Context: an optimization exercise on an open-source flow, tuned for small area. The choices shown serve that exercise and are no tape-out recipe. The RTL was checked by simulation tests, not by an equivalence proof against the original design. The series may have gaps, and a smaller design here may also do less where the tests do not look. The clock cells of run 14 come from the design's own scripts or RTL, not from TritonCTS. The clock input has no modelled driver; a real chip could not lean on it and would need a root buffer or a full tree.

`design.v`:
```
`timescale 1ns / 1ps
module multiplicador(constante,multiplicador,salida);
input signed [8:0]constante,multiplicador;
output wire[17:0]salida;
assign salida=constante*multiplicador;
endmodule
`timescale 1ns / 1ps
module sumador16bits(entrada1,entrada2,salida);
input [17:0]entrada1,entrada2;
output wire [17:0]salida;
assign salida=entrada1+entrada2;
endmodule
`timescale 1ns / 1ps
module restador8bits(entrada1,entrada2,salida);
input[8:0]entrada1,entrada2;
output wire[8:0]salida;
assign salida=entrada1-entrada2;
endmodule
`timescale 1ns / 1ps
module restador16bits(entrada1,entrada2,salida);
input[17:0]entrada1,entrada2;
output wire[17:0]salida;
assign salida=entrada1-entrada2;
endmodule
`timescale 1ns / 1ps
module registro16bits(clk,rst,ena,dato,guardado);
input clk,ena,rst;
input [17:0]dato;
output reg [17:0]guardado;
always @(posedge clk)
	if(rst)
		guardado<=18'b0;
	else if(ena)
				guardado<=dato;
			else 
				guardado<=guardado;
endmodule
`timescale 1ns / 1ps
module registro8bits(clk,rst,ena,dato,guardado);
input clk,ena,rst;
input [8:0]dato;
output reg [8:0]guardado;
always @(posedge clk)
	if(rst)
		guardado<=8'b0;
	else if(ena)
				guardado<=dato;
			else 
				guardado<=guardado;
endmodule
`timescale 1ns / 1ps
module cuentatiempos(clk,rst1,ena1,salidaz1,salida2);
input clk,rst1,ena1;
output wire salidaz1;
output wire salida2;
reg [19:0] cuenta;
always @(posedge clk)
	if(rst1)
		cuenta<=20'b0;
	else if (ena1)
		cuenta<=cuenta+1'b1;
	else 
		cuenta<=cuenta;
assign salidaz1=(cuenta==20'd25000);
assign salida2=&cuenta[1:0];
endmodule
`timescale 1ns / 1ps
module controldelPID(clk,rst,tiempo,seg,ena1,ena2,ki,kd,kp,rst1,etapa2,etapa3,etapa4);
input clk,tiempo,rst,seg;
output reg ena1,ena2,rst1,etapa2,etapa3,etapa4;
output reg [8:0] ki,kp,kd;
reg [2:0] pres,futu;
	parameter 
	t0=3'b000,
	t1=3'b001,
	t2=3'b010,
	t3=3'b011,
	t4=3'b100,
	t5=3'b101,
	t6=3'b110,
	t7=3'b111;
always @(posedge clk)
	if (rst)
		pres<=0;
	else
		pres<=futu;
always @(pres or tiempo or seg)
	case(pres)
	t0: futu=t1;
	t1: if(seg)
			futu=t2;
		 else
			futu=t1;
	t2: if(seg)
			futu=t3;
		 else
			futu=t2;
	t3: if(seg)
			futu=t4;
		 else
			futu=t3;
	t4: if(seg)
			futu=t5;
		 else
			futu=t4;
	t5:futu=t6;
	t6: futu=t7;
	t7: if(tiempo)
			futu=t0;
		 else
			futu=t7;
	endcase
always @(pres)
	case(pres)
		t0:begin 
			ena1=0;
			ena2=0;
			rst1=1;
			ki=9'd504;
			kp=9'd493;
			kd=9'd436;
			etapa2=0;
			etapa3=0;
			etapa4=0;end
		t1:begin 
			ena1=1;
			ena2=0;
			rst1=0;
			ki=9'd7;
			kp=9'd18;
			kd=9'd150;
			etapa2=0;
			etapa3=0;
			etapa4=0;end
		t2:begin 
			ena1=1;
			ena2=0;
			rst1=0;
			ki=9'd7;
			kp=9'd18;
			kd=9'd150;
			etapa2=1;
			etapa3=0;
			etapa4=0;end
		t3:begin 
			ena1=1;
			ena2=0;
			rst1=0;
			ki=9'd7;
			kp=9'd18;
			kd=9'd150;
			etapa2=0;
			etapa3=1;
			etapa4=0;end
		t4:begin 
			ena1=1;
			ena2=0;
			rst1=0;
			ki=9'd7;
			kp=9'd18;
			kd=9'd150;
			etapa2=0;
			etapa3=0;
			etapa4=1;end
		t5:begin 
			ena1=1;
			ena2=0;
			rst1=0;
			ki=9'd7;
			kp=9'd18;
			kd=9'd150;
			etapa2=0;
			etapa3=0;
			etapa4=0;end
		t6:begin 
			ena1=1;
			ena2=0;
			rst1=0;
			ki=9'd7;
			kp=9'd18;
			kd=9'd150;
			etapa2=0;
			etapa3=0;
			etapa4=0;end
		t7:begin 
			ena1=1;
			ena2=1;
			rst1=0;
			ki=9'd7;
			kp=9'd18;
			kd=9'd150;
			etapa2=0;
			etapa3=0;
			etapa4=0;end
	endcase
endmodule
`timescale 1ns / 1ps
module P(clk,rst,etapa2,kp,yact,propo);
input clk,rst,etapa2;
input signed [8:0]yact,kp;
output wire [17:0]propo;
wire [17:0]salida,guardado;
multiplicador multipique(kp,yact,salida);
registro16bits guarde(clk,rst,etapa2,salida,guardado);
assign propo=guardado; 
endmodule
`timescale 1ns / 1ps
module I(clk,rst,etapa5,etapa2,yact,refe,ki,Isal);
input clk,rst,etapa5,etapa2;
input [8:0]yact,refe,ki;
output wire[17:0] Isal;
wire [8:0]dif;
wire [17:0]kiek,iant,salida,guardado;
restador8bits restador(refe,yact,dif);
multiplicador multip(ki,dif,kiek);
sumador16bits suma(iant,kiek,salida);
registro16bits ianterior(clk,rst,etapa5,guardado,iant);
registro16bits sigue(clk,rst,etapa2,salida,guardado);
assign Isal=guardado;
endmodule
`timescale 1ns / 1ps
module D(clk,rst,etapa5,etapa3,kd,yact,Dsal);
input clk,rst,etapa5,etapa3;
input [8:0]kd,yact;
output wire [17:0]Dsal;
wire [8:0]yant,ysub;
wire [17:0]kdysub,guardado;
registro16bits salidapd(clk,rst,etapa3,kdysub,guardado);
restador8bits ymenos(yact,yant,ysub);
multiplicador multi(kd,ysub,kdysub);
registro8bits anterior(clk,rst,etapa5,yact,yant);
assign Dsal=guardado;
endmodule
`timescale 1ns / 1ps
module PIDgeneral(clk,rst,etapa2,etapa3,etapa4,yactual,referencia,ki,kd,kp,PWMin);
input clk,rst,etapa2,etapa3,etapa4;
input[8:0] yactual,referencia,ki,kd,kp;
output wire [17:0]PWMin;
wire [17:0]Isal,propo,dato,Pids;
P proporcional(clk,rst,etapa2,kp,yactual,propo); 
I integral(clk,rst,etapa4,etapa2,yactual,referencia,ki,Isal); 
restador16bits restPI(Isal,propo,dato); 
registro16bits guardaresta(clk,rst,etapa3,dato,Pids); 
wire [17:0]Dsal,restatodo,fin;
D derivada(clk,rst,etapa4,etapa3,kd,yactual,Dsal); 
restador16bits restPID(Pids,Dsal,restatodo); 
registro16bits guardatodo(clk,rst,etapa4,restatodo,fin); 
assign PWMin=fin;
endmodule
`timescale 1ns / 1ps
module todoPID(clk,rst,yactual,referencia,ena2,PWMin);
input clk,rst;
input [8:0]yactual,referencia;
output wire ena2;
output wire [17:0]PWMin;
wire etapa2,etapa3,etapa4,ena1,seg,tiempo,rst1;
wire [8:0]ki,kp,kd;
PIDgeneral fisico(clk,rst,etapa2,etapa3,etapa4,yactual,referencia,ki,kd,kp,PWMin);
controldelPID FSM(clk,rst,tiempo,seg,ena1,ena2,ki,kd,kp,rst1,etapa2,etapa3,etapa4);
cuentatiempos periodo(clk,rst1,ena1,tiempo,seg); 
endmodule
```
`run.sh`:
```
#!/bin/bash
# synth_recipe.tcl (not shown) runs the flow's synth.tcl, then flattens the netlist and writes it again
# the make line also repeats each setting of config.mk as NAME=value (left out here)
make -C /OpenROAD-flow-scripts/flow DESIGN_CONFIG=/design/flow/config.mk WORK_HOME=/design/flow/orfs CLKGATE_MAP_FILE= SYNTH_SCRIPT=/design/flow/synth_recipe.tcl finish
```
`config.mk`:
```
export PLATFORM = sky130hd
export DESIGN_NAME = todoPID
export DESIGN_NICKNAME = todoPID
export VERILOG_FILES = /design/flow/design.v
export SDC_FILE = /design/flow/constraint.sdc
export NUM_CORES = 4
export LEC_CHECK = 0
export CAP_MARGIN = 20
export CORE_MARGIN = 2
export CORE_UTILIZATION = 40
export SLEW_MARGIN = 20
```
`constraint.sdc`:
```
create_clock -name core_clock -period 10.0 [get_ports {clk}]
set_input_delay 2.0000 -clock core_clock [delete_from_list [all_inputs] [get_ports {clk}]]
set_output_delay 2.0000 -clock core_clock [all_outputs]
set_load 0.01 [all_outputs]
```
==> impl_metrics.json, run 1 <==
{
  "grt-ovfl-total": 0,
  "die_x_um": 195.4,
  "slowest_stage": "fa_1",
  "synth-seq-cells": 145,
  "cts_resized": 0,
  "rrSetupSlack_ns": 3.74,
  "globalRouteTotalUtil": 0.1800,
  "cts_tree": "yes",
  "pin_count": 39,
  "cts_setup_buffers": 0,
  "yosysSeqAreaShare": 0.1981,
  "maxCapViolCount": 0,
  "yosys-top-cells-count": "inv_1 (295), ha_1 (192), nor2_1 (151), fa_1 (148), dfxtp_1 (145)",
  "placementRows": 70,
  "io_buffers": 38,
  "crit_path_end_kind": "flop",
  "syn-num-nets": 2000,
  "status": "no timing/DRC/antenna violations",
  "cts.sinks": 145,
  "globalplace.congestion": 0.8278,
  "antennaDiodeCount": 0,
  "synth_cell_types": 67,
  "timing.fmax_mhz": 118.0,
  "final.setup.worst_slack_ns": 1.528,
  "first_pass_iters": 4,
  "grt_pass1_vias": 10980,
  "place_worst_setup_slack_ns": 1.093,
  "rsz0062_at_grt": "false",
  "tns_ns": 0
}
==> run 1: worst register-to-register path: stages (launching register included) <==
cell and delay [ns]:
dfxtp_1 0.32, ha_1 0.22, fa_1 0.41, nor2b_1 0.13
o21ai_1 0.08, a21boi_1 0.31, o21ai_1 0.13, nor2b_1 0.16
xnor2_1 0.39, and2_1 0.28, fa_1 0.44, inv_1 0.09
fa_1 0.41, inv_1 0.08, fa_1 0.45, fa_1 0.49
ha_1 0.30, ha_1 0.37, and3_1 0.21, a211oi_1 0.36
a21oi_1 0.15, xnor2_1 0.16, a211oi_1 0.23
==> run 1: final timing paths <==
path | from | endpoint | cells after the start
setup / recovery | yactual[0] | fisico.integral.sigue.guardado[15] | 27
hold / removal | fisico.guardatodo.guardado[15] | fisico.guardatodo.guardado[15] | 2
setup reg to reg | fisico.derivada.anterior.guardado[0] | fisico.derivada.salidapd.guardado[17] | 22
hold reg to reg | fisico.guardatodo.guardado[15] | fisico.guardatodo.guardado[15] | 2
==> run 1: layout make-up <==
cell class                      instances  area (µm²)
Clock buffer                           18       429.2
Clock inverter                         12       205.2
Fill cell                            3500       20210
Inverter                              299        1122
Multi-Input combinational cell       1150       10450
Sequential cell                       145        2907
Tap cell                              468       585.6
Timing Repair Buffer                   46       437.9
==> run 1: layout by cell type (no fill, tap or decap), types with 33 or more instances in the layout <==
cell type / synthesis / layout
inv_1: 295 / 295
ha_1: 192 / 192
nor2_1: 151 / 151
fa_1: 148 / 148
dfxtp_1: 145 / 142
nand2_1: 76 / 76
mux2i_1: 76 / 76
a21oi_1: 66 / 66
xnor2_1: 58 / 58
clkdlybuf4s50_1: 0 / 37
xor2_1: 33 / 33
==> run 1: routing by layer <==
layer	global-route usage	share of wire
met3	0.02383	0.019
met2	0.3139	0.48
met5	0	0
met1	0.2339	0.48
met4	0.05004	0.018
==> run 1: stage by stage <==
step,utilization,instances
finish,0.4439,2138
global route,0.4439,2138
CTS,0.4439,2138
detailed placement,0.4265,2108
global placement,0.4265,2108
floorplan,-,1640
==> run 1: cells by family after synthesis <==
| group | count (synthesis) | share of synthesized area |
|---|---|---|
| compound gates | 239 | 0.1072 |
| xor+xnor | 91 | 0.05440 |
| fa+ha+maj | 340 | 0.3662 |
| buf+inv | 345 | 0.08865 |
| flops | 145 | 0.1981 |
| mux | 76 | 0.05193 |
| simple gates | 404 | 0.1335 |
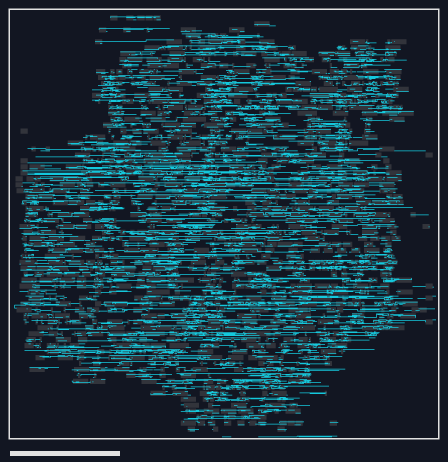
*The metal 1 layer, run 1*
The bar under the picture is 50 µm long. Cells faint in the background.
The wires run mostly horizontal. The longest straight run is 59.3 µm. The layer holds 48% of the routed length. The layer carries 15700 µm of wire.

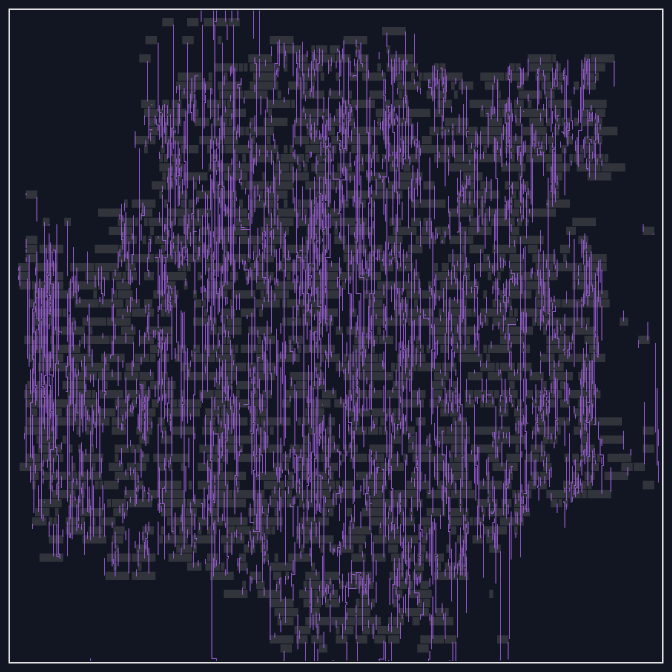
*The metal 2 layer, run 1*
Cells faint in the background.
The layer carries 15800 µm of wire. 1657 nets have wire on it. The longest straight run is 95.9 µm. The wires run mostly vertical. The layer holds 48% of the routed length.

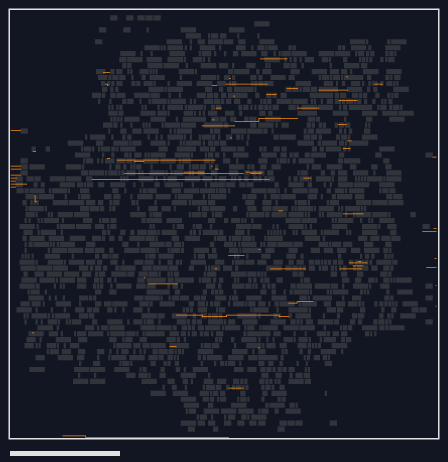
*Met3 routing, run 1*
The bar under the picture is 50 µm long. Cells faint in the background.
46 nets have wire on it. The wires run mostly horizontal. The layer holds 1.9% of the routed length. The layer carries 626 µm of wire.

==> run 2: changes to the inputs <==
==> design.v (replaced) <==
`timescale 1ns / 1ps
module rca #(parameter N = 8) (a, b, ci, s);
input [N-1:0] a, b;
input ci;
output [N-1:0] s;
wire [N:0] c;
assign c[0] = ci;
genvar i;
generate for (i = 0; i < N; i = i + 1) begin : fa
  assign s[i] = a[i] ^ b[i] ^ c[i];
  assign c[i+1] = (a[i] & b[i]) | (c[i] & (a[i] ^ b[i]));
end endgenerate
endmodule
`timescale 1ns / 1ps
module todoPID(clk,rst,yactual,referencia,ena2,PWMin);
input clk,rst;
input [8:0]yactual,referencia;
output wire ena2;
output reg [17:0]PWMin;
reg [14:0] k;       
reg [17:0] I;       
reg [8:0]  y8;      
reg [8:0]  yp;      
wire last = k[14] & k[13] & k[8] & k[7] & k[5] & k[3] & k[0];  
wire [14:0] kn;
rca #(15) inc(k, 15'd0, 1'b1, kn);
wire [8:0] e;
rca #(9) sub_e(referencia, ~yactual, 1'b1, e);
wire [11:0] e7;
rca #(12) mul7({e[8],e,3'b0}, ~{{3{e[8]}},e}, 1'b1, e7);
wire [17:0] ie;
rca #(18) add_i(I, {{6{e7[11]}},e7}, 1'b0, ie);
wire [8:0] d;
rca #(9) sub_d(yactual, ~yp, 1'b1, d);
wire [12:0] z;    
rca #(13) add_z({{4{y8[8]}},y8}, {yp[8],yp,3'b0}, 1'b0, z);
wire [16:0] z9;   
rca #(17) add_z9({{4{z[12]}},z}, {z[12],z,3'b0}, 1'b0, z9);
wire [10:0] d3;   
rca #(11) add_d3({{2{yp[8]}},yp}, {yp[8],yp,1'b0}, 1'b0, d3);
wire [16:0] s;
rca #(17) add_s(z9, {{6{d3[10]}},d3}, 1'b0, s);
wire [17:0] pw;
rca #(18) add_pw(I, ~{s,1'b0}, 1'b1, pw);
assign ena2 = (k >= 15'd19);
always @(posedge clk)
  if (rst) begin
    k <= 0; I <= 0; yp <= 0; PWMin <= 0;
  end else begin
    k <= last ? 15'd0 : kn;
    if (k == 15'd8) begin
      I <= ie;
      y8 <= yactual;
    end
    if (k == 15'd12) yp <= d;
    if (k == 15'd13) PWMin <= pw;
    if (k == 15'd16) yp <= yactual;
  end
endmodule
--- a/config.mk
+++ b/config.mk
@@ -8,4 +8,7 @@
 export CAP_MARGIN = 20
 export CORE_MARGIN = 2
 export CORE_UTILIZATION = 40
+export CTS_BUF_LIST = sky130_fd_sc_hd__clkbuf_8
+export CTS_CLUSTER_DIAMETER = 500
+export CTS_CLUSTER_SIZE = 100
 export SLEW_MARGIN = 20
==> impl_metrics.json, run 2 <==
{
  "status": "no timing/DRC/antenna violations",
  "synth_top_area_share": 0.3642,
  "die_x_um": 117.7,
  "core_region_area_um2": 12620,
  "vias": 3055,
  "max_stage_delay_ns": 0.50,
  "cts_setup_buffers": 0,
  "cts.clk_slew.worst_paths_ns": 0.08,
  "yosysSeqAreaShare": 0.2847,
  "h-tree-depth": 3,
  "drt_iter0_drc": 60,
  "final.fill_count": 1205,
  "syn-num-nets": 583,
  "crit_path_end_kind": "flop",
  "top_regs": "I: 18 flops, PWMin: 18 flops, k: 15 flops",
  "yosys-top-cells-count": "fa_1 (94), inv_1 (92), dfxtp_1 (60), nor2_1 (28), ha_1 (25)",
  "globalplace.congestion": 0.7606,
  "grt_pass1_wl_um": 15970,
  "tns_ns": 0,
  "synth-seq-cells": 69,
  "async_flop_share": 0,
  "finalSetupViolCount": 0,
  "synth_cell_types": 42,
  "globalRouteTotalUtil": 0.1443,
  "layout_commonest_cell": "inv_1",
  "cts_tree": "yes",
  "slowest_stage": "fa_1",
  "drt_wl_total_um": 8640,
  "io_buffers": 38,
  "min_from": "I[1]",
  "grt_pass1_vias": 3407,
  "finalCritPeriodShare": 0.9641,
  "layout_common_cells": "inv_1 (93), fa_1 (91), dfxtp_1 (60)",
  "crit_path_start_kind": "input pin",
  "pin_count": 39,
  "first_pass_iters": 4,
  "tightest_slew_ns": 0.9747,
  "rsz0062_at_grt": "false",
  "ys_warn_count": 2,
  "timing.fmax_mhz": 103.7,
  "clockBufferDepth": 2,
  "maxCapViolCount": 0,
  "grt-ovfl-total": 0,
  "initial_core_util": 0.4095,
  "cts.sinks": 69,
  "antennaDiodeCount": 0,
  "r2r-start": "yp[1]",
  "startpoint": "yactual[0]",
  "placementRows": 41,
  "slew_violations": 0
}
## run 2: changes by cell type after synthesis, moves of 31 or more
| cell | previous run | this run |
|---|---|---|
| xnor2_1 | 58 | 4 |
| xor2_1 | 33 | 2 |
| ha_1 | 192 | 25 |
| fa_1 | 148 | 94 |
| inv_1 | 295 | 92 |
| mux2i_1 | 76 | 24 |
| nand2_1 | 76 | 13 |
| a21oi_1 | 66 | 13 |
| nor2_1 | 151 | 28 |
| dfxtp_1 | 145 | 60 |
| clkbuf_1 | 38 | 6 |
## run 2: cell type report
type | instances | area (µm²) | share of cell area
multi-input combinational | 272 | 3296 | 0.5513
sequential | 69 | 1471 | 0.2461
timing repair buffer | 45 | 427.9 | 0.07158
inverter | 92 | 345.3 | 0.05776
tap | 172 | 215.2 | 0.03600
clock buffer | 10 | 137.6 | 0.02302
clock inverter | 6 | 85.08 | 0.01423
## run 2: worst paths after layout
path	to	slack, ns	depth (start not counted)
setup / recovery	I[17]	0.36	29
hold / removal	I[1]	0.46	2
setup reg to reg	PWMin[17]	1.67	22
hold reg to reg	I[1]	0.46	2
## run 2: critical path, delay by kind of cell
kind / cells / cell delay [ns]
compound gates: 1 / 0.15
fa+ha+maj: 19 / 6.46
simple gates: 1 / 0.31
xor+xnor: 1 / 0.15
buf+inv: 7 / 0.84
## run 2: metrics by stage
step                      setup slack, ns  hold slack (ns)    util  instance area (µm²)  cells
after floorplan                    0.5867           0.4319       -                 5167    444
after global placement           -0.07668           0.4390  0.4555                 5748    650
after detailed placement          -0.1545           0.4535  0.4555                 5748    650
after CTS                          0.2363           0.4629  0.4731                 5971    666
after global routing              0.02901           0.4940  0.4737                 5978    666
final                              0.3595           0.4598  0.4737                 5978    666
## run 2: kinds of logic after synthesis
kind of cell,share of synthesized area
muxes,0.04649
AOI/OAI and AO/OA,0.05375
DFF,0.2847
and+or+nand+nor,0.09686
adders and majority gates,0.4247
xor gates and xnor gates,0.01453
buffers and inverters,0.07893
## run 2: metal layers
metal	track usage	wire, µm	up-vias
met1	0.1977	4335	1507
met3	0.03101	289	15
met5	0	0	-
met2	0.2246	3850	43
met4	0.05648	164	0
li1	-	-	1490
## run 2: what timing repair did
item                       in CTS  in global routing
setup endpoints to repair       0                  1
hold buffers                    0                  0
resized for setup               0                  3
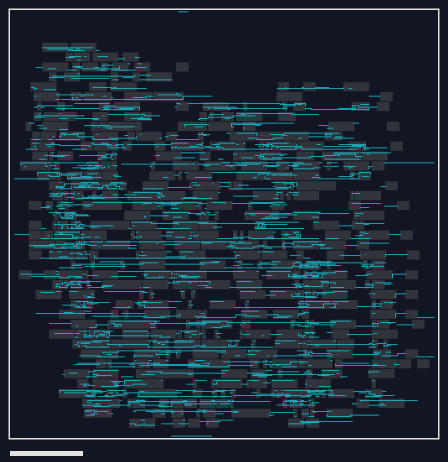
*The metal 1 layer, run 2*
The bar under the picture is 20 µm long. Cells faint in the background.
The longest straight run is 38.9 µm. The layer carries 4340 µm of wire.

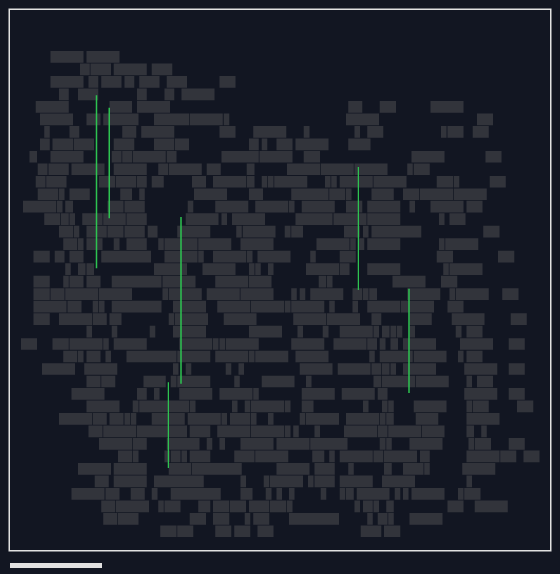
*Signal wires on met4, run 2*
The bar under the picture is 20 µm long. Cells faint in the background.
The layer carries 165 µm of wire. 2 nets have wire on it. The layer holds 1.9% of the routed length.

### The metal 2 layer, run 2

Cells faint in the background.
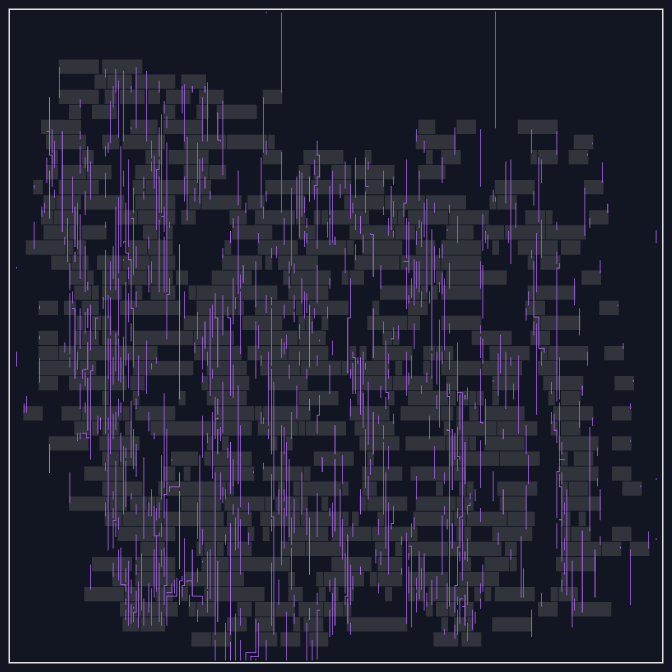

==> run 3: changes to the inputs <==
--- a/config.mk
+++ b/config.mk
@@ -8,7 +8,7 @@
 export CAP_MARGIN = 20
 export CORE_MARGIN = 2
 export CORE_UTILIZATION = 40
-export CTS_BUF_LIST = sky130_fd_sc_hd__clkbuf_8
+export CTS_BUF_LIST = sky130_fd_sc_hd__clkbuf_16
 export CTS_CLUSTER_DIAMETER = 500
 export CTS_CLUSTER_SIZE = 100
 export SLEW_MARGIN = 20
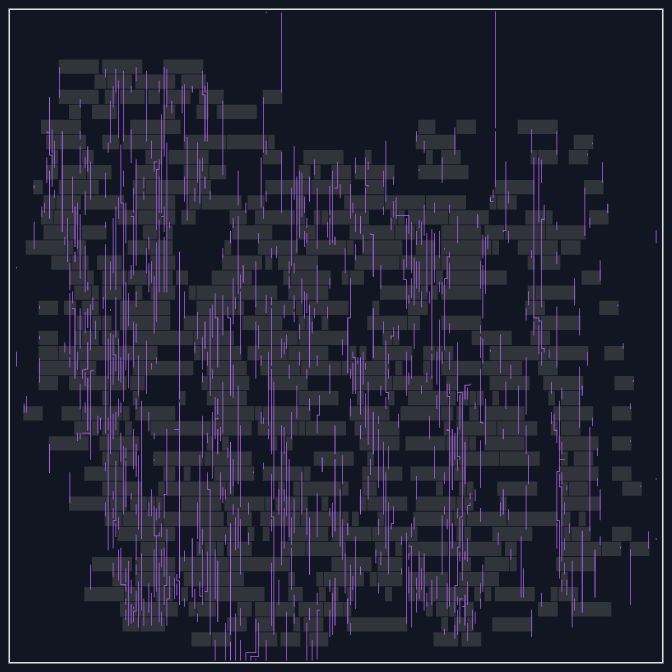
*The metal 2 layer, run 3*
Cells faint in the background.
The layer carries 3820 µm of wire. 512 nets have wire on it. The layer holds 44% of the routed length.

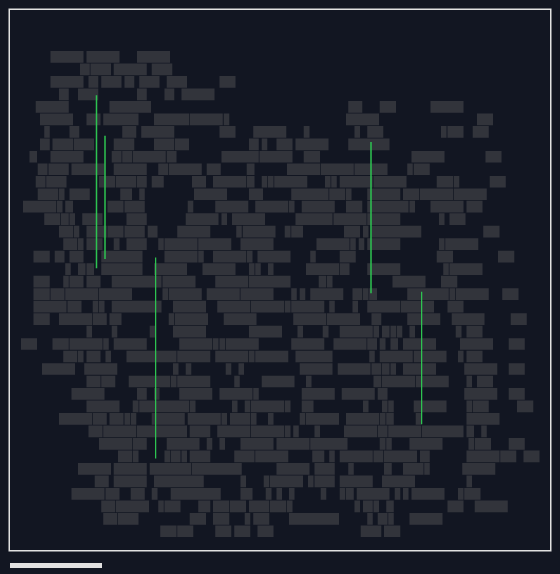
*Signal wires on met4, run 3*
The bar under the picture is 20 µm long. Cells faint in the background.
The wires run mostly vertical. The layer holds 1.9% of the routed length.

==> impl_metrics.json, run 3 <==
{
  "drt_wl_total_um": 8672,
  "whs_ns": 0.4569,
  "antennaDiodeCount": 0,
  "dpl_cell_area_um2": 5748,
  "multi_input_area_um2": 3298,
  "finalCritPeriodShare": 0.9647,
  "yosysSeqAreaShare": 0.2847,
  "fin_util": 0.4808,
  "layout_commonest_cell": "inv_1",
  "cts_setup_buffers": 0,
  "tns_ns": 0,
  "grt_busiest_layer": "met2",
  "grt_pass1_wl_um": 16010,
  "timing.fmax_mhz": 103.7,
  "grt_pass1_vias": 3408,
  "async_flop_share": 0,
  "synth_cell_types": 42,
  "vias": 3041,
  "hold_buffers": 0,
  "synth_top_area_share": 0.3642,
  "layout_common_cells": "inv_1 (93), fa_1 (90), dfxtp_1 (60)",
  "status": "no timing/DRC/antenna violations",
  "cts.clk_slew.worst_paths_ns": 0.06,
  "dp.cells": 650,
  "first_pass_iters": 4,
  "final.setup.worst_slack_ns": 0.3533,
  "syn-num-nets": 583,
  "io_buffers": 38,
  "maxCapViolCount": 0,
  "slowest_stage": "fa_1",
  "finalSetupViolCount": 0,
  "final_area_um2": 6067,
  "grt-ovfl-total": 0,
  "drt_iter0_drc": 53,
  "globalRouteTotalUtil": 0.1449,
  "grt_use_met1": 0.1979,
  "top_regs": "I: 18 flops, PWMin: 18 flops, k: 15 flops",
  "place_worst_setup_slack_ns": -0.1545
}
-- run 3: layer usage --
layer,vias up,part of all wire
li1,1492,-
met1,1491,0.51
met2,45,0.44
met3,13,0.034
met4,0,0.019
met5,-,0
-- run 3: kinds of logic (layout without fill, tap and decap cells) --
logic type                 count (synthesis)  in the layout  synth area share
AOI/OAI and AO/OA                         38             38           0.05375
xor gates and xnor gates                   7              7           0.01453
adders and majority gates                119            119            0.4247
buffers and inverters                    103            153           0.07893
DFF                                       69             69            0.2847
muxes                                     24             24           0.04649
and+or+nand+nor                           84             84           0.09686
-- run 3: cell type report --
type                    count  area share
inverters                  92     0.05692
repair buffers             45     0.07053
clock inverters             6    0.009693
multi-input cells         272      0.5436
well taps                 172     0.03547
clock buffers              10     0.04125
flip-flops and latches     69      0.2425
-- run 3: worst max-delay path: cells and delay by family --
kind / cells / cell delay, ns
compound gates: 1 / 0.15
xor+xnor: 1 / 0.15
fa+ha+maj: 19 / 6.44
buf+inv: 7 / 0.84
simple gates: 1 / 0.31
-- run 3: final timing paths --
path              start  cells past startpoint        end
max          yactual[0]                     29      I[17]
min                I[1]                      2       I[1]
max reg2reg       yp[1]                     22  PWMin[17]
min reg2reg        I[1]                      2       I[1]
### Cell outlines without signal wires, run 3

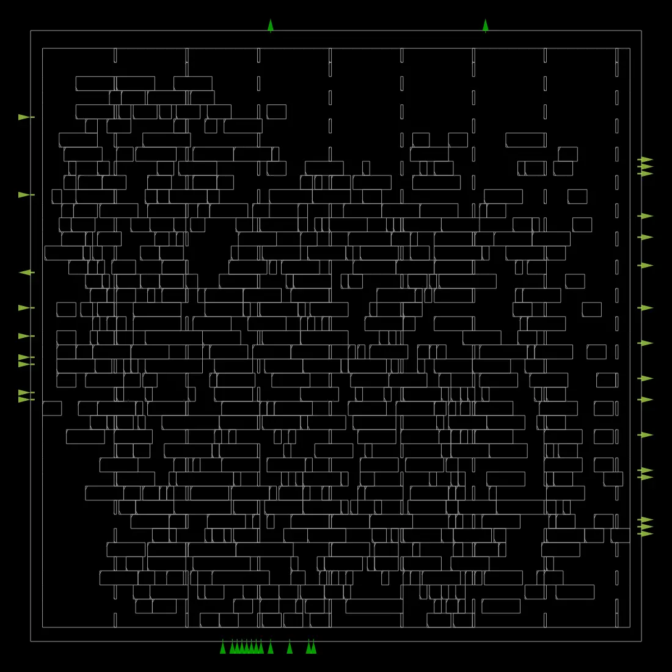

==> run 4: changes to the inputs <==
--- a/config.mk
+++ b/config.mk
@@ -8,7 +8,4 @@
 export CAP_MARGIN = 20
 export CORE_MARGIN = 2
 export CORE_UTILIZATION = 40
-export CTS_BUF_LIST = sky130_fd_sc_hd__clkbuf_16
-export CTS_CLUSTER_DIAMETER = 500
-export CTS_CLUSTER_SIZE = 100
 export SLEW_MARGIN = 20
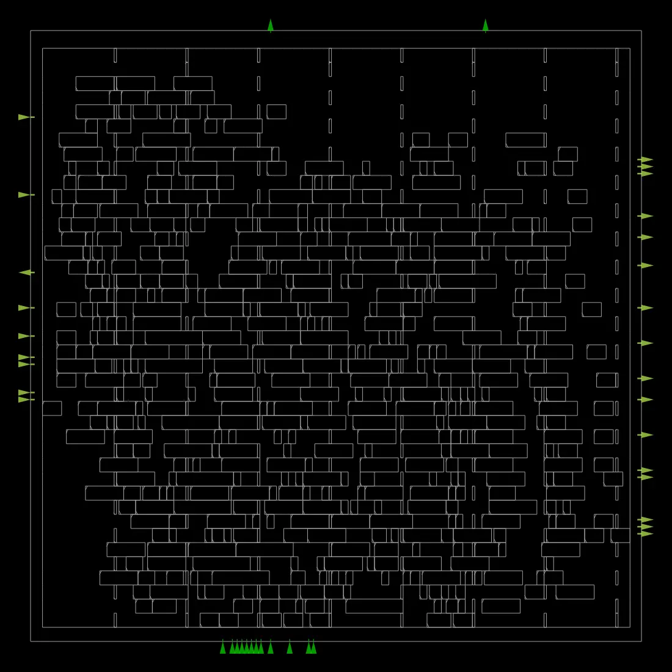
*Cell outlines without signal wires, run 4*
final core utilization: 0.4816
CORE AREA: 12620 µm²
site row count: 41
Taps Inserted: 172
Filler cells: 1195

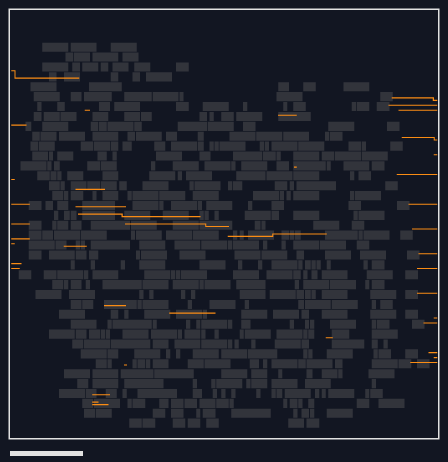
*Met3 routing, run 4*
The bar under the picture is 20 µm long. Cells faint in the background.
The layer holds 3.5% of the routed length. 32 nets have wire on it. The longest straight run is 22.1 µm. The wires run mostly horizontal. The layer carries 301 µm of wire.
Detailed Route WL: 8692 µm
met3 usage: 0.03101
total number of vias: 3059

==> impl_metrics.json, run 4 <==
{
  "status": "no timing/DRC/antenna violations",
  "ys_warn_count": 2,
  "crit_path_start_kind": "input pin",
  "final_area_um2": 6077,
  "async_flop_share": 0,
  "min_from": "PWMin[1]",
  "timing.fmax_mhz": 103.7,
  "globalRouteTotalUtil": 0.1445,
  "dpl_cell_area_um2": 5748,
  "finalSetupViolCount": 0,
  "top_regs": "I: 18 flops, PWMin: 18 flops, k: 15 flops",
  "pin_count": 39,
  "rr_endpoint": "PWMin[17]",
  "max_stage_delay_ns": 0.50,
  "antennaDiodeCount": 0,
  "synth-seq-cells": 69,
  "place_worst_setup_slack_ns": -0.1545,
  "slew_violations": 0,
  "initial_core_util": 0.4095,
  "cts.sinks": 69,
  "synth_top_area_share": 0.3642,
  "r2r-start": "yp[0]",
  "h-tree-depth": 3,
  "grt_pass1_wl_um": 15980,
  "rrSetupSlack_ns": 1.66
}
run 4: cell counts after synthesis:
Identical to the previous run, type by type.
run 4: critical path: cells and delay by family:
kind	cells	cell delay [ns]
and+or+nand+nor	1	0.31
xor gates and xnor gates	1	0.15
buffers and inverters	7	0.84
AOI/OAI and AO/OA	1	0.15
adders and majority gates	19	6.44
run 4: kinds of logic after synthesis:
logic type	Yosys count	share of synthesized area
fa+ha+maj	119	0.4247
flops	69	0.2847
mux	24	0.04649
simple gates	84	0.09686
xor+xnor	7	0.01453
buf+inv	103	0.07893
compound gates	38	0.05375
run 4: through the flow:
| stage | std cells | TNS [ns] |
|---|---|---|
| detailed placement | 650 | -0.1545 |
| floorplan | 444 | 0 |
| finish | 666 | 0 |
| CTS | 666 | 0 |
| global route | 666 | 0 |
| global placement | 650 | -0.07668 |
run 4: worst max path at each step:
| stage | slack (ns) | cells past startpoint | startpoint | end |
|---|---|---|---|---|
| after floorplan | 0.59 | 29 | referencia[0] | I[17] |
| after global placement | -0.08 | 30 | referencia[0] | I[17] |
| after detailed placement | -0.15 | 30 | referencia[0] | I[17] |
| after CTS | 0.20 | 29 | yactual[0] | I[17] |
| after global routing | 0.03 | 29 | yactual[0] | I[17] |
| final | 0.36 | 29 | yactual[0] | I[17] |
run 4: layer usage:
| layer | wire [µm] | vias to the layer above | global-route usage |
|---|---|---|---|
| met3 | 300 | 13 | 0.03101 |
| met2 | 3840 | 48 | 0.2227 |
| met5 | 0 | - | 0 |
| met4 | 168 | 0 | 0.05873 |
| met1 | 4382 | 1508 | 0.1989 |
| li1 | - | 1490 | - |
run 4: cell type report:
type / instances / area, µm² / area share
repair buffers: 45 / 427.9 / 0.07041
well taps: 172 / 215.2 / 0.03541
clock inverters: 4 / 51.30 / 0.008441
flip-flops and latches: 69 / 1471 / 0.2421
multi-input cells: 272 / 3298 / 0.5427
inverters: 92 / 345.3 / 0.05683
clock buffers: 12 / 267.8 / 0.04406
run 4: what timing repair did:
action | in CTS | in global routing
setup endpoints to repair | 0 | 1
resized for setup | 0 | 4
setup buffers | 0 | 0
==> run 5: changes to the inputs <==
==> design.v (replaced) <==
`timescale 1ns / 1ps
module rca #(parameter N = 8) (a, b, ci, s);
input [N-1:0] a, b;
input ci;
output [N-1:0] s;
wire [N:0] c;
assign c[0] = ci;
genvar i;
generate for (i = 0; i < N; i = i + 1) begin : fa
  assign s[i] = a[i] ^ b[i] ^ c[i];
  assign c[i+1] = (a[i] & b[i]) | (c[i] & (a[i] ^ b[i]));
end endgenerate
endmodule
`timescale 1ns / 1ps
module todoPID(clk,rst,yactual,referencia,ena2,PWMin);
input clk,rst;
input [8:0]yactual,referencia;
output reg ena2;
output reg [17:0]PWMin;
reg [5:0]  L;
reg [8:0]  H;
reg [17:0] I;       
reg [8:0]  yp;      
wire w = ena2;
wire k8  = ~w & L[3] & ~L[2] & ~L[1] & ~L[0];
wire k12 = ~w & L[3] &  L[2] & ~L[1] & ~L[0];
wire k13 = ~w & L[3] &  L[2] & ~L[1] &  L[0];
wire k16 = ~w & L[4] & ~L[1] & ~L[0];
wire k18 = ~w & L[4] &  L[1];
wire last = w & H[8] & H[7] & H[2] & H[1] & L[5] & L[3] & L[0];  
wire [5:0] Ln;
rca #(6) incl(L, 6'd0, 1'b1, Ln);
wire [8:0] Hn;
rca #(9) inch(H, 9'd0, w & (&L), Hn);
wire [8:0] e;
rca #(9) sub_e(referencia, ~yactual, 1'b1, e);
wire [8:0] eg = e & {9{k8}};
wire [11:0] e7;
rca #(12) mul7({eg[8],eg,3'b0}, ~{{3{eg[8]}},eg}, 1'b1, e7);
wire [17:0] ie;
rca #(18) add_i(I, {{6{e7[11]}},e7}, 1'b0, ie);
wire [8:0] d;
rca #(9) sub_d(yactual, ~yp, 1'b1, d);
wire [12:0] z;    
rca #(13) add_z({{4{H[8]}},H}, {yp[8],yp,3'b0}, 1'b0, z);
wire [16:0] z9;   
rca #(17) add_z9({{4{z[12]}},z}, {z[12],z,3'b0}, 1'b0, z9);
wire [10:0] d3;   
rca #(11) add_d3({{2{yp[8]}},yp}, {yp[8],yp,1'b0}, 1'b0, d3);
wire [16:0] s;
rca #(17) add_s(z9, {{6{d3[10]}},d3}, 1'b0, s);
wire [17:0] pw;
rca #(18) add_pw(I, ~{s,1'b0}, 1'b1, pw);
always @(posedge clk) begin
  if (rst | last) begin
    L <= 0; ena2 <= 0;
  end else begin
    L <= Ln;
    if (k18) ena2 <= 1'b1;
  end
  if (k8) H <= yactual;
  else if (w) H <= Hn;
  else if (L[4]) H <= 0;
  if (rst) begin
    I <= 0; yp <= 0; PWMin <= 0;
  end else begin
    I <= ie;
    if (k12) yp <= d;
    if (k13) PWMin <= pw;
    if (k16) yp <= yactual;
  end
end
endmodule
==> impl_metrics.json, run 5 <==
{
  "layout_common_cells": "fa_1 (88), inv_1 (84), nand2_1 (57)",
  "tightest_slew_ns": 0.9453,
  "slew_violations": 0,
  "cts.sinks": 61,
  "critPathTopFamily": "adder cells",
  "core_region_area_um2": 11520,
  "synth_top_area_share": 0.3945,
  "io_buffers": 38,
  "final.fill_count": 1047,
  "hold_buffers": 0,
  "layout_commonest_cell": "fa_1",
  "syn-num-nets": 579,
  "synth-seq-cells": 61,
  "first_pass_iters": 15,
  "grt_pass1_vias": 3392,
  "final.setup.worst_slack_ns": 0.3477,
  "synth_cell_types": 35,
  "antenna_found_initial": 0,
  "whs_ns": 0.4515,
  "pin_count": 39,
  "crit_path_end_kind": "flop",
  "antennaDiodeCount": 0,
  "maxCapViolCount": 0,
  "cts.clk_slew.worst_paths_ns": 0.05,
  "initial_core_util": 0.4142,
  "drt_iter0_drc": 131,
  "die_x_um": 113.2,
  "slowest_stage": "clkdlybuf4s50_1",
  "place_worst_setup_slack_ns": -0.3569,
  "ys_warn_count": 2,
  "dp.cells": 618,
  "stdcell_count": 634,
  "finalSetupViolCount": 0,
  "yosys-top-cells-count": "fa_1 (94), inv_1 (84), nand2_1 (57), dfxtp_1 (52), a21oi_1 (26)",
  "status": "no timing/DRC/antenna violations",
  "rsz0062_at_grt": "false",
  "top_regs": "I: 18 flops, PWMin: 18 flops",
  "grt_pass1_wl_um": 15920,
  "max_slew_margin": 0.3698,
  "finalCritPeriodShare": 0.9652,
  "yosysSeqAreaShare": 0.2749,
  "crit_path_start_kind": "input pin",
  "cts_tree": "yes",
  "path_common_cell": "fa_1",
  "h-tree-depth": 3,
  "placementRows": 39,
  "tns_ns": 0,
  "timing.fmax_mhz": 103.6
}
run 5: changes by cell type in the layout (fill, tap and decap cells not counted), sizes merged, moves of 10 or more:
cell   delta
nand2    +46
mux2i    -24
a21oi    +15
or2      -12
inv      -10
run 5: logic make-up (layout without fill, tap and decap cells):
logic type,after synthesis,in the layout,synth area share
and+or+nand+nor,108,108,0.1023
DFF,61,61,0.2749
buffers and inverters,100,147,0.08237
AOI/OAI and AO/OA,50,50,0.06952
adders and majority gates,115,115,0.4496
xor gates and xnor gates,10,10,0.02125
run 5: tightest hold or removal path, stage by stage, from the launching register on:
cell and delay, ns:
dfxtp_1 0.30, nand2_1 0.05, a21oi_1 0.05
run 5: layout make-up:
class                   count  area, µm²  share of cell area
flip-flops and latches     61       1311              0.2343
inverters                  84      315.3             0.05634
repair buffers             47      442.9             0.07914
well taps                 143      178.9             0.03197
clock buffers              11      232.7             0.04158
clock inverters             5      27.53            0.004918
multi-input cells         283       3088              0.5518
run 5: metal layers:
metal	global-route usage	up-vias	routed length, µm
li1	-	1446	-
met1	0.2068	1515	4027
met2	0.2687	46	4360
met3	0.03910	9	407
met4	0.06260	0	130
met5	0	-	0
run 5: worst paths after layout:
kind | start | end | slack, ns | depth (start not counted)
worst max register to register | yp[1] | PWMin[17] | 1.97 | 22
worst min-delay path | PWMin[7] | PWMin[7] | 0.45 | 2
worst min register to register | PWMin[7] | PWMin[7] | 0.45 | 2
worst max-delay path | yactual[0] | I[17] | 0.35 | 29
run 5: repair_timing:
| item | in CTS | in global routing |
|---|---|---|
| setup endpoints to repair | 0 | 2 |
| gates resized for setup | 0 | 7 |
| hold endpoints to repair | 0 | 0 |
run 5: per-stage QoR:
step / cell area, µm² / utilization
after global placement: 5314 / 0.4614
after floorplan: 4770 / -
after global routing: 5597 / 0.4860
after CTS: 5574 / 0.4840
final: 5597 / 0.4860
after detailed placement: 5314 / 0.4614
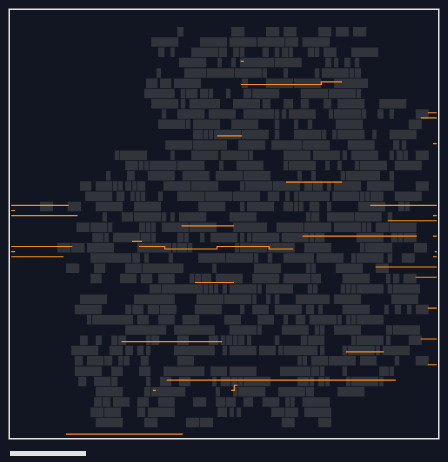
*Met3 routing, run 5*
The bar under the picture is 20 µm long. Cells faint in the background.
The layer carries 407 µm of wire. 29 nets have wire on it. The wires run mostly horizontal.
met3 usage: 0.03910
total number of vias: 3016

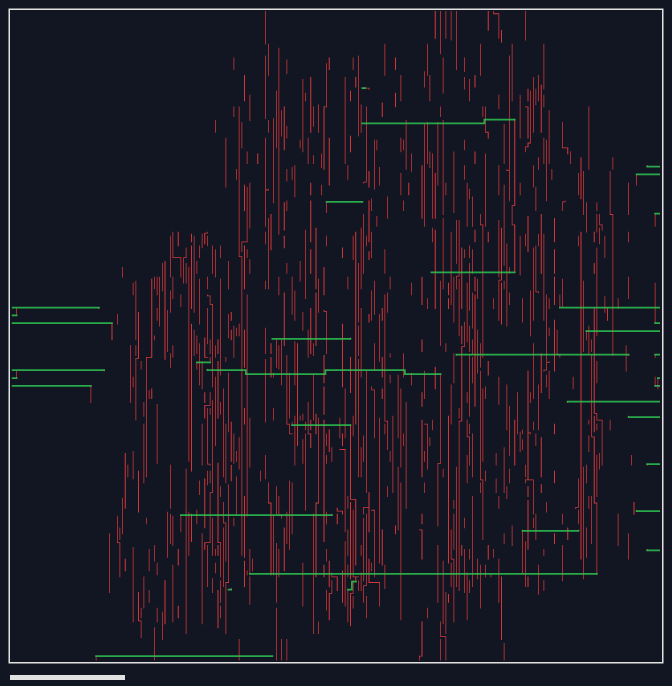
*Metal layers overlaid, run 5*
The bar under the picture is 20 µm long. Only two layers are drawn.
Green is met3, wire length 407 µm. Red is met2, wire length 4360 µm.
routed len/inst: 14.08 µm
GRT Total Usage: 0.1622
Detailed Route WL: 8925 µm

### The metal 1 layer, run 5

The bar under the picture is 20 µm long. Cells faint in the background.
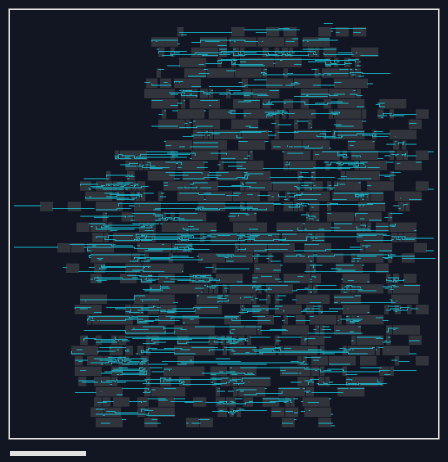

--- run 6 (changed files replaced; the others as in run 5) ---
removed: run.sh
==> flow/run.sh <==
#!/bin/bash
# Own layout flow: the standard synthesis, then full adders used in the
# polarity that needs fewer inverters (flow/fixpol.py), then the standard
# layout steps with a smaller clock tree and smaller port buffers.
set -euo pipefail
R=orfs/results/$FLOW_PLATFORM/todoPID/base
export CTS_ARGS="-sink_clustering_enable -repair_clock_nets -dont_use_dummy_load -buf_list sky130_fd_sc_hd__clkbuf_8"
export BUFFER_PORTS_ARGS="-buffer_cell sky130_fd_sc_hd__buf_1"
bash standard.sh synth > synth.log 2>&1
cp $R/1_2_yosys.v yosys_before_fixpol.v
python3 flow/fixpol.py $R/1_2_yosys.v > fixpol.log 2>&1
rm -f $R/1_synth.odb
bash standard.sh finish > layout.log 2>&1
==> flow/fixpol.py <==
#!/usr/bin/env python3
"""Push inverters through full-adder cells of a flat Yosys netlist.

A full adder is self-dual: FA(~a, ~b, ~c) = (~sum, ~cout). For each
sky130 fa cell, try using it in the other polarity (complementing its three
inputs and both outputs) and keep the change when the netlist ends up with
fewer inverter cells. The logic function of every net that existed before is
unchanged; only inverters are added or removed around the full adders.

usage: fixpol.py NETLIST.v  (rewrites the file in place)
"""
import copy, re, sys

INV = 'sky130_fd_sc_hd__inv_1'

def parse(text):
    cell_re = re.compile(r'^[ \t]*(sky130_fd_sc_hd__\w+)\s+(\S+)\s*\((.*?)\);[ \t]*\n', re.S | re.M)
    cells = {}
    order = []
    spans = []
    for m in cell_re.finditer(text):
        pins = {}
        for p, v in re.findall(r'\.(\w+)\(\s*(.*?)\s*\)', m.group(3), re.S):
            pins[p] = v.strip()
        cells[m.group(2)] = {'type': m.group(1), 'pins': pins}
        order.append(m.group(2))
        spans.append((m.start(), m.end()))
    return cells, order, spans

OUTS = ('X', 'Y', 'Q', 'Q_N', 'SUM', 'COUT', 'HI', 'LO')

def is_inv(c):
    return re.search(r'__(clk)?inv_\d+$', c['type']) is not None

class Net:
    def __init__(self, cells, fixed):
        self.cells = cells
        self.fixed = fixed
        self.n = 0
        self.rebuild()
    def rebuild(self):
        self.drv = {}
        self.lds = {}
        for name, c in self.cells.items():
            for p, v in c['pins'].items():
                if p in OUTS:
                    self.drv[v] = name
                else:
                    self.lds.setdefault(v, set()).add((name, p))
    def connect(self, cell, pin, net):
        old = self.cells[cell]['pins'].get(pin)
        if old is not None:
            if pin in OUTS:
                if self.drv.get(old) == cell:
                    del self.drv[old]
            else:
                self.lds.get(old, set()).discard((cell, pin))
        self.cells[cell]['pins'][pin] = net
        if pin in OUTS:
            self.drv[net] = cell
        else:
            self.lds.setdefault(net, set()).add((cell, pin))
    def remove(self, cell):
        for p, v in self.cells[cell]['pins'].items():
            if p in OUTS:
                if self.drv.get(v) == cell:
                    del self.drv[v]
            else:
                self.lds.get(v, set()).discard((cell, p))
        del self.cells[cell]
    def fresh(self, base):
        while True:
            self.n += 1
            name = '_fp%s%d_' % (base, self.n)
            if name not in self.drv and name not in self.lds:
                return name
    def new_inv(self, a):
        y = self.fresh('n')
        name = self.fresh('i')
        self.cells[name] = {'type': INV, 'pins': {}}
        self.connect(name, 'A', a)
        self.connect(name, 'Y', y)
        return y
    def inv_of(self, net):
        for (c, p) in self.lds.get(net, ()):
            if p == 'A' and is_inv(self.cells[c]):
                return self.cells[c]['pins']['Y']
        return None
    def move_loads(self, src, dst):
        for (c, p) in list(self.lds.get(src, ())):
            self.connect(c, p, dst)
    def flip(self, f):
        pins = self.cells[f]['pins']
        for p in ('A', 'B', 'CIN'):
            x = pins[p]
            d = self.drv.get(x)
            if d is not None and is_inv(self.cells[d]):
                self.connect(f, p, self.cells[d]['pins']['A'])
            else:
                y = self.inv_of(x) or self.new_inv(x)
                self.connect(f, p, y)
        for p in ('SUM', 'COUT'):
            o = pins[p]
            o2 = self.fresh('o')
            self.connect(f, p, o2)
            for (c, q) in list(self.lds.get(o, ())):
                if c in self.cells and q == 'A' and is_inv(self.cells[c]) \
                        and self.cells[c]['pins']['Y'] not in self.fixed:
                    t = self.cells[c]['pins']['Y']
                    self.remove(c)
                    self.move_loads(t, o2)
            if self.lds.get(o) or o in self.fixed:
                name = self.fresh('i')
                self.cells[name] = {'type': INV, 'pins': {}}
                self.connect(name, 'A', o2)
                self.connect(name, 'Y', o)
        self.cleanup()
    def cleanup(self):
        changed = True
        while changed:
            changed = False
            for name in list(self.cells):
                c = self.cells.get(name)
                if c is None or not is_inv(c):
                    continue
                y = c['pins']['Y']
                if not self.lds.get(y) and y not in self.fixed:
                    self.remove(name); changed = True; continue
                d = self.drv.get(c['pins']['A'])
                if d is not None and is_inv(self.cells[d]) and y not in self.fixed:
                    self.move_loads(y, self.cells[d]['pins']['A'])
                    self.remove(name); changed = True
    def ninv(self):
        return sum(1 for c in self.cells.values() if is_inv(c))

def main():
    path = sys.argv[1]
    text = open(path).read()
    cells, order, spans = parse(text)
    body = text[:spans[0][0]] + ''.join(
        text[spans[i][1]:spans[i + 1][0]] for i in range(len(spans) - 1)) + text[spans[-1][1]:]
    fixed = set()
    for m in re.finditer(r'^\s*(input|output|inout)\s+(\[[^\]]*\]\s*)?([^;]+);', body, re.M):
        for n in m.group(3).split(','):
            n = n.strip()
            if m.group(2):
                lo, hi = sorted(int(x) for x in re.findall(r'\d+', m.group(2)))
                fixed.update('%s[%d]' % (n, i) for i in range(lo, hi + 1))
            fixed.add(n)
    for m in re.finditer(r'^\s*assign\s+(.*?);', body, re.M | re.S):
        for tok in re.findall(r'\\\S+|[A-Za-z_][\w$]*(?:\s*\[\d+\])?', m.group(1)):
            fixed.add(re.sub(r'\s+', '', tok))
    net = Net(cells, fixed)
    before = net.ninv()
    fas = [n for n in order if re.search(r'__fa_\d+$', cells[n]['type'])]
    # carry chains: runs of full adders linked COUT -> CIN (through at most one inverter)
    def nxt(nt, f):
        o = nt.cells[f]['pins']['COUT']
        for (c, p) in nt.lds.get(o, ()):
            if p == 'CIN' and c in fas:
                return c
            if p == 'A' and is_inv(nt.cells[c]):
                for (c2, p2) in nt.lds.get(nt.cells[c]['pins']['Y'], ()):
                    if p2 == 'CIN' and c2 in fas:
                        return c2
        return None
    def chains(nt):
        succ = {f: nxt(nt, f) for f in fas}
        heads = set(fas) - set(v for v in succ.values() if v)
        out = []
        for h in heads:
            ch = [h]
            while succ[ch[-1]] and len(ch) < 64:
                ch.append(succ[ch[-1]])
            out.append(ch)
        return out
    for it in range(20):
        improved = False
        cands = [[f] for f in fas]
        for ch in chains(net):
            for i in range(len(ch)):
                for j in range(i + 2, len(ch) + 1):
                    cands.append(ch[i:j])
        for group in cands:
            if any(f not in net.cells for f in group):
                continue
            trial = copy.deepcopy(net)
            for f in group:
                trial.flip(f)
            if trial.ninv() < net.ninv():
                net = trial
                improved = True
        if not improved:
            break
    after = net.ninv()
    # write back: header/wires/assigns as they were, then every cell
    nets_new = sorted({v for c in net.cells.values() for v in c['pins'].values() if v.startswith('_fp')})
    head_end = body.index(';', body.index('module')) + 1
    decl = ''.join('  wire %s;\n' % n for n in nets_new)
    endm = body.rindex('endmodule')
    out = body[:head_end] + '\n' + decl + body[head_end:endm]
    for name, c in net.cells.items():
        pins = ',\n'.join('    .%s(%s )' % (p, v) for p, v in c['pins'].items())
        out += '  %s %s (\n%s\n  );\n' % (c['type'], name, pins)
    out += body[endm:]
    open(path, 'w').write(out)
    print('fixpol: %d full adders, inverters %d -> %d' % (len(fas), before, after))

main()
==> standard.sh <==
#!/bin/bash
# synth_recipe.tcl (not shown) runs the flow's synth.tcl, then flattens the netlist and writes it again
# the make line also repeats each setting of config.mk as NAME=value (left out here)
make -C /OpenROAD-flow-scripts/flow DESIGN_CONFIG=/design/flow/config.mk WORK_HOME=/design/flow/orfs CLKGATE_MAP_FILE= SYNTH_SCRIPT=/design/flow/synth_recipe.tcl "${@:-finish}"
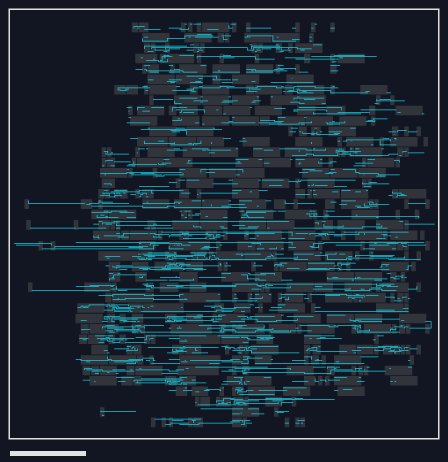
*The metal 1 layer, run 6*
The bar under the picture is 20 µm long. Cells faint in the background.
The wires run mostly horizontal. The layer holds 47% of the routed length. The longest straight run is 45.8 µm. 545 nets have wire on it.
Detailed Route WL: 8412 µm
total number of vias: 2872

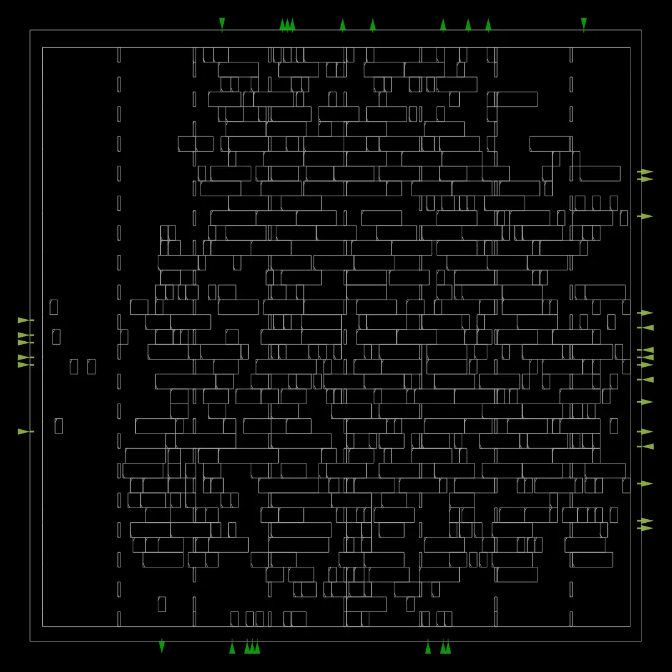
*Cell outlines without signal wires, run 6*
final core utilization: 0.4467
fraction of area in registers: 0.2571

==> impl_metrics.json, run 6 <==
{
  "max_stage_delay_ns": 0.51,
  "syn-num-nets": 551,
  "placementRows": 39,
  "status": "no timing/DRC/antenna violations",
  "timing.fmax_mhz": 103.1,
  "cp.buffers_inverters": 3,
  "globalRouteTotalUtil": 0.1511,
  "finalSetupViolCount": 0,
  "tightest_slew_ns": 0.8922,
  "die_x_um": 112.0,
  "top_regs": "I: 18 flops, PWMin: 18 flops",
  "io_buffers": 38,
  "h-tree-depth": 3,
  "rrSetupSlack_ns": 1.77,
  "crit_path_end_kind": "flop",
  "path_common_cell": "fa_1",
  "globalplace.congestion": 0.7686,
  "maxCapViolCount": 0,
  "whs_ns": 0.4506,
  "ys_warn_count": 2,
  "antennaDiodeCount": 0,
  "min_from": "PWMin[8]",
  "hold_path_depth": 2,
  "cts.sinks": 61,
  "pin_count": 39,
  "final.setup.worst_slack_ns": 0.3035,
  "slew_violations": 0,
  "rsz0062_at_grt": "false",
  "drt_iter0_drc": 117
}
==> run 6: stage by stage <==
stage	utilization	instances
2_1_floorplan	-	416
3_5_place_dp	0.4352	589
4_1_cts	0.4461	598
5_1_grt	0.4467	598
3_3_place_gp	0.4352	589
6_report	0.4467	598
==> run 6: per-layer routing <==
metal	wire, µm	part of all wire	global-route usage	vias up
met5	0	0	0	-
met4	105	0.012	0.04390	0
met3	237	0.028	0.03157	7
met2	4125	0.49	0.2549	38
met1	3944	0.47	0.1986	1452
li1	-	-	-	1375
==> run 6: how the worst max path moves through the flow <==
| stage | start | depth (start not counted) | to | slack (ns) |
|---|---|---|---|---|
| 2_1_floorplan | referencia[0] | 27 | I[17] | 0.33 |
| 6_report | yactual[0] | 26 | I[17] | 0.30 |
| 5_1_grt | yactual[0] | 26 | I[17] | 0.02 |
| 3_5_place_dp | yactual[0] | 26 | I[17] | -0.08 |
| 4_1_cts | yactual[0] | 26 | I[17] | 0.26 |
| 3_3_place_gp | yactual[0] | 26 | I[17] | -0.03 |
==> run 6: what timing repair did <==
action | in CTS | in global routing
hold buffers | 0 | 0
setup endpoints to repair | 0 | 1
gates resized for setup | 0 | 1
buffers inserted | 0 | 0
==> run 6: layout make-up <==
cell class / instances / area [µm²]
Clock buffer: 9 / 123.9
Fill cell: 1125 / 6317
Tap cell: 143 / 178.9
Inverter: 56 / 210.2
Multi-Input combinational cell: 283 / 3073
Sequential cell: 61 / 1311
Timing Repair Buffer: 46 / 203.9
==> run 6: tightest hold or removal path, delay by kind of cell (launching register included) <==
kind	cells	cell delay (ns)
flip-flops	1	0.30
AO/OA/AOI/OAI	1	0.05
AND/OR/NAND/NOR	1	0.05
==> run 7: changes to the inputs <==
==> design.v (replaced) <==
`timescale 1ns / 1ps
module rca #(parameter N = 8) (a, b, ci, s);
input [N-1:0] a, b;
input ci;
output [N-1:0] s;
wire [N:0] c;
assign c[0] = ci;
genvar i;
generate for (i = 0; i < N; i = i + 1) begin : fa
  assign s[i] = a[i] ^ b[i] ^ c[i];
  assign c[i+1] = (a[i] & b[i]) | (c[i] & (a[i] ^ b[i]));
end endgenerate
endmodule
`timescale 1ns / 1ps
module todoPID(clk,rst,yactual,referencia,ena2,PWMin);
input clk,rst;
input [8:0]yactual,referencia;
output reg ena2;
output reg [17:0]PWMin;
reg [5:0]  L;
reg [8:0]  H;
reg [17:0] J;       
reg [8:0]  yp;      
wire w = ena2;
wire k8  = ~w & L[3] & ~L[2] & ~L[1] & ~L[0];
wire k12 = ~w & L[3] &  L[2] & ~L[1] & ~L[0];
wire k13 = ~w & L[3] &  L[2] & ~L[1] &  L[0];
wire k16 = ~w & L[4] & ~L[1] & ~L[0];
wire k18 = ~w & L[4] &  L[1];
wire last = w & H[8] & H[7] & H[2] & H[1] & L[5] & L[3] & L[0];  
wire [5:0] Ln;
rca #(6) incl(L, 6'd0, 1'b1, Ln);
wire [8:0] Hn;
rca #(9) inch(H, 9'd0, w & (&L), Hn);
wire [8:0] e;
rca #(9) sub_e(referencia & {9{k8}}, ~yactual & {9{k8}}, k8, e);
wire [11:0] e7;
rca #(12) mul7({e[8],e,3'b0}, ~{{3{e[8]}},e}, 1'b1, e7);
wire [17:0] je;
rca #(18) add_j(J, {{6{e7[11]}},e7}, 1'b0, je);
wire [8:0] nd;
rca #(9) sub_d(~yactual & {9{k12}}, yp, 1'b0, nd);
wire [16:0] Jh = J[17:1];
wire [16:0] pwh;
wire ts1 = Jh[6] ^ H[3];
wire tc2 = Jh[6] & H[3];
wire ts3 = Jh[7] ^ H[4] ^ H[7];
wire tc4 = (Jh[7] & H[4]) | (H[7] & (Jh[7] ^ H[4]));
wire ts5 = Jh[8] ^ H[5] ^ H[8];
wire tc6 = (Jh[8] & H[5]) | (H[8] & (Jh[8] ^ H[5]));
wire ts7 = Jh[3] ^ H[0] ^ H[3];
wire tc8 = (Jh[3] & H[0]) | (H[3] & (Jh[3] ^ H[0]));
wire ts9 = Jh[4] ^ H[1] ^ H[4];
wire tc10 = (Jh[4] & H[1]) | (H[4] & (Jh[4] ^ H[1]));
wire ts11 = yp[1] ^ yp[3];
wire tc12 = yp[1] & yp[3];
wire ts13 = Jh[5] ^ H[2] ^ H[5];
wire tc14 = (Jh[5] & H[2]) | (H[5] & (Jh[5] ^ H[2]));
wire ts15 = yp[2] ^ yp[4] ^ yp[5];
wire tc16 = (yp[2] & yp[4]) | (yp[5] & (yp[2] ^ yp[4]));
wire ts17 = ts1 ^ H[6] ^ yp[0];
wire tc18 = (ts1 & H[6]) | (yp[0] & (ts1 ^ H[6]));
wire ts19 = yp[3] ^ yp[5] ^ yp[6];
wire tc20 = (yp[3] & yp[5]) | (yp[6] & (yp[3] ^ yp[5]));
wire ts21 = ts3 ^ yp[1] ^ yp[4];
wire tc22 = (ts3 & yp[1]) | (yp[4] & (ts3 ^ yp[1]));
wire ts23 = yp[6] ^ yp[7] ^ tc2;
wire tc24 = (yp[6] & yp[7]) | (tc2 & (yp[6] ^ yp[7]));
wire ts25 = ts5 ^ yp[2] ^ yp[5];
wire tc26 = (ts5 & yp[2]) | (yp[5] & (ts5 ^ yp[2]));
wire ts27 = yp[7] ^ yp[8] ^ tc4;
wire tc28 = (yp[7] & yp[8]) | (tc4 & (yp[7] ^ yp[8]));
wire ts29 = Jh[9] ^ H[6] ^ yp[3];
wire tc30 = (Jh[9] & H[6]) | (yp[3] & (Jh[9] ^ H[6]));
wire ts31 = yp[6] ^ yp[8] ^ tc6;
wire tc32 = (yp[6] & yp[8]) | (tc6 & (yp[6] ^ yp[8]));
wire ts33 = Jh[10] ^ H[7] ^ yp[4];
wire tc34 = (Jh[10] & H[7]) | (yp[4] & (Jh[10] ^ H[7]));
wire ts35 = Jh[11] ^ H[8];
wire tc36 = Jh[11] & H[8];
wire ts37 = Jh[1] ^ H[1];
wire tc38 = Jh[1] & H[1];
wire ts39 = Jh[2] ^ H[2] ^ yp[1];
wire tc40 = (Jh[2] & H[2]) | (yp[1] & (Jh[2] ^ H[2]));
wire ts41 = ts7 ^ yp[0] ^ yp[2];
wire tc42 = (ts7 & yp[0]) | (yp[2] & (ts7 ^ yp[0]));
wire ts43 = ts9 ^ ts11 ^ yp[4];
wire tc44 = (ts9 & ts11) | (yp[4] & (ts9 ^ ts11));
wire ts45 = ts13 ^ ts15 ^ tc10;
wire tc46 = (ts13 & ts15) | (tc10 & (ts13 ^ ts15));
wire ts47 = ts17 ^ ts19 ^ tc14;
wire tc48 = (ts17 & ts19) | (tc14 & (ts17 ^ ts19));
wire ts49 = ts21 ^ ts23 ^ tc18;
wire tc50 = (ts21 & ts23) | (tc18 & (ts21 ^ ts23));
wire ts51 = ts25 ^ ts27 ^ tc22;
wire tc52 = (ts25 & ts27) | (tc22 & (ts25 ^ ts27));
wire ts53 = ts29 ^ ts31 ^ tc26;
wire tc54 = (ts29 & ts31) | (tc26 & (ts29 ^ ts31));
wire ts55 = ts33 ^ yp[7] ^ tc30;
wire tc56 = (ts33 & yp[7]) | (tc30 & (ts33 ^ yp[7]));
wire ts57 = ts35 ^ yp[5] ^ yp[8];
wire tc58 = (ts35 & yp[5]) | (yp[8] & (ts35 ^ yp[5]));
wire ts59 = Jh[12] ^ yp[6];
wire tc60 = Jh[12] & yp[6];
wire ts61 = Jh[0] ^ H[0];
wire tc62 = Jh[0] & H[0];
wire ts63 = ts37 ^ yp[0] ^ yp[1];
wire tc64 = (ts37 & yp[0]) | (yp[1] & (ts37 ^ yp[0]));
wire ts65 = ts39 ^ yp[2] ^ tc38;
wire tc66 = (ts39 & yp[2]) | (tc38 & (ts39 ^ yp[2]));
wire ts67 = ts41 ^ yp[3] ^ tc40;
wire tc68 = (ts41 & yp[3]) | (tc40 & (ts41 ^ yp[3]));
wire ts69 = ts43 ^ tc8 ^ tc42;
wire tc70 = (ts43 & tc8) | (tc42 & (ts43 ^ tc8));
wire ts71 = ts45 ^ tc12 ^ tc44;
wire tc72 = (ts45 & tc12) | (tc44 & (ts45 ^ tc12));
wire ts73 = ts47 ^ tc16 ^ tc46;
wire tc74 = (ts47 & tc16) | (tc46 & (ts47 ^ tc16));
wire ts75 = ts49 ^ tc20 ^ tc48;
wire tc76 = (ts49 & tc20) | (tc48 & (ts49 ^ tc20));
wire ts77 = ts51 ^ tc24 ^ tc50;
wire tc78 = (ts51 & tc24) | (tc50 & (ts51 ^ tc24));
wire ts79 = ts53 ^ tc28 ^ tc52;
wire tc80 = (ts53 & tc28) | (tc52 & (ts53 ^ tc28));
wire ts81 = ts55 ^ tc32 ^ tc54;
wire tc82 = (ts55 & tc32) | (tc54 & (ts55 ^ tc32));
wire ts83 = ts57 ^ tc34 ^ tc56;
wire tc84 = (ts57 & tc34) | (tc56 & (ts57 ^ tc34));
wire ts85 = ts59 ^ tc36 ^ tc58;
wire tc86 = (ts59 & tc36) | (tc58 & (ts59 ^ tc36));
wire ts87 = Jh[13] ^ yp[7] ^ tc60;
wire tc88 = (Jh[13] & yp[7]) | (tc60 & (Jh[13] ^ yp[7]));
wire ts89 = Jh[14] ^ yp[8];
wire tc90 = Jh[14] & yp[8];
wire ps0 = ts61 ^ yp[0];
wire pc0 = ts61 & yp[0];
wire ps1 = ts63 ^ tc62 ^ pc0;
wire pc1 = (ts63 & tc62) | (pc0 & (ts63 ^ tc62));
wire ps2 = ts65 ^ tc64 ^ pc1;
wire pc2 = (ts65 & tc64) | (pc1 & (ts65 ^ tc64));
wire ps3 = ts67 ^ tc66 ^ pc2;
wire pc3 = (ts67 & tc66) | (pc2 & (ts67 ^ tc66));
wire ps4 = ts69 ^ tc68 ^ pc3;
wire pc4 = (ts69 & tc68) | (pc3 & (ts69 ^ tc68));
wire ps5 = ts71 ^ tc70 ^ pc4;
wire pc5 = (ts71 & tc70) | (pc4 & (ts71 ^ tc70));
wire ps6 = ts73 ^ tc72 ^ pc5;
wire pc6 = (ts73 & tc72) | (pc5 & (ts73 ^ tc72));
wire ps7 = ts75 ^ tc74 ^ pc6;
wire pc7 = (ts75 & tc74) | (pc6 & (ts75 ^ tc74));
wire ps8 = ts77 ^ tc76 ^ pc7;
wire pc8 = (ts77 & tc76) | (pc7 & (ts77 ^ tc76));
wire ps9 = ts79 ^ tc78 ^ pc8;
wire pc9 = (ts79 & tc78) | (pc8 & (ts79 ^ tc78));
wire ps10 = ts81 ^ tc80 ^ pc9;
wire pc10 = (ts81 & tc80) | (pc9 & (ts81 ^ tc80));
wire ps11 = ts83 ^ tc82 ^ pc10;
wire pc11 = (ts83 & tc82) | (pc10 & (ts83 ^ tc82));
wire ps12 = ts85 ^ tc84 ^ pc11;
wire pc12 = (ts85 & tc84) | (pc11 & (ts85 ^ tc84));
wire ps13 = ts87 ^ tc86 ^ pc12;
wire pc13 = (ts87 & tc86) | (pc12 & (ts87 ^ tc86));
wire ps14 = ts89 ^ tc88 ^ pc13;
wire pc14 = (ts89 & tc88) | (pc13 & (ts89 ^ tc88));
wire ps15 = Jh[15] ^ tc90 ^ pc14;
wire pc15 = (Jh[15] & tc90) | (pc14 & (Jh[15] ^ tc90));
wire ps16 = Jh[16] ^ pc15;
wire pc16 = Jh[16] & pc15;
assign pwh = {ps16, ps15, ps14, ps13, ps12, ps11, ps10, ps9, ps8, ps7, ps6, ps5, ps4, ps3, ps2, ps1, ps0};
always @(posedge clk) begin
  if (rst | last) begin
    L <= 0; ena2 <= 0;
  end else begin
    L <= Ln;
    if (k18) ena2 <= 1'b1;
  end
  if (k8) H <= {yactual[8], ~yactual[7:0]};
  else if (w) H <= Hn;
  else if (L[4]) H <= 0;
  if (rst) begin
    J <= 18'd219304; yp <= 0; PWMin <= 0;
  end else begin
    J <= je;
    if (k12) yp <= {~nd[8], nd[7:0]};
    if (k13) PWMin <= {pwh, J[0]};
    if (k16) yp <= yactual;
  end
end
endmodule
--- a/config.mk
+++ b/config.mk
@@ -8,4 +8,5 @@
 export CAP_MARGIN = 20
 export CORE_MARGIN = 2
 export CORE_UTILIZATION = 40
+export GPL_TIMING_DRIVEN = 0
 export SLEW_MARGIN = 20
==> impl_metrics.json, run 7 <==
{
  "worst_hold_path.endpoint": "PWMin[9]",
  "grt_pass1_vias": 3259,
  "h-tree-depth": 3,
  "status": "no timing/DRC/antenna violations",
  "cts_tree": "yes",
  "max_slew_margin": 0.4438,
  "drt_wl_total_um": 9460,
  "max_stage_delay_ns": 0.59,
  "grt_pass1_wl_um": 16260,
  "r2r-start": "L[0]",
  "pin_count": 39,
  "maxCapViolCount": 0,
  "cts.sinks": 61,
  "cts.clk_slew.worst_paths_ns": 0.06,
  "rrSetupSlack_ns": 1.03,
  "reg2reg_depth": 34,
  "drt_iter0_drc": 110,
  "finalSetupViolCount": 0,
  "rr_endpoint": "J[17]",
  "min_from": "PWMin[9]",
  "crit_path_end_kind": "flop",
  "tightest_slew_ns": 0.8307,
  "clockBufferDepth": 2,
  "globalplace.congestion": 0.8356,
  "slew_violations": 0,
  "cp.buffers_inverters": 4
}
## run 7: cell count changes in the layout (fill, tap and decap cells not counted), moves of 6 or more
cell	delta
inv_1	-27
fa_1	-17
nand2_1	+14
fa_2	+12
clkbuf_1	+11
a22o_1	-8
buf_4	-7
ha_1	+6
or3_1	+6
## run 7: how the worst max path moves through the flow
stage | from | to | slack, ns | depth (start not counted)
3_5_place_dp | yactual[0] | J[17] | -0.42 | 31
3_3_place_gp | yactual[0] | J[17] | -0.37 | 31
5_1_grt | yactual[0] | J[17] | 0.02 | 31
2_1_floorplan | yactual[0] | J[17] | 0.11 | 29
6_report | yactual[0] | J[17] | 0.35 | 31
4_1_cts | yactual[0] | J[17] | 0.02 | 30
## run 7: metal layers
layer | track usage | part of all wire | up-vias
met5 | 0 | 0 | -
met4 | 0.05350 | 0.020 | 0
met3 | 0.03718 | 0.044 | 16
met2 | 0.3014 | 0.51 | 51
met1 | 0.2099 | 0.43 | 1525
li1 | - | - | 1406
## run 7: area by class of cell
cell class	instances	area [µm²]	share of cell area
multi-input cells	303	3141	0.6182
flip-flops and latches	61	1311	0.2581
well taps	143	178.9	0.03522
repair buffers	39	150.1	0.02956
clock buffers	9	123.9	0.02438
inverters	29	108.9	0.02143
plain buffers	16	66.31	0.01305
## run 7: metrics by stage
| stage | cells |
|---|---|
| 2_1_floorplan | 409 |
| 3_3_place_gp | 590 |
| 3_5_place_dp | 590 |
| 4_1_cts | 600 |
| 5_1_grt | 600 |
| 6_report | 600 |
## run 7: timing repair
action                                  4_1_cts  5_1_grt
pin swaps                                     1        3
hold buffers                                  0        0
gates resized for setup                       4        9
endpoints found under the setup margin        1        2
setup buffers                                 1        0
## run 7: tightest hold or removal path, stage by stage, from the launching register on
cell     delay [ns]
dfxtp_1        0.31
nand2_1        0.05
a21oi_1        0.05
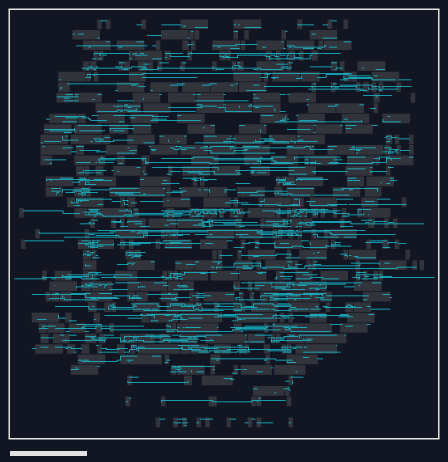
*The metal 1 layer, run 7*
The bar under the picture is 20 µm long. Cells faint in the background.
The layer holds 43% of the routed length. The wires run mostly horizontal. The layer carries 4040 µm of wire. 525 nets have wire on it. The longest straight run is 54.0 µm.

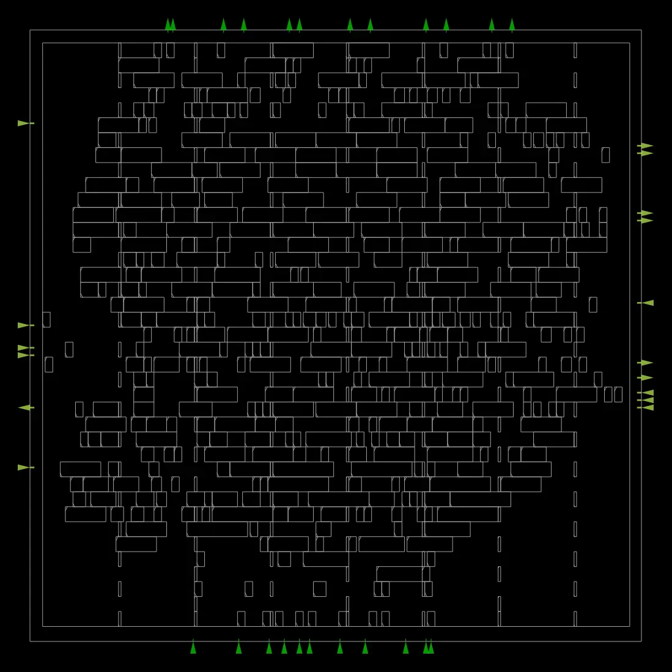
*Cell outlines without signal wires, run 7*
Filler cells: 1112
site row count: 39
final core utilization: 0.4487
sequential cell count: 61

==> run 8: changes to the inputs <==
--- a/config.mk
+++ b/config.mk
@@ -7,6 +7,5 @@
 export LEC_CHECK = 0
 export CAP_MARGIN = 20
 export CORE_MARGIN = 2
-export CORE_UTILIZATION = 40
-export GPL_TIMING_DRIVEN = 0
+export CORE_UTILIZATION = 75
 export SLEW_MARGIN = 20
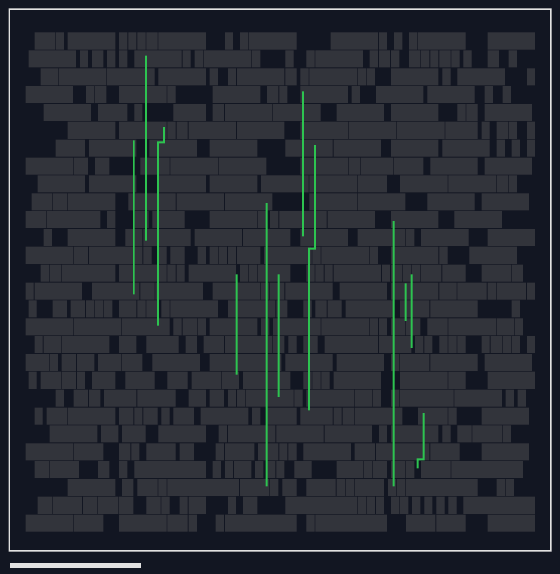
*Signal wires on met4, run 8*
The bar under the picture is 20 µm long. Cells faint in the background.
11 nets have wire on it. The longest straight run is 42.8 µm. The layer carries 286 µm of wire. The layer holds 3.0% of the routed length. The wires run mostly vertical.
total number of vias: 3075
Detailed Route WL: 9487 µm

==> impl_metrics.json, run 8 <==
{
  "antennaDiodeCount": 0,
  "crit_path_end_kind": "flop",
  "path_common_cell": "fa_1",
  "first_pass_iters": 5,
  "cts.clk_slew.worst_paths_ns": 0.06,
  "wl_met2_um": 5069,
  "rrSetupSlack_ns": 0.56,
  "wl_per_cell_um": 18.10,
  "antenna_found_initial": 0,
  "status": "no timing/DRC/antenna violations",
  "top_regs": "J: 18 flops, PWMin: 18 flops",
  "min_from": "PWMin[0]",
  "r2r-start": "ena2",
  "grt_pass1_wl_um": 15700,
  "place_worst_setup_slack_ns": -0.3690,
  "drt_iter0_drc": 154,
  "cts_tree": "yes",
  "fin_util": 0.8400,
  "die_x_um": 82.25,
  "pin_count": 39,
  "grt-ovfl-total": 0,
  "io_buffers": 38,
  "rr_endpoint": "J[17]",
  "worst_hold_path.endpoint": "PWMin[0]",
  "reg2reg_depth": 32,
  "globalplace.congestion": 0.9147,
  "max_stage_delay_ns": 0.51,
  "layout_common_cells": "fa_1 (83), nand2_1 (71), dfxtp_1 (52)",
  "cts.sinks": 61,
  "layout_commonest_cell": "fa_1",
  "core_region_area_um2": 5921,
  "syn-num-nets": 545,
  "routed-wl-met3_um": 466,
  "globalRouteTotalUtil": 0.3277,
  "clockBufferDepth": 2,
  "met1_length_um": 3664,
  "whs_ns": 0.4511,
  "crit_path_start_kind": "input pin",
  "h-tree-depth": 3,
  "finalSetupViolCount": 0,
  "max_slew_margin": 0.5994,
  "hold_path_depth": 2
}
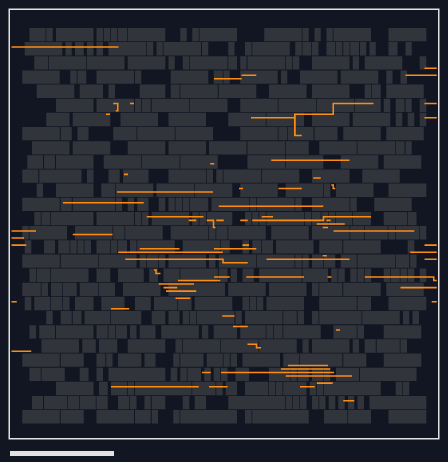
*Met3 routing, run 8*
The bar under the picture is 20 µm long. Cells faint in the background.
The layer holds 4.9% of the routed length. 49 nets have wire on it. The layer carries 467 µm of wire.
met3 usage: 0.05978

run 8: how the worst max path moves through the flow:
stage,start,end,slack (ns),depth (start not counted)
detailed placement,yactual[0],J[17],-0.37,30
CTS,yactual[0],J[17],0.01,30
finish,yactual[0],J[17],0.17,30
floorplan,yactual[0],J[17],0.11,29
global placement,yactual[0],J[17],-0.1,30
global route,yactual[0],J[17],-0.02,30
run 8: critical path, delay by kind of cell:
kind            cells  cell delay [ns]
fa+ha+maj          19             6.66
simple gates        2             0.47
buf+inv             5             0.39
xor+xnor            2             0.31
compound gates      2             0.22
run 8: area by class of cell:
cell class | count | area, µm² | area share
clock buffer | 9 | 123.9 | 0.02491
inverter | 29 | 108.9 | 0.02189
tap | 75 | 93.84 | 0.01887
sequential | 61 | 1311 | 0.2636
timing repair buffer | 47 | 210.2 | 0.04226
multi-input combinational | 303 | 3126 | 0.6284
run 8: layer usage:
metal / GRT usage / up-vias
met5: 0 / -
met4: 0.1533 / 0
met3: 0.05978 / 28
met2: 0.5677 / 115
met1: 0.3983 / 1542
li1: - / 1390
run 8: repair_timing:
item,in CTS,in global routing
resized for setup,1,6
endpoints found under the setup margin,1,2
pin swaps,0,2
hold buffers,0,0
run 8: per-stage QoR:
stage | std cells | cell area (µm²)
after floorplan | 409 | 4592
after global placement | 515 | 4830
after detailed placement | 515 | 4830
after CTS | 524 | 4956
after global routing | 524 | 4974
final | 524 | 4974
### Cell outlines without signal wires, run 8

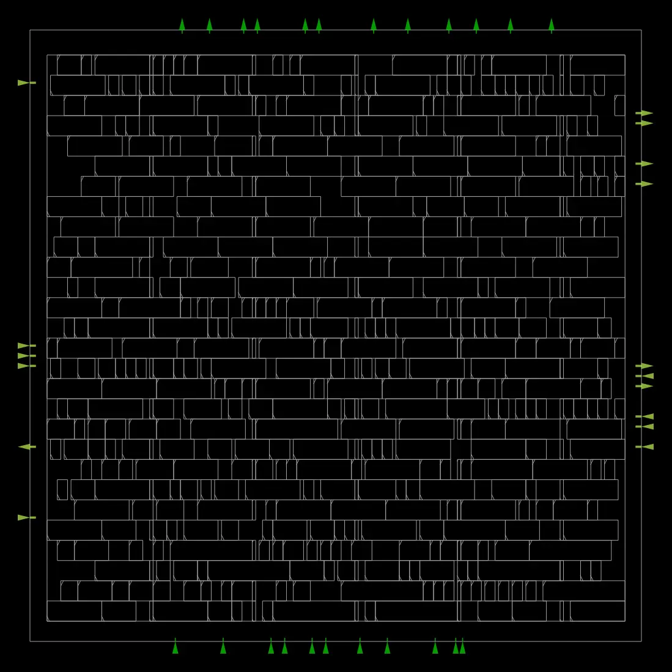

==> run 9: changes to the inputs <==
--- a/config.mk
+++ b/config.mk
@@ -7,5 +7,5 @@
 export LEC_CHECK = 0
 export CAP_MARGIN = 20
 export CORE_MARGIN = 2
-export CORE_UTILIZATION = 75
+export CORE_UTILIZATION = 60
 export SLEW_MARGIN = 20
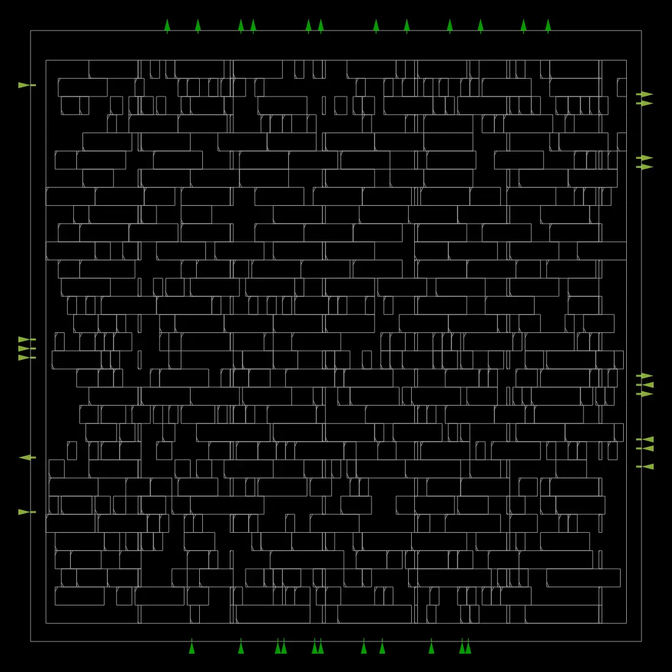
*Cell outlines without signal wires, run 9*
fraction of area in registers: 0.2609
final core utilization: 0.6856
Filler cells: 584
Taps Inserted: 99

==> impl_metrics.json, run 9 <==
{
  "antenna_found_initial": 0,
  "path_common_cell": "fa_1",
  "rr_endpoint": "J[17]",
  "cts.clk_slew.worst_paths_ns": 0.06,
  "die_x_um": 91.48,
  "final.setup.worst_slack_ns": 0.3625,
  "syn-num-nets": 545,
  "status": "no timing/DRC/antenna violations",
  "grt_pass1_wl_um": 15460,
  "cts.sinks": 61,
  "ys_warn_count": 2,
  "finalSetupViolCount": 0,
  "io_buffers": 38,
  "crit_path_end_kind": "flop",
  "slew_violations": 0,
  "top_regs": "J: 18 flops, PWMin: 18 flops",
  "place_worst_setup_slack_ns": -0.2721,
  "min_from": "PWMin[14]",
  "finalCritPeriodShare": 0.9637,
  "multi_input_area_um2": 3133,
  "initial_core_util": 0.6264,
  "first_pass_iters": 4,
  "grt_pass1_vias": 3156,
  "seq_area_um2": 1311,
  "r2r-start": "L[0]",
  "globalRouteTotalUtil": 0.2437,
  "timing.fmax_mhz": 103.8,
  "drt_iter0_drc": 74,
  "pin_count": 39,
  "crit_path_start_kind": "input pin",
  "worst_hold_path.endpoint": "PWMin[14]",
  "layout_common_cells": "fa_1 (83), nand2_1 (71), dfxtp_1 (52)",
  "max_stage_delay_ns": 0.55,
  "placementRows": 31
}
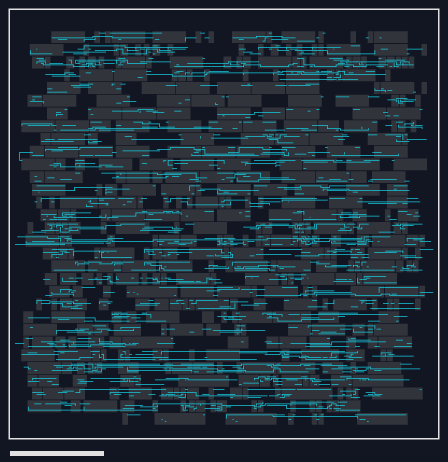
*The metal 1 layer, run 9*
The bar under the picture is 20 µm long. Cells faint in the background.
The wires run mostly horizontal. The layer holds 42% of the routed length. 528 nets have wire on it. The longest straight run is 39.1 µm. The layer carries 3660 µm of wire.
total number of vias: 2922
met1 Usage GRT: 0.3095
Detailed Route WL: 8785 µm

==> run 9: final cells by class <==
cell class | instances | share of cell area
clock buffers | 9 | 0.02465
multi-input cells | 303 | 0.6233
repair buffers | 49 | 0.04481
well taps | 99 | 0.02465
flip-flops and latches | 61 | 0.2609
inverters | 29 | 0.02166
==> run 9: worst max-delay path, delay by kind of cell <==
kind            cells  cell delay (ns)
fa+ha+maj          19             6.44
xor+xnor            3             0.45
simple gates        2             0.44
buf+inv             4             0.27
compound gates      3             0.27
==> run 9: metrics by stage <==
step	cells	TNS (ns)	hold WS [ns]	area (µm²)
4_1_cts	549	0	0.4555	4991
5_1_grt	550	0	0.4685	5026
2_1_floorplan	409	0	0.4362	4592
3_3_place_gp	540	-0.1845	0.4423	4867
3_5_place_dp	540	-0.4493	0.4460	4867
6_report	550	0	0.4536	5026
==> run 9: how the worst max path moves through the flow <==
stage | startpoint | to | slack, ns | cells past startpoint
final | yactual[0] | J[17] | 0.36 | 31
after global routing | yactual[0] | J[17] | 0.03 | 30
after CTS | yactual[0] | J[17] | 0.04 | 31
after detailed placement | yactual[0] | J[17] | -0.27 | 31
after global placement | yactual[0] | J[17] | -0.12 | 30
after floorplan | yactual[0] | J[17] | 0.11 | 29
==> run 9: repair_timing <==
item                       CTS  global route
setup endpoints to repair    0             2
buffers inserted             0             1
gates resized for setup      0             8
hold buffers                 0             0
==> run 9: per-layer routing <==
layer / vias to the layer above / wire length, µm / GRT usage
li1: 1395 / - / -
met1: 1449 / 3662 / 0.3095
met2: 63 / 4519 / 0.4130
met3: 15 / 404 / 0.04564
met4: 0 / 198 / 0.09722
met5: - / 0 / 0
==> run 10: changes to the inputs <==
--- a/config.mk
+++ b/config.mk
@@ -7,5 +7,5 @@
 export LEC_CHECK = 0
 export CAP_MARGIN = 20
 export CORE_MARGIN = 2
-export CORE_UTILIZATION = 60
+export CORE_UTILIZATION = 40
 export SLEW_MARGIN = 20
==> impl_metrics.json, run 10 <==
{
  "tightest_slew_ns": 0.5945,
  "placementRows": 39,
  "core_region_area_um2": 11320,
  "stdcell_count": 593,
  "initial_core_util": 0.4056,
  "grt_pass1_vias": 3273,
  "max_slew_margin": 0.6036,
  "drt_wl_total_um": 9286,
  "reg2reg_depth": 32,
  "hold_path_depth": 2,
  "top_regs": "J: 18 flops, PWMin: 18 flops",
  "maxCapViolCount": 0,
  "h-tree-depth": 3,
  "crit_path_start_kind": "input pin",
  "max_stage_delay_ns": 0.58,
  "dpl_cell_area_um2": 4922,
  "final_area_um2": 5069,
  "layout_commonest_cell": "fa_1",
  "slew_violations": 0,
  "cts_tree": "yes",
  "final.setup.worst_slack_ns": 0.2335,
  "drt_iter0_drc": 121,
  "first_pass_iters": 4,
  "wl_per_cell_um": 15.66,
  "place_worst_setup_slack_ns": -0.3118,
  "antennaDiodeCount": 0,
  "timing.fmax_mhz": 102.4,
  "status": "no timing/DRC/antenna violations",
  "cts_setup_buffers": 0,
  "grt-ovfl-total": 0,
  "syn-num-nets": 545,
  "finalSetupViolCount": 0,
  "vias": 2959,
  "finalCritPeriodShare": 0.9767,
  "pin_count": 39,
  "globalplace.congestion": 0.8199,
  "grt_pass1_wl_um": 16330,
  "ys_warn_count": 2
}
==> run 10: cell types whose count changed in the layout (fill, tap and decap cells not counted), sizes merged <==
cell | previous run | this run
buf | 49 | 48
==> run 10: worst max-delay path, delay by kind of cell <==
family	cells	cell delay (ns)
fa+ha+maj	19	6.66
simple gates	2	0.44
buf+inv	5	0.36
xor+xnor	2	0.30
compound gates	2	0.22
==> run 10: layout make-up <==
cell class                 count  area, µm²
inverter                      29      108.9
multi-input combinational    303       3128
tap                          143      178.9
timing repair buffer          48      217.7
sequential                    61       1311
fill                        1093       6252
clock buffer                   9      123.9
==> run 10: final timing paths <==
check | startpoint | to | slack [ns]
setup / recovery | yactual[0] | J[17] | 0.23
hold / removal | PWMin[3] | PWMin[3] | 0.45
setup reg to reg | L[0] | J[17] | 0.69
hold reg to reg | PWMin[3] | PWMin[3] | 0.45
==> run 10: metal layers <==
layer,GRT usage,part of all wire
met1,0.2051,0.42
met4,0.04362,0.017
met2,0.3067,0.53
met3,0.03390,0.039
met5,0,0
==> run 10: stage by stage <==
stage	setup TNS, ns	utilization
detailed placement	-0.5430	0.4348
global placement	-0.2055	0.4348
global route	-0.09818	0.4477
floorplan	0	-
CTS	0	0.4457
finish	0	0.4477
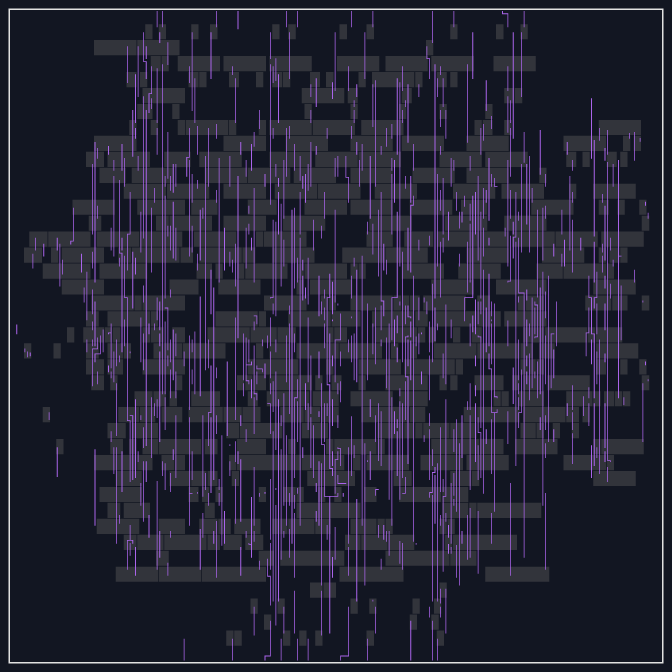
*The metal 2 layer, run 10*
Cells faint in the background.
The layer carries 4900 µm of wire. The layer holds 53% of the routed length. The wires run mostly vertical. The longest straight run is 57.1 µm. 513 nets have wire on it.

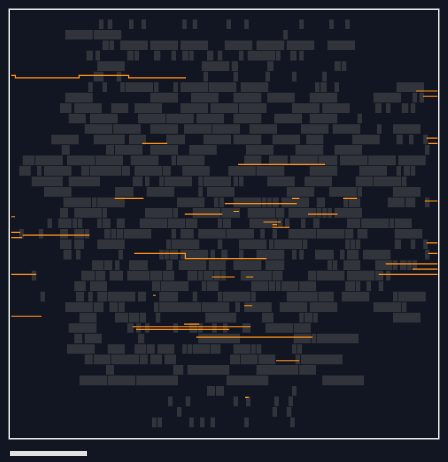
*Met3 routing, run 10*
The bar under the picture is 20 µm long. Cells faint in the background.
The layer carries 363 µm of wire. The wires run mostly horizontal. 32 nets have wire on it. The longest straight run is 30.4 µm.

### Signal wires on met4, run 10

The bar under the picture is 20 µm long. Cells faint in the background.
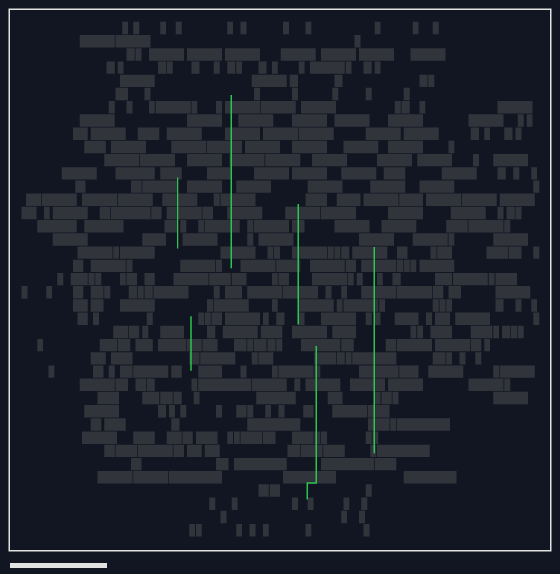

==> run 11: changes to the inputs <==
--- a/flow/run.sh
+++ b/flow/run.sh
@@ -4,7 +4,7 @@
 # layout steps with a smaller clock tree and smaller port buffers.
 set -euo pipefail
 R=orfs/results/$FLOW_PLATFORM/todoPID/base
-export CTS_ARGS="-sink_clustering_enable -repair_clock_nets -dont_use_dummy_load -buf_list sky130_fd_sc_hd__clkbuf_8"
+export CTS_ARGS="-sink_clustering_enable -repair_clock_nets -dont_use_dummy_load -root_buf sky130_fd_sc_hd__clkbuf_8 -buf_list sky130_fd_sc_hd__clkbuf_4"
 export BUFFER_PORTS_ARGS="-buffer_cell sky130_fd_sc_hd__buf_1"
 bash standard.sh synth > synth.log 2>&1
 cp $R/1_2_yosys.v yosys_before_fixpol.v
--- a/config.mk
+++ b/config.mk
@@ -8,4 +8,5 @@
 export CAP_MARGIN = 20
 export CORE_MARGIN = 2
 export CORE_UTILIZATION = 40
+export GPL_TIMING_DRIVEN = 0
 export SLEW_MARGIN = 20
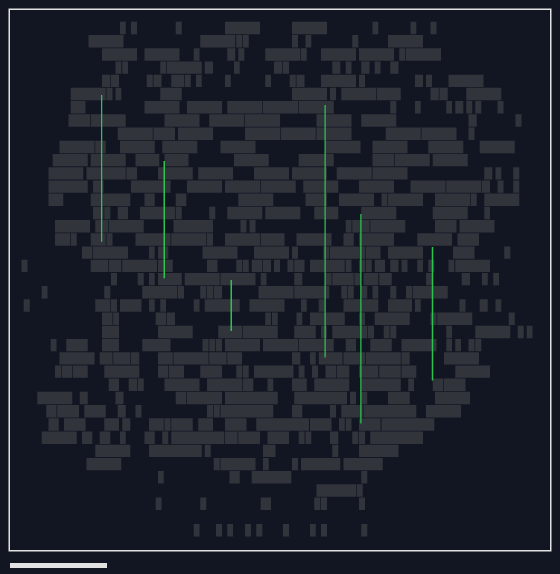
*Signal wires on met4, run 11*
The bar under the picture is 20 µm long. Cells faint in the background.
The layer holds 2.0% of the routed length. The layer carries 186 µm of wire.
Detailed Route WL: 9460 µm
total number of vias: 2998

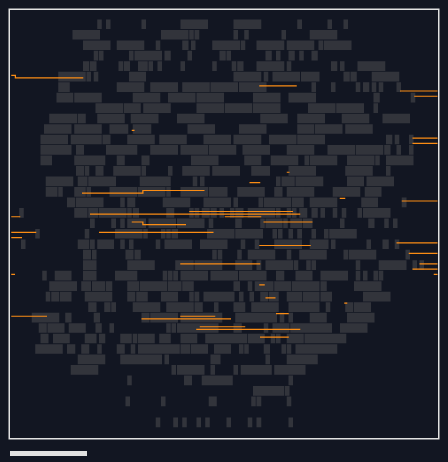
*Met3 routing, run 11*
The bar under the picture is 20 µm long. Cells faint in the background.
29 nets have wire on it. The longest straight run is 54.3 µm. The layer carries 414 µm of wire.
met3 usage: 0.03718

==> impl_metrics.json, run 11 <==
{
  "status": "no timing/DRC/antenna violations",
  "grt_pass1_vias": 3259,
  "max_stage_delay_ns": 0.59,
  "grt-ovfl-total": 0,
  "final.setup.worst_slack_ns": 0.3486,
  "place_worst_setup_slack_ns": -0.4172,
  "path_common_cell": "fa_2",
  "globalRouteTotalUtil": 0.1709,
  "layout_common_cells": "fa_1 (77), nand2_1 (71), dfxtp_1 (52)",
  "whs_ns": 0.4549,
  "antenna_found_initial": 0,
  "die_x_um": 111.1,
  "final_area_um2": 5080,
  "cts.sinks": 61,
  "grt_use_met1": 0.2099,
  "cts_tree": "yes",
  "first_pass_iters": 4,
  "initial_core_util": 0.4056,
  "grt_util_met2": 0.3014,
  "io_buffers": 38,
  "core_region_area_um2": 11320,
  "placementRows": 39,
  "timing.fmax_mhz": 103.6
}
==> run 11: final timing paths <==
path	start	end	slack [ns]	depth (start not counted)
worst max-delay path	yactual[0]	J[17]	0.35	31
worst min-delay path	PWMin[9]	PWMin[9]	0.45	2
worst max register to register	L[0]	J[17]	1.03	34
worst min register to register	PWMin[9]	PWMin[9]	0.45	2
==> run 11: cell type report <==
class                   instances  area [µm²]  share of cell area
multi-input cells             303        3141              0.6182
flip-flops and latches         61        1311              0.2581
well taps                     143       178.9             0.03522
repair buffers                 39       150.1             0.02956
clock buffers                   9       123.9             0.02438
inverters                      29       108.9             0.02143
plain buffers                  16       66.31             0.01305
==> run 11: layer usage <==
| metal | share of wire | routed length [µm] |
|---|---|---|
| met1 | 0.43 | 4041 |
| met2 | 0.51 | 4819 |
| met3 | 0.044 | 414 |
| met4 | 0.020 | 185 |
| met5 | 0 | 0 |
==> run 11: repair_timing <==
action | CTS | global route
gates resized for setup | 4 | 9
endpoints found under the setup margin | 1 | 2
setup buffers | 1 | 0
pin swaps | 1 | 3
==> run 11: through the flow <==
stage / util / TNS (ns)
6_report: 0.4487 / 0
5_1_grt: 0.4487 / 0
4_1_cts: 0.4467 / 0
3_5_place_dp: 0.4340 / -0.7543
3_3_place_gp: 0.4340 / -0.6573
2_1_floorplan: - / 0
==> run 11: critical path: cells and delay by family <==
kind	cells	cell delay (ns)
buffers and inverters	4	0.30
xor gates and xnor gates	3	0.46
adders and majority gates	19	6.37
AOI/OAI and AO/OA	3	0.25
and+or+nand+nor	2	0.46
==> run 12: changes to the inputs <==
==> flow/run.sh (replaced) <==
#!/bin/bash
# Own layout flow: the standard synthesis; then the full adders are used in
# the polarity that needs fewer inverters (flow/fixpol.py) and the plain logic
# around them is re-mapped with ABC (flow/reabc.tcl), twice; then the standard flow's
# standard layout steps, with a clock tree without dummy loads and with buf_1
# port buffers.
set -euo pipefail
R=orfs/results/$FLOW_PLATFORM/todoPID/base
export CTS_ARGS="-sink_clustering_enable -repair_clock_nets -dont_use_dummy_load -buf_list sky130_fd_sc_hd__clkbuf_8"
export BUFFER_PORTS_ARGS="-buffer_cell sky130_fd_sc_hd__buf_1"
bash standard.sh synth > synth.log 2>&1
cp $R/1_2_yosys.v synth_standard.v
YOSYS=yosys
[ -x "$FLOW_HOME/../tools/install/yosys/bin/yosys" ] && YOSYS="$FLOW_HOME/../tools/install/yosys/bin/yosys"
export LIB="$FLOW_HOME/platforms/$FLOW_PLATFORM/lib/sky130_fd_sc_hd__tt_025C_1v80.lib"
export NETLIST="$PWD/$R/1_2_yosys.v"
export DELAY_PS=$(python3 -c "print(int(round(float('$FLOW_PERIOD_NS') * 1000)))")
export DONT_USE="$(make -s -C "$FLOW_HOME" DESIGN_CONFIG="$PWD/config.mk" WORK_HOME="$PWD/orfs" print-DONT_USE_CELLS 2>/dev/null | sed 's/^DONT_USE_CELLS[:=] *//' | tail -1)"
echo "DONT_USE: $DONT_USE" > reabc.log
for pass in 1 2; do
  python3 flow/fixpol.py "$NETLIST" >> fixpol.log 2>&1
  "$YOSYS" -c flow/reabc.tcl >> reabc.log 2>&1
done
cp $R/1_2_yosys.v synth_final.v
rm -f $R/1_synth.odb
bash standard.sh finish > layout.log 2>&1
==> flow/reabc.tcl (new file) <==
# Re-map the plain logic of the synthesized netlist with ABC, keeping the
# full/half adders and the flip-flops (and so every register name) as they are.
yosys read_liberty -ignore_miss_func $::env(LIB)
yosys read_verilog $::env(NETLIST)
yosys hierarchy -top $::env(FLOW_TOP)
yosys setattr -mod -set blackbox 1 sky130_fd_sc_hd__fa_* sky130_fd_sc_hd__ha_* sky130_fd_sc_hd__df* sky130_fd_sc_hd__edf* sky130_fd_sc_hd__sdf* sky130_fd_sc_hd__conb_*
yosys flatten
yosys opt -purge
set du {}
foreach c $::env(DONT_USE) { lappend du -dont_use $c }
yosys abc -liberty $::env(LIB) {*}$du -D $::env(DELAY_PS)
yosys opt_clean -purge
yosys stat -liberty $::env(LIB)
yosys write_verilog -noattr -nohex -nodec $::env(NETLIST)
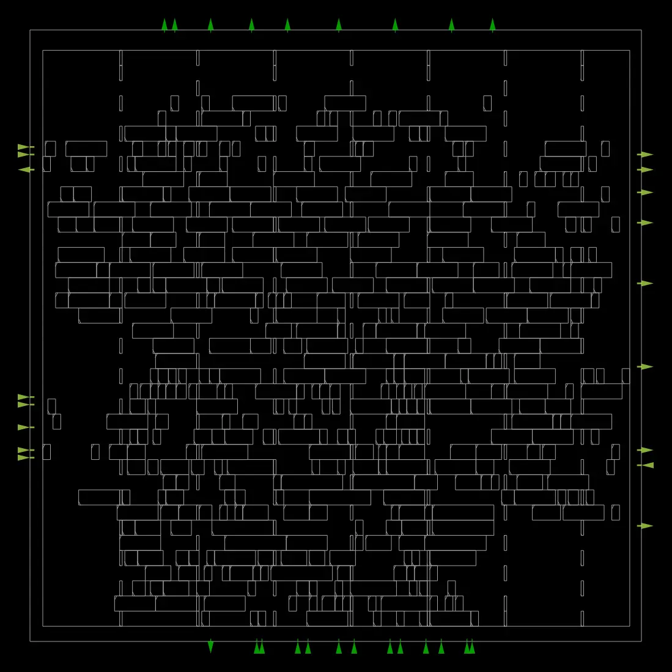
*Cell outlines without signal wires, run 12*
site row count: 38
final core utilization: 0.4555
Taps Inserted: 140
CORE AREA: 10890 µm²
Filler cells: 1045

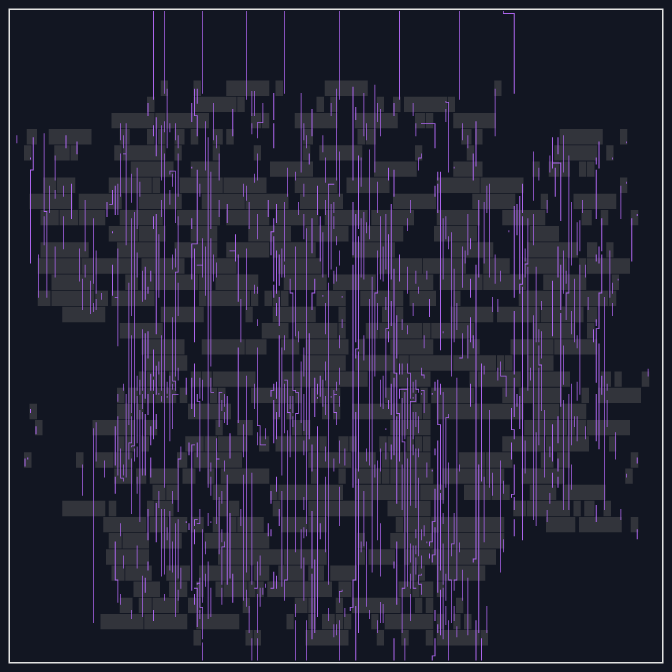
*The metal 2 layer, run 12*
Cells faint in the background.
490 nets have wire on it. The layer holds 53% of the routed length. The wires run mostly vertical. The layer carries 4730 µm of wire. The longest straight run is 58.8 µm.
met2 GRT Util: 0.3086
Detailed Route WL: 8947 µm

==> impl_metrics.json, run 12 <==
{
  "wl_per_cell_um": 15.45,
  "antennaDiodeCount": 0,
  "nonClkBufAreaFrac": 0.03204,
  "maxCapViolCount": 0,
  "pin_count": 39,
  "globalRouteTotalUtil": 0.1743,
  "nClkBuffers": 9,
  "flops_and_latches": 61,
  "io_buffers": 38,
  "status": "no timing/DRC/antenna violations",
  "finalSetupViolCount": 0,
  "grt-ovfl-total": 0,
  "finalCritPeriodShare": 0.9713,
  "initial_core_util": 0.4107,
  "layout_commonest_cell": "fa_1",
  "multi_input_area_um2": 3093,
  "inverters": 26,
  "antenna_found_initial": 0,
  "first_pass_iters": 4,
  "grt_pass1_wl_um": 15320,
  "crit_path_start_kind": "input pin",
  "cts_tree": "yes",
  "cts_resized": 1,
  "timing.fmax_mhz": 103.0,
  "syn-num-nets": 526,
  "vias": 2876,
  "multi_input_gates": 303,
  "seq_area_um2": 1311,
  "slew_violations": 0
}
## run 12: cell count changes in the layout (fill, tap and decap cells not counted), moves of 6 or more
cell      before  now
inv_1         29    0
clkinv_1       0   26
o21ai_0        6   18
clkbuf_1      11    0
nand2_1       71   63
and2_0         0    7
and2_1         7    0
a31oi_1        7    1
fa_1          77   83
fa_2          12    6
or2_0          0    6
## run 12: routing by layer
metal	GRT usage	vias up	wire, µm
li1	-	1360	-
met1	0.2041	1447	3728
met2	0.3086	52	4730
met3	0.05157	17	339
met4	0.05154	0	148
met5	0	-	0
## run 12: path summary, 6_finish.rpt
| path | start | endpoint | slack, ns | cells after the start |
|---|---|---|---|---|
| worst max register to register | ena2 | J[16] | 0.62 | 29 |
| worst min-delay path | PWMin[9] | PWMin[9] | 0.45 | 2 |
| worst max-delay path | yactual[0] | J[16] | 0.29 | 28 |
| worst min register to register | PWMin[9] | PWMin[9] | 0.45 | 2 |
## run 12: worst max-delay path, stage by stage
cell      delay (ns)
buf_1           0.13
or3_4           0.40
fa_2            0.37
fa_1            0.39
fa_2            0.36
fa_2            0.35
clkinv_1        0.06
fa_1            0.48
fa_1            0.43
fa_1            0.37
clkinv_1        0.05
ha_1            0.13
a21oi_1         0.05
fa_1            0.38
fa_1            0.37
clkinv_1        0.06
ha_1            0.13
o21ba_1         0.15
fa_1            0.51
fa_1            0.18
clkinv_1        0.07
fa_1            0.37
fa_1            0.39
fa_1            0.39
fa_1            0.39
fa_1            0.39
fa_2            0.41
or2_0           0.20
## run 12: through the flow
stage | worst slack (ns) | hold WS, ns | instances | cell area, µm²
6_report | 0.2872 | 0.4519 | 579 | 4960
5_1_grt | 0.01397 | 0.4725 | 579 | 4960
4_1_cts | 0.05033 | 0.4544 | 577 | 4920
3_5_place_dp | -0.3176 | 0.4470 | 568 | 4793
3_3_place_gp | -0.2255 | 0.4415 | 568 | 4790
2_1_floorplan | 0.2053 | 0.4290 | 390 | 4472
==> run 13: changes to the inputs <==
--- a/config.mk
+++ b/config.mk
@@ -8,5 +8,4 @@
 export CAP_MARGIN = 20
 export CORE_MARGIN = 2
 export CORE_UTILIZATION = 40
-export GPL_TIMING_DRIVEN = 0
 export SLEW_MARGIN = 20
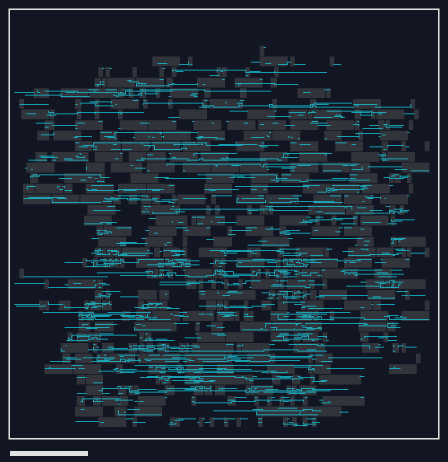
*The metal 1 layer, run 13*
The bar under the picture is 20 µm long. Cells faint in the background.
523 nets have wire on it. The layer carries 3800 µm of wire. The layer holds 42% of the routed length. The wires run mostly horizontal. The longest straight run is 48.3 µm.

==> impl_metrics.json, run 13 <==
{
  "status": "no timing/DRC/antenna violations",
  "crit_path_start_kind": "input pin",
  "tightest_slew_ns": 0.6753,
  "h-tree-depth": 3,
  "cts_tree": "yes",
  "cts.sinks": 61,
  "maxCapViolCount": 0,
  "antenna_found_initial": 0,
  "multi_input_area_um2": 3088,
  "top_regs": "J: 18 flops, PWMin: 18 flops",
  "fin_util": 0.4605,
  "grt-ovfl-total": 0,
  "worst_hold_path.endpoint": "PWMin[9]",
  "pin_count": 39,
  "reg2reg_depth": 29,
  "syn-num-nets": 526,
  "dp.cells": 577,
  "layout_commonest_cell": "fa_1",
  "die_x_um": 109.7,
  "grt_use_met3": 0.04209,
  "core_region_area_um2": 10890,
  "slew_violations": 0,
  "globalplace.congestion": 0.8473,
  "crit_path_end_kind": "flop",
  "rrSetupSlack_ns": 0.79,
  "max_slew_margin": 0.5498,
  "place_worst_setup_slack_ns": -0.1736,
  "finalCritPeriodShare": 0.9639
}
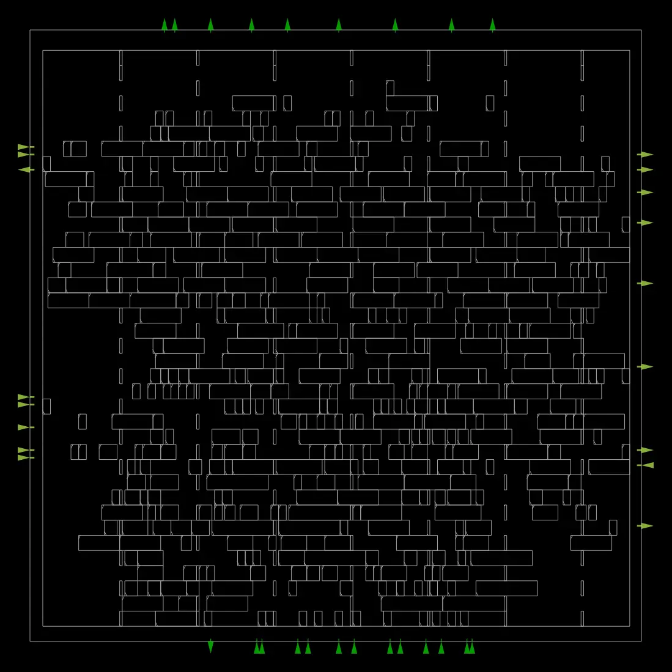
*Cell outlines without signal wires, run 13*
fraction of area in registers: 0.2615
post-route insts no fill: 587

[run 13: area by class of cell]
class,count,share of cell area
Tap cell,140,0.03494
Timing Repair Buffer,48,0.04342
Sequential cell,61,0.2615
Inverter,26,0.01947
Multi-Input combinational cell,303,0.6159
Clock buffer,9,0.02471
[run 13: per-layer routing]
metal / wire length, µm / part of all wire / vias up
li1: - / - / 1378
met1: 3802 / 0.42 / 1482
met2: 4614 / 0.51 / 54
met3: 345 / 0.038 / 20
met4: 261 / 0.029 / 0
met5: 0 / 0 / -
[run 13: how the worst max path moves through the flow]
stage / startpoint / to / slack (ns)
after floorplan: yactual[0] / J[16] / 0.21
after global placement: yactual[0] / J[16] / -0.03
after detailed placement: yactual[0] / J[16] / -0.17
after CTS: yactual[0] / J[16] / 0.19
after global routing: yactual[0] / J[16] / 0.04
final: yactual[0] / J[16] / 0.36
[run 13: worst max-delay path, cell delays in order]
cell and delay [ns]:
buf_1 0.10, or3_4 0.38, fa_2 0.36, fa_2 0.35, fa_1 0.39, fa_1 0.37, clkinv_1 0.07, fa_1 0.46
fa_2 0.41, fa_1 0.38, clkinv_1 0.06, ha_1 0.13, a21oi_1 0.05, fa_1 0.38, fa_1 0.37, clkinv_1 0.06
ha_1 0.12, o21ba_1 0.16, fa_1 0.57, fa_2 0.20, clkinv_1 0.07, fa_1 0.38, fa_2 0.35, fa_2 0.35
fa_2 0.34, fa_1 0.38, fa_1 0.42, or2_0 0.21
[run 13: through the flow]
step | cell area (µm²) | hold slack (ns) | TNS (ns)
floorplan | 4472 | 0.4290 | 0
global route | 5014 | 0.4806 | 0
detailed placement | 4857 | 0.4482 | -0.3153
finish | 5014 | 0.4535 | 0
CTS | 4981 | 0.4579 | 0
global placement | 4857 | 0.4421 | -0.03848
[run 13: what timing repair did]
item	in CTS	in global routing
endpoints found under the hold margin	0	0
setup buffers	0	1
setup endpoints to repair	0	2
resized for setup	0	9
### The metal 2 layer, run 13

Cells faint in the background.
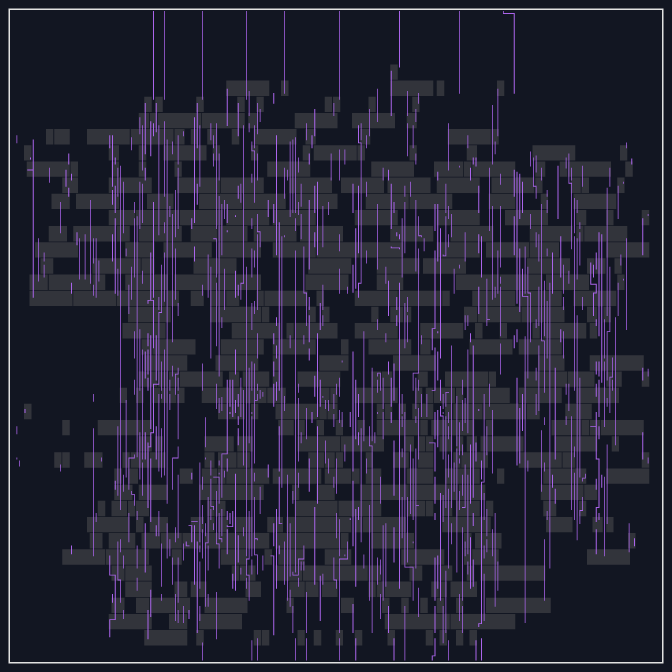

==> run 14: changes to the inputs <==
--- a/flow/run.sh
+++ b/flow/run.sh
@@ -2,11 +2,13 @@
 # Own layout flow: the standard synthesis; then the full adders are used in
 # the polarity that needs fewer inverters (flow/fixpol.py) and the plain logic
 # around them is re-mapped with ABC (flow/reabc.tcl), twice; then the standard flow's
-# standard layout steps, with a clock tree without dummy loads and with buf_1
-# port buffers.
+# standard layout steps, with buf_1 port buffers and a one-level clock tree
+# (flow/cts_manual.tcl: the flip-flops split into a few groups by location, one
+# clock buffer per group, driven from the clock port).
 set -euo pipefail
 R=orfs/results/$FLOW_PLATFORM/todoPID/base
-export CTS_ARGS="-sink_clustering_enable -repair_clock_nets -dont_use_dummy_load -buf_list sky130_fd_sc_hd__clkbuf_8"
+export PRE_CTS_TCL="$PWD/flow/cts_manual.tcl"
+export MANUAL_CTS_PORT=clk MANUAL_CTS_GROUPS=${MANUAL_CTS_GROUPS:-4} MANUAL_CTS_BUF=${MANUAL_CTS_BUF:-sky130_fd_sc_hd__clkbuf_8}
 export BUFFER_PORTS_ARGS="-buffer_cell sky130_fd_sc_hd__buf_1"
 bash standard.sh synth > synth.log 2>&1
 cp $R/1_2_yosys.v synth_standard.v
==> flow/cts_manual.tcl (new file) <==
# Sourced by ORFS's CTS step before it builds the clock tree (PRE_CTS_TCL).
# Replaces TritonCTS with a one-level tree: the clock sinks are split by
# location into MANUAL_CTS_GROUPS groups (k-means), and each group gets one
# clock buffer at its centre, driven straight from the clock port. The rest
# of the CTS step (legalization, timing repair) runs as usual.
rename clock_tree_synthesis _orfs_clock_tree_synthesis
proc clock_tree_synthesis {args} {
  set block [ord::get_db_block]
  set ngroups $::env(MANUAL_CTS_GROUPS)
  set master [[ord::get_db] findMaster $::env(MANUAL_CTS_BUF)]
  set port [$block findBTerm $::env(MANUAL_CTS_PORT)]
  set clknet [$port getNet]
  set sinks {}
  foreach it [$clknet getITerms] {
    set inst [$it getInst]
    set bb [$inst getBBox]
    set x [expr {([$bb xMin] + [$bb xMax]) / 2.0}]
    set y [expr {([$bb yMin] + [$bb yMax]) / 2.0}]
    lappend sinks [list $it $x $y]
  }
  set n [llength $sinks]
  puts "manual CTS: $n sinks on [$clknet getName], $ngroups groups of [$master getName]"
  # k-means, started from sinks spread along x
  set sorted [lsort -real -index 1 $sinks]
  set cx {}; set cy {}
  for {set g 0} {$g < $ngroups} {incr g} {
    set s [lindex $sorted [expr {int(($g + 0.5) * $n / $ngroups)}]]
    lappend cx [lindex $s 1]; lappend cy [lindex $s 2]
  }
  for {set iter 0} {$iter < 50} {incr iter} {
    set assign {}
    foreach s $sinks {
      set best 0; set bd 1e30
      for {set g 0} {$g < $ngroups} {incr g} {
        set d [expr {abs([lindex $s 1] - [lindex $cx $g]) + abs([lindex $s 2] - [lindex $cy $g])}]
        if {$d < $bd} { set bd $d; set best $g }
      }
      lappend assign $best
    }
    set nx {}; set ny {}
    for {set g 0} {$g < $ngroups} {incr g} {
      set sx 0; set sy 0; set c 0
      foreach s $sinks a $assign {
        if {$a == $g} { set sx [expr {$sx + [lindex $s 1]}]; set sy [expr {$sy + [lindex $s 2]}]; incr c }
      }
      if {$c > 0} { lappend nx [expr {$sx / $c}]; lappend ny [expr {$sy / $c}] } else { lappend nx [lindex $cx $g]; lappend ny [lindex $cy $g] }
    }
    set cx $nx; set cy $ny
  }
  for {set g 0} {$g < $ngroups} {incr g} {
    set net [odb::dbNet_create $block "clknet_m$g"]
    $net setSigType CLOCK
    set buf [odb::dbInst_create $block $master "clkbuf_m$g"]
    [$buf findITerm A] connect $clknet
    [$buf findITerm X] connect $net
    set c 0
    foreach s $sinks a $assign {
      if {$a == $g} { set it [lindex $s 0]; $it disconnect; $it connect $net; incr c }
    }
    set w [[$buf getMaster] getWidth]
    $buf setLocation [expr {int([lindex $cx $g] - $w / 2)}] [expr {int([lindex $cy $g])}]
    $buf setPlacementStatus PLACED
    puts "manual CTS: group $g: $c sinks, buffer at ([lindex $cx $g], [lindex $cy $g])"
  }
  set_propagated_clock [all_clocks]
}
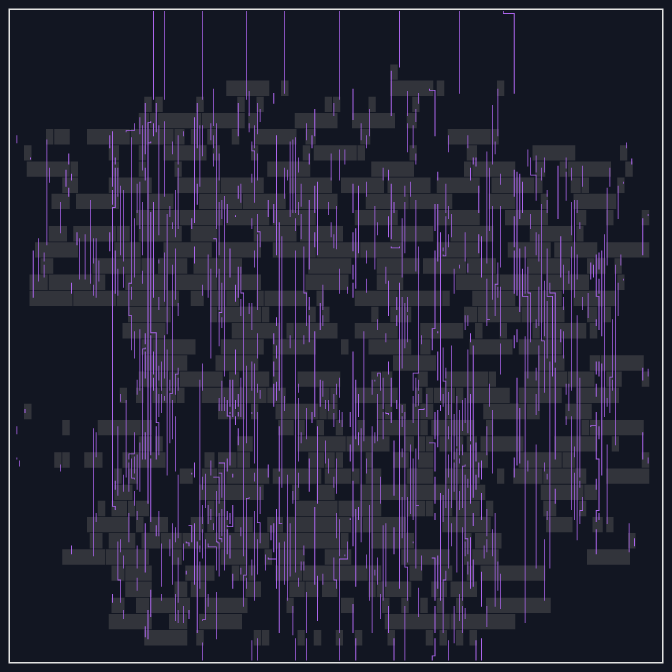
*The metal 2 layer, run 14*
Cells faint in the background.
The wires run mostly vertical. 504 nets have wire on it. The layer carries 4560 µm of wire.

==> impl_metrics.json, run 14 <==
{
  "clk_latency_ns": 0.17,
  "hold_buffers": 0,
  "initial_core_util": 0.4107,
  "core_region_area_um2": 10890,
  "max_stage_delay_ns": 0.57,
  "rrSetupSlack_ns": 0.95,
  "globalRouteTotalUtil": 0.1668,
  "cts.clk_slew.worst_paths_ns": 0.11,
  "vias": 2913,
  "layout_common_cells": "fa_1 (78), nand2_1 (63), dfxtp_1 (52)",
  "io_buffers": 38,
  "finalSetupViolCount": 0,
  "layout_commonest_cell": "fa_1",
  "placementRows": 38,
  "first_pass_iters": 4,
  "wl_per_cell_um": 15.33,
  "grt_pass1_vias": 3120,
  "path_common_cell": "fa_2",
  "crit_path_end_kind": "flop",
  "die_x_um": 109.7,
  "fin_util": 0.4548,
  "max_slew_margin": 0.5505,
  "status": "no timing/DRC/antenna violations",
  "tightest_slew_ns": 0.6743,
  "critPathTopFamily": "adder cells",
  "top_regs": "J: 18 flops, PWMin: 18 flops",
  "grt_pass1_wl_um": 15530,
  "antennaDiodeCount": 0,
  "antenna_found_initial": 0,
  "rsz0062_at_grt": "false",
  "syn-num-nets": 526,
  "cp.buffers_inverters": 5,
  "crit_path_start_kind": "input pin",
  "grt-ovfl-total": 0,
  "slew_violations": 0
}
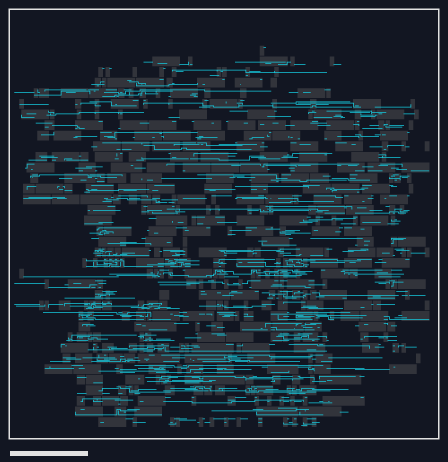
*The metal 1 layer, run 14*
The bar under the picture is 20 µm long. Cells faint in the background.
510 nets have wire on it. The layer carries 3770 µm of wire. The layer holds 42% of the routed length.

-- run 14: cell types whose count changed in the layout (fill, tap and decap cells not counted) --
cell      change
clkbuf_8      -5
fa_1          -3
fa_2          +3
-- run 14: worst min-delay path: stages, from the launching register on --
cell	delay, ns
dfxtp_1	0.32
nand2_1	0.05
a21oi_1	0.05
-- run 14: metal layers --
| layer | track usage | wire length (µm) | vias up | part of all wire |
|---|---|---|---|---|
| met3 | 0.01067 | 337 | 16 | 0.038 |
| met4 | 0.03617 | 255 | 0 | 0.029 |
| met1 | 0.2177 | 3767 | 1472 | 0.42 |
| met5 | 0 | 0 | - | 0 |
| met2 | 0.3047 | 4559 | 59 | 0.51 |
| li1 | - | - | 1366 | - |
-- run 14: cell type report --
cell class	count	area [µm²]
well taps	140	175.2
fillers	1049	5936
flip-flops and latches	61	1311
inverters	26	97.59
repair buffers	48	217.7
plain buffers	4	55.05
multi-input cells	303	3095
-- run 14: stage by stage --
stage / std cells / area, µm² / setup TNS [ns] / hold slack (ns) / setup slack, ns
floorplan: 390 / 4472 / 0 / 0.4290 / 0.2053
global placement: 577 / 4857 / -0.03848 / 0.4421 / -0.02733
detailed placement: 577 / 4857 / -0.3153 / 0.4482 / -0.1736
CTS: 581 / 4912 / 0 / 0.4646 / 0.0004521
global route: 582 / 4952 / 0 / 0.4870 / 0.007407
finish: 582 / 4952 / 0 / 0.4590 / 0.3319
-- run 14: repair_timing --
action,in CTS,in global routing
setup endpoints to repair,0,2
setup buffers,0,1
gates resized for setup,0,12
hold endpoints to repair,0,0
-- run 14: worst paths after layout --
path,startpoint,endpoint,depth (start not counted)
min reg2reg,PWMin[0],PWMin[0],2
min,PWMin[0],PWMin[0],2
max,yactual[0],J[16],28
max reg2reg,ena2,J[16],29

## port drivers added, routing unchanged
No port has a modelled driver above. Below, the same layouts with a new extraction and two added sets of constraints.
Step 1 assumes that a clkbuf_16 drives the clock port and a buf_2 every other input.
Step 2 moves the port delays by t, midway between the first and last clock arrival at a register: inputs arrive t later, outputs are due t later. That takes back most of the time a late clock gives input paths.
Three values: ideal ports, drivers, drivers and shift; two values: the first two.
run	shift t [ns]	slack for setup (ns)	slew at the worst register clock pin (ns)
run 1	0.479	1.528 / 1.523 / 1.043	0.07 / 0.07
run 2	0.388	0.359 / 0.368 / -0.019	0.08 / 0.08
run 3	0.372	0.353 / 0.366 / -0.006	0.06 / 0.06
run 4	0.372	0.357 / 0.370 / -0.002	0.06 / 0.06
run 5	0.371	0.348 / 0.358 / -0.013	0.05 / 0.05
run 6	0.356	0.304 / 0.316 / -0.040	0.07 / 0.07
run 7	0.368	0.349 / 0.352 / -0.016	0.07 / 0.07
run 8	0.365	0.173 / 0.180 / -0.185	0.07 / 0.07
run 9	0.365	0.363 / 0.364 / -0.001	0.07 / 0.07
run 10	0.366	0.233 / 0.236 / -0.130	0.08 / 0.08
run 11	0.368	0.349 / 0.352 / -0.016	0.07 / 0.07
run 12	0.382	0.287 / 0.298 / -0.083	0.07 / 0.07
run 13	0.371	0.361 / 0.361 / -0.010	0.07 / 0.07
run 14	0.226	0.332 / 0.364 / 0.139	0.11 / 0.11
With both steps, setup timing fails in 12 of these runs, where it was met with ideal ports. For run 1, which loses most, drivers alone change the setup slack by -0.005 ns; drivers and shift together by -0.485 ns.
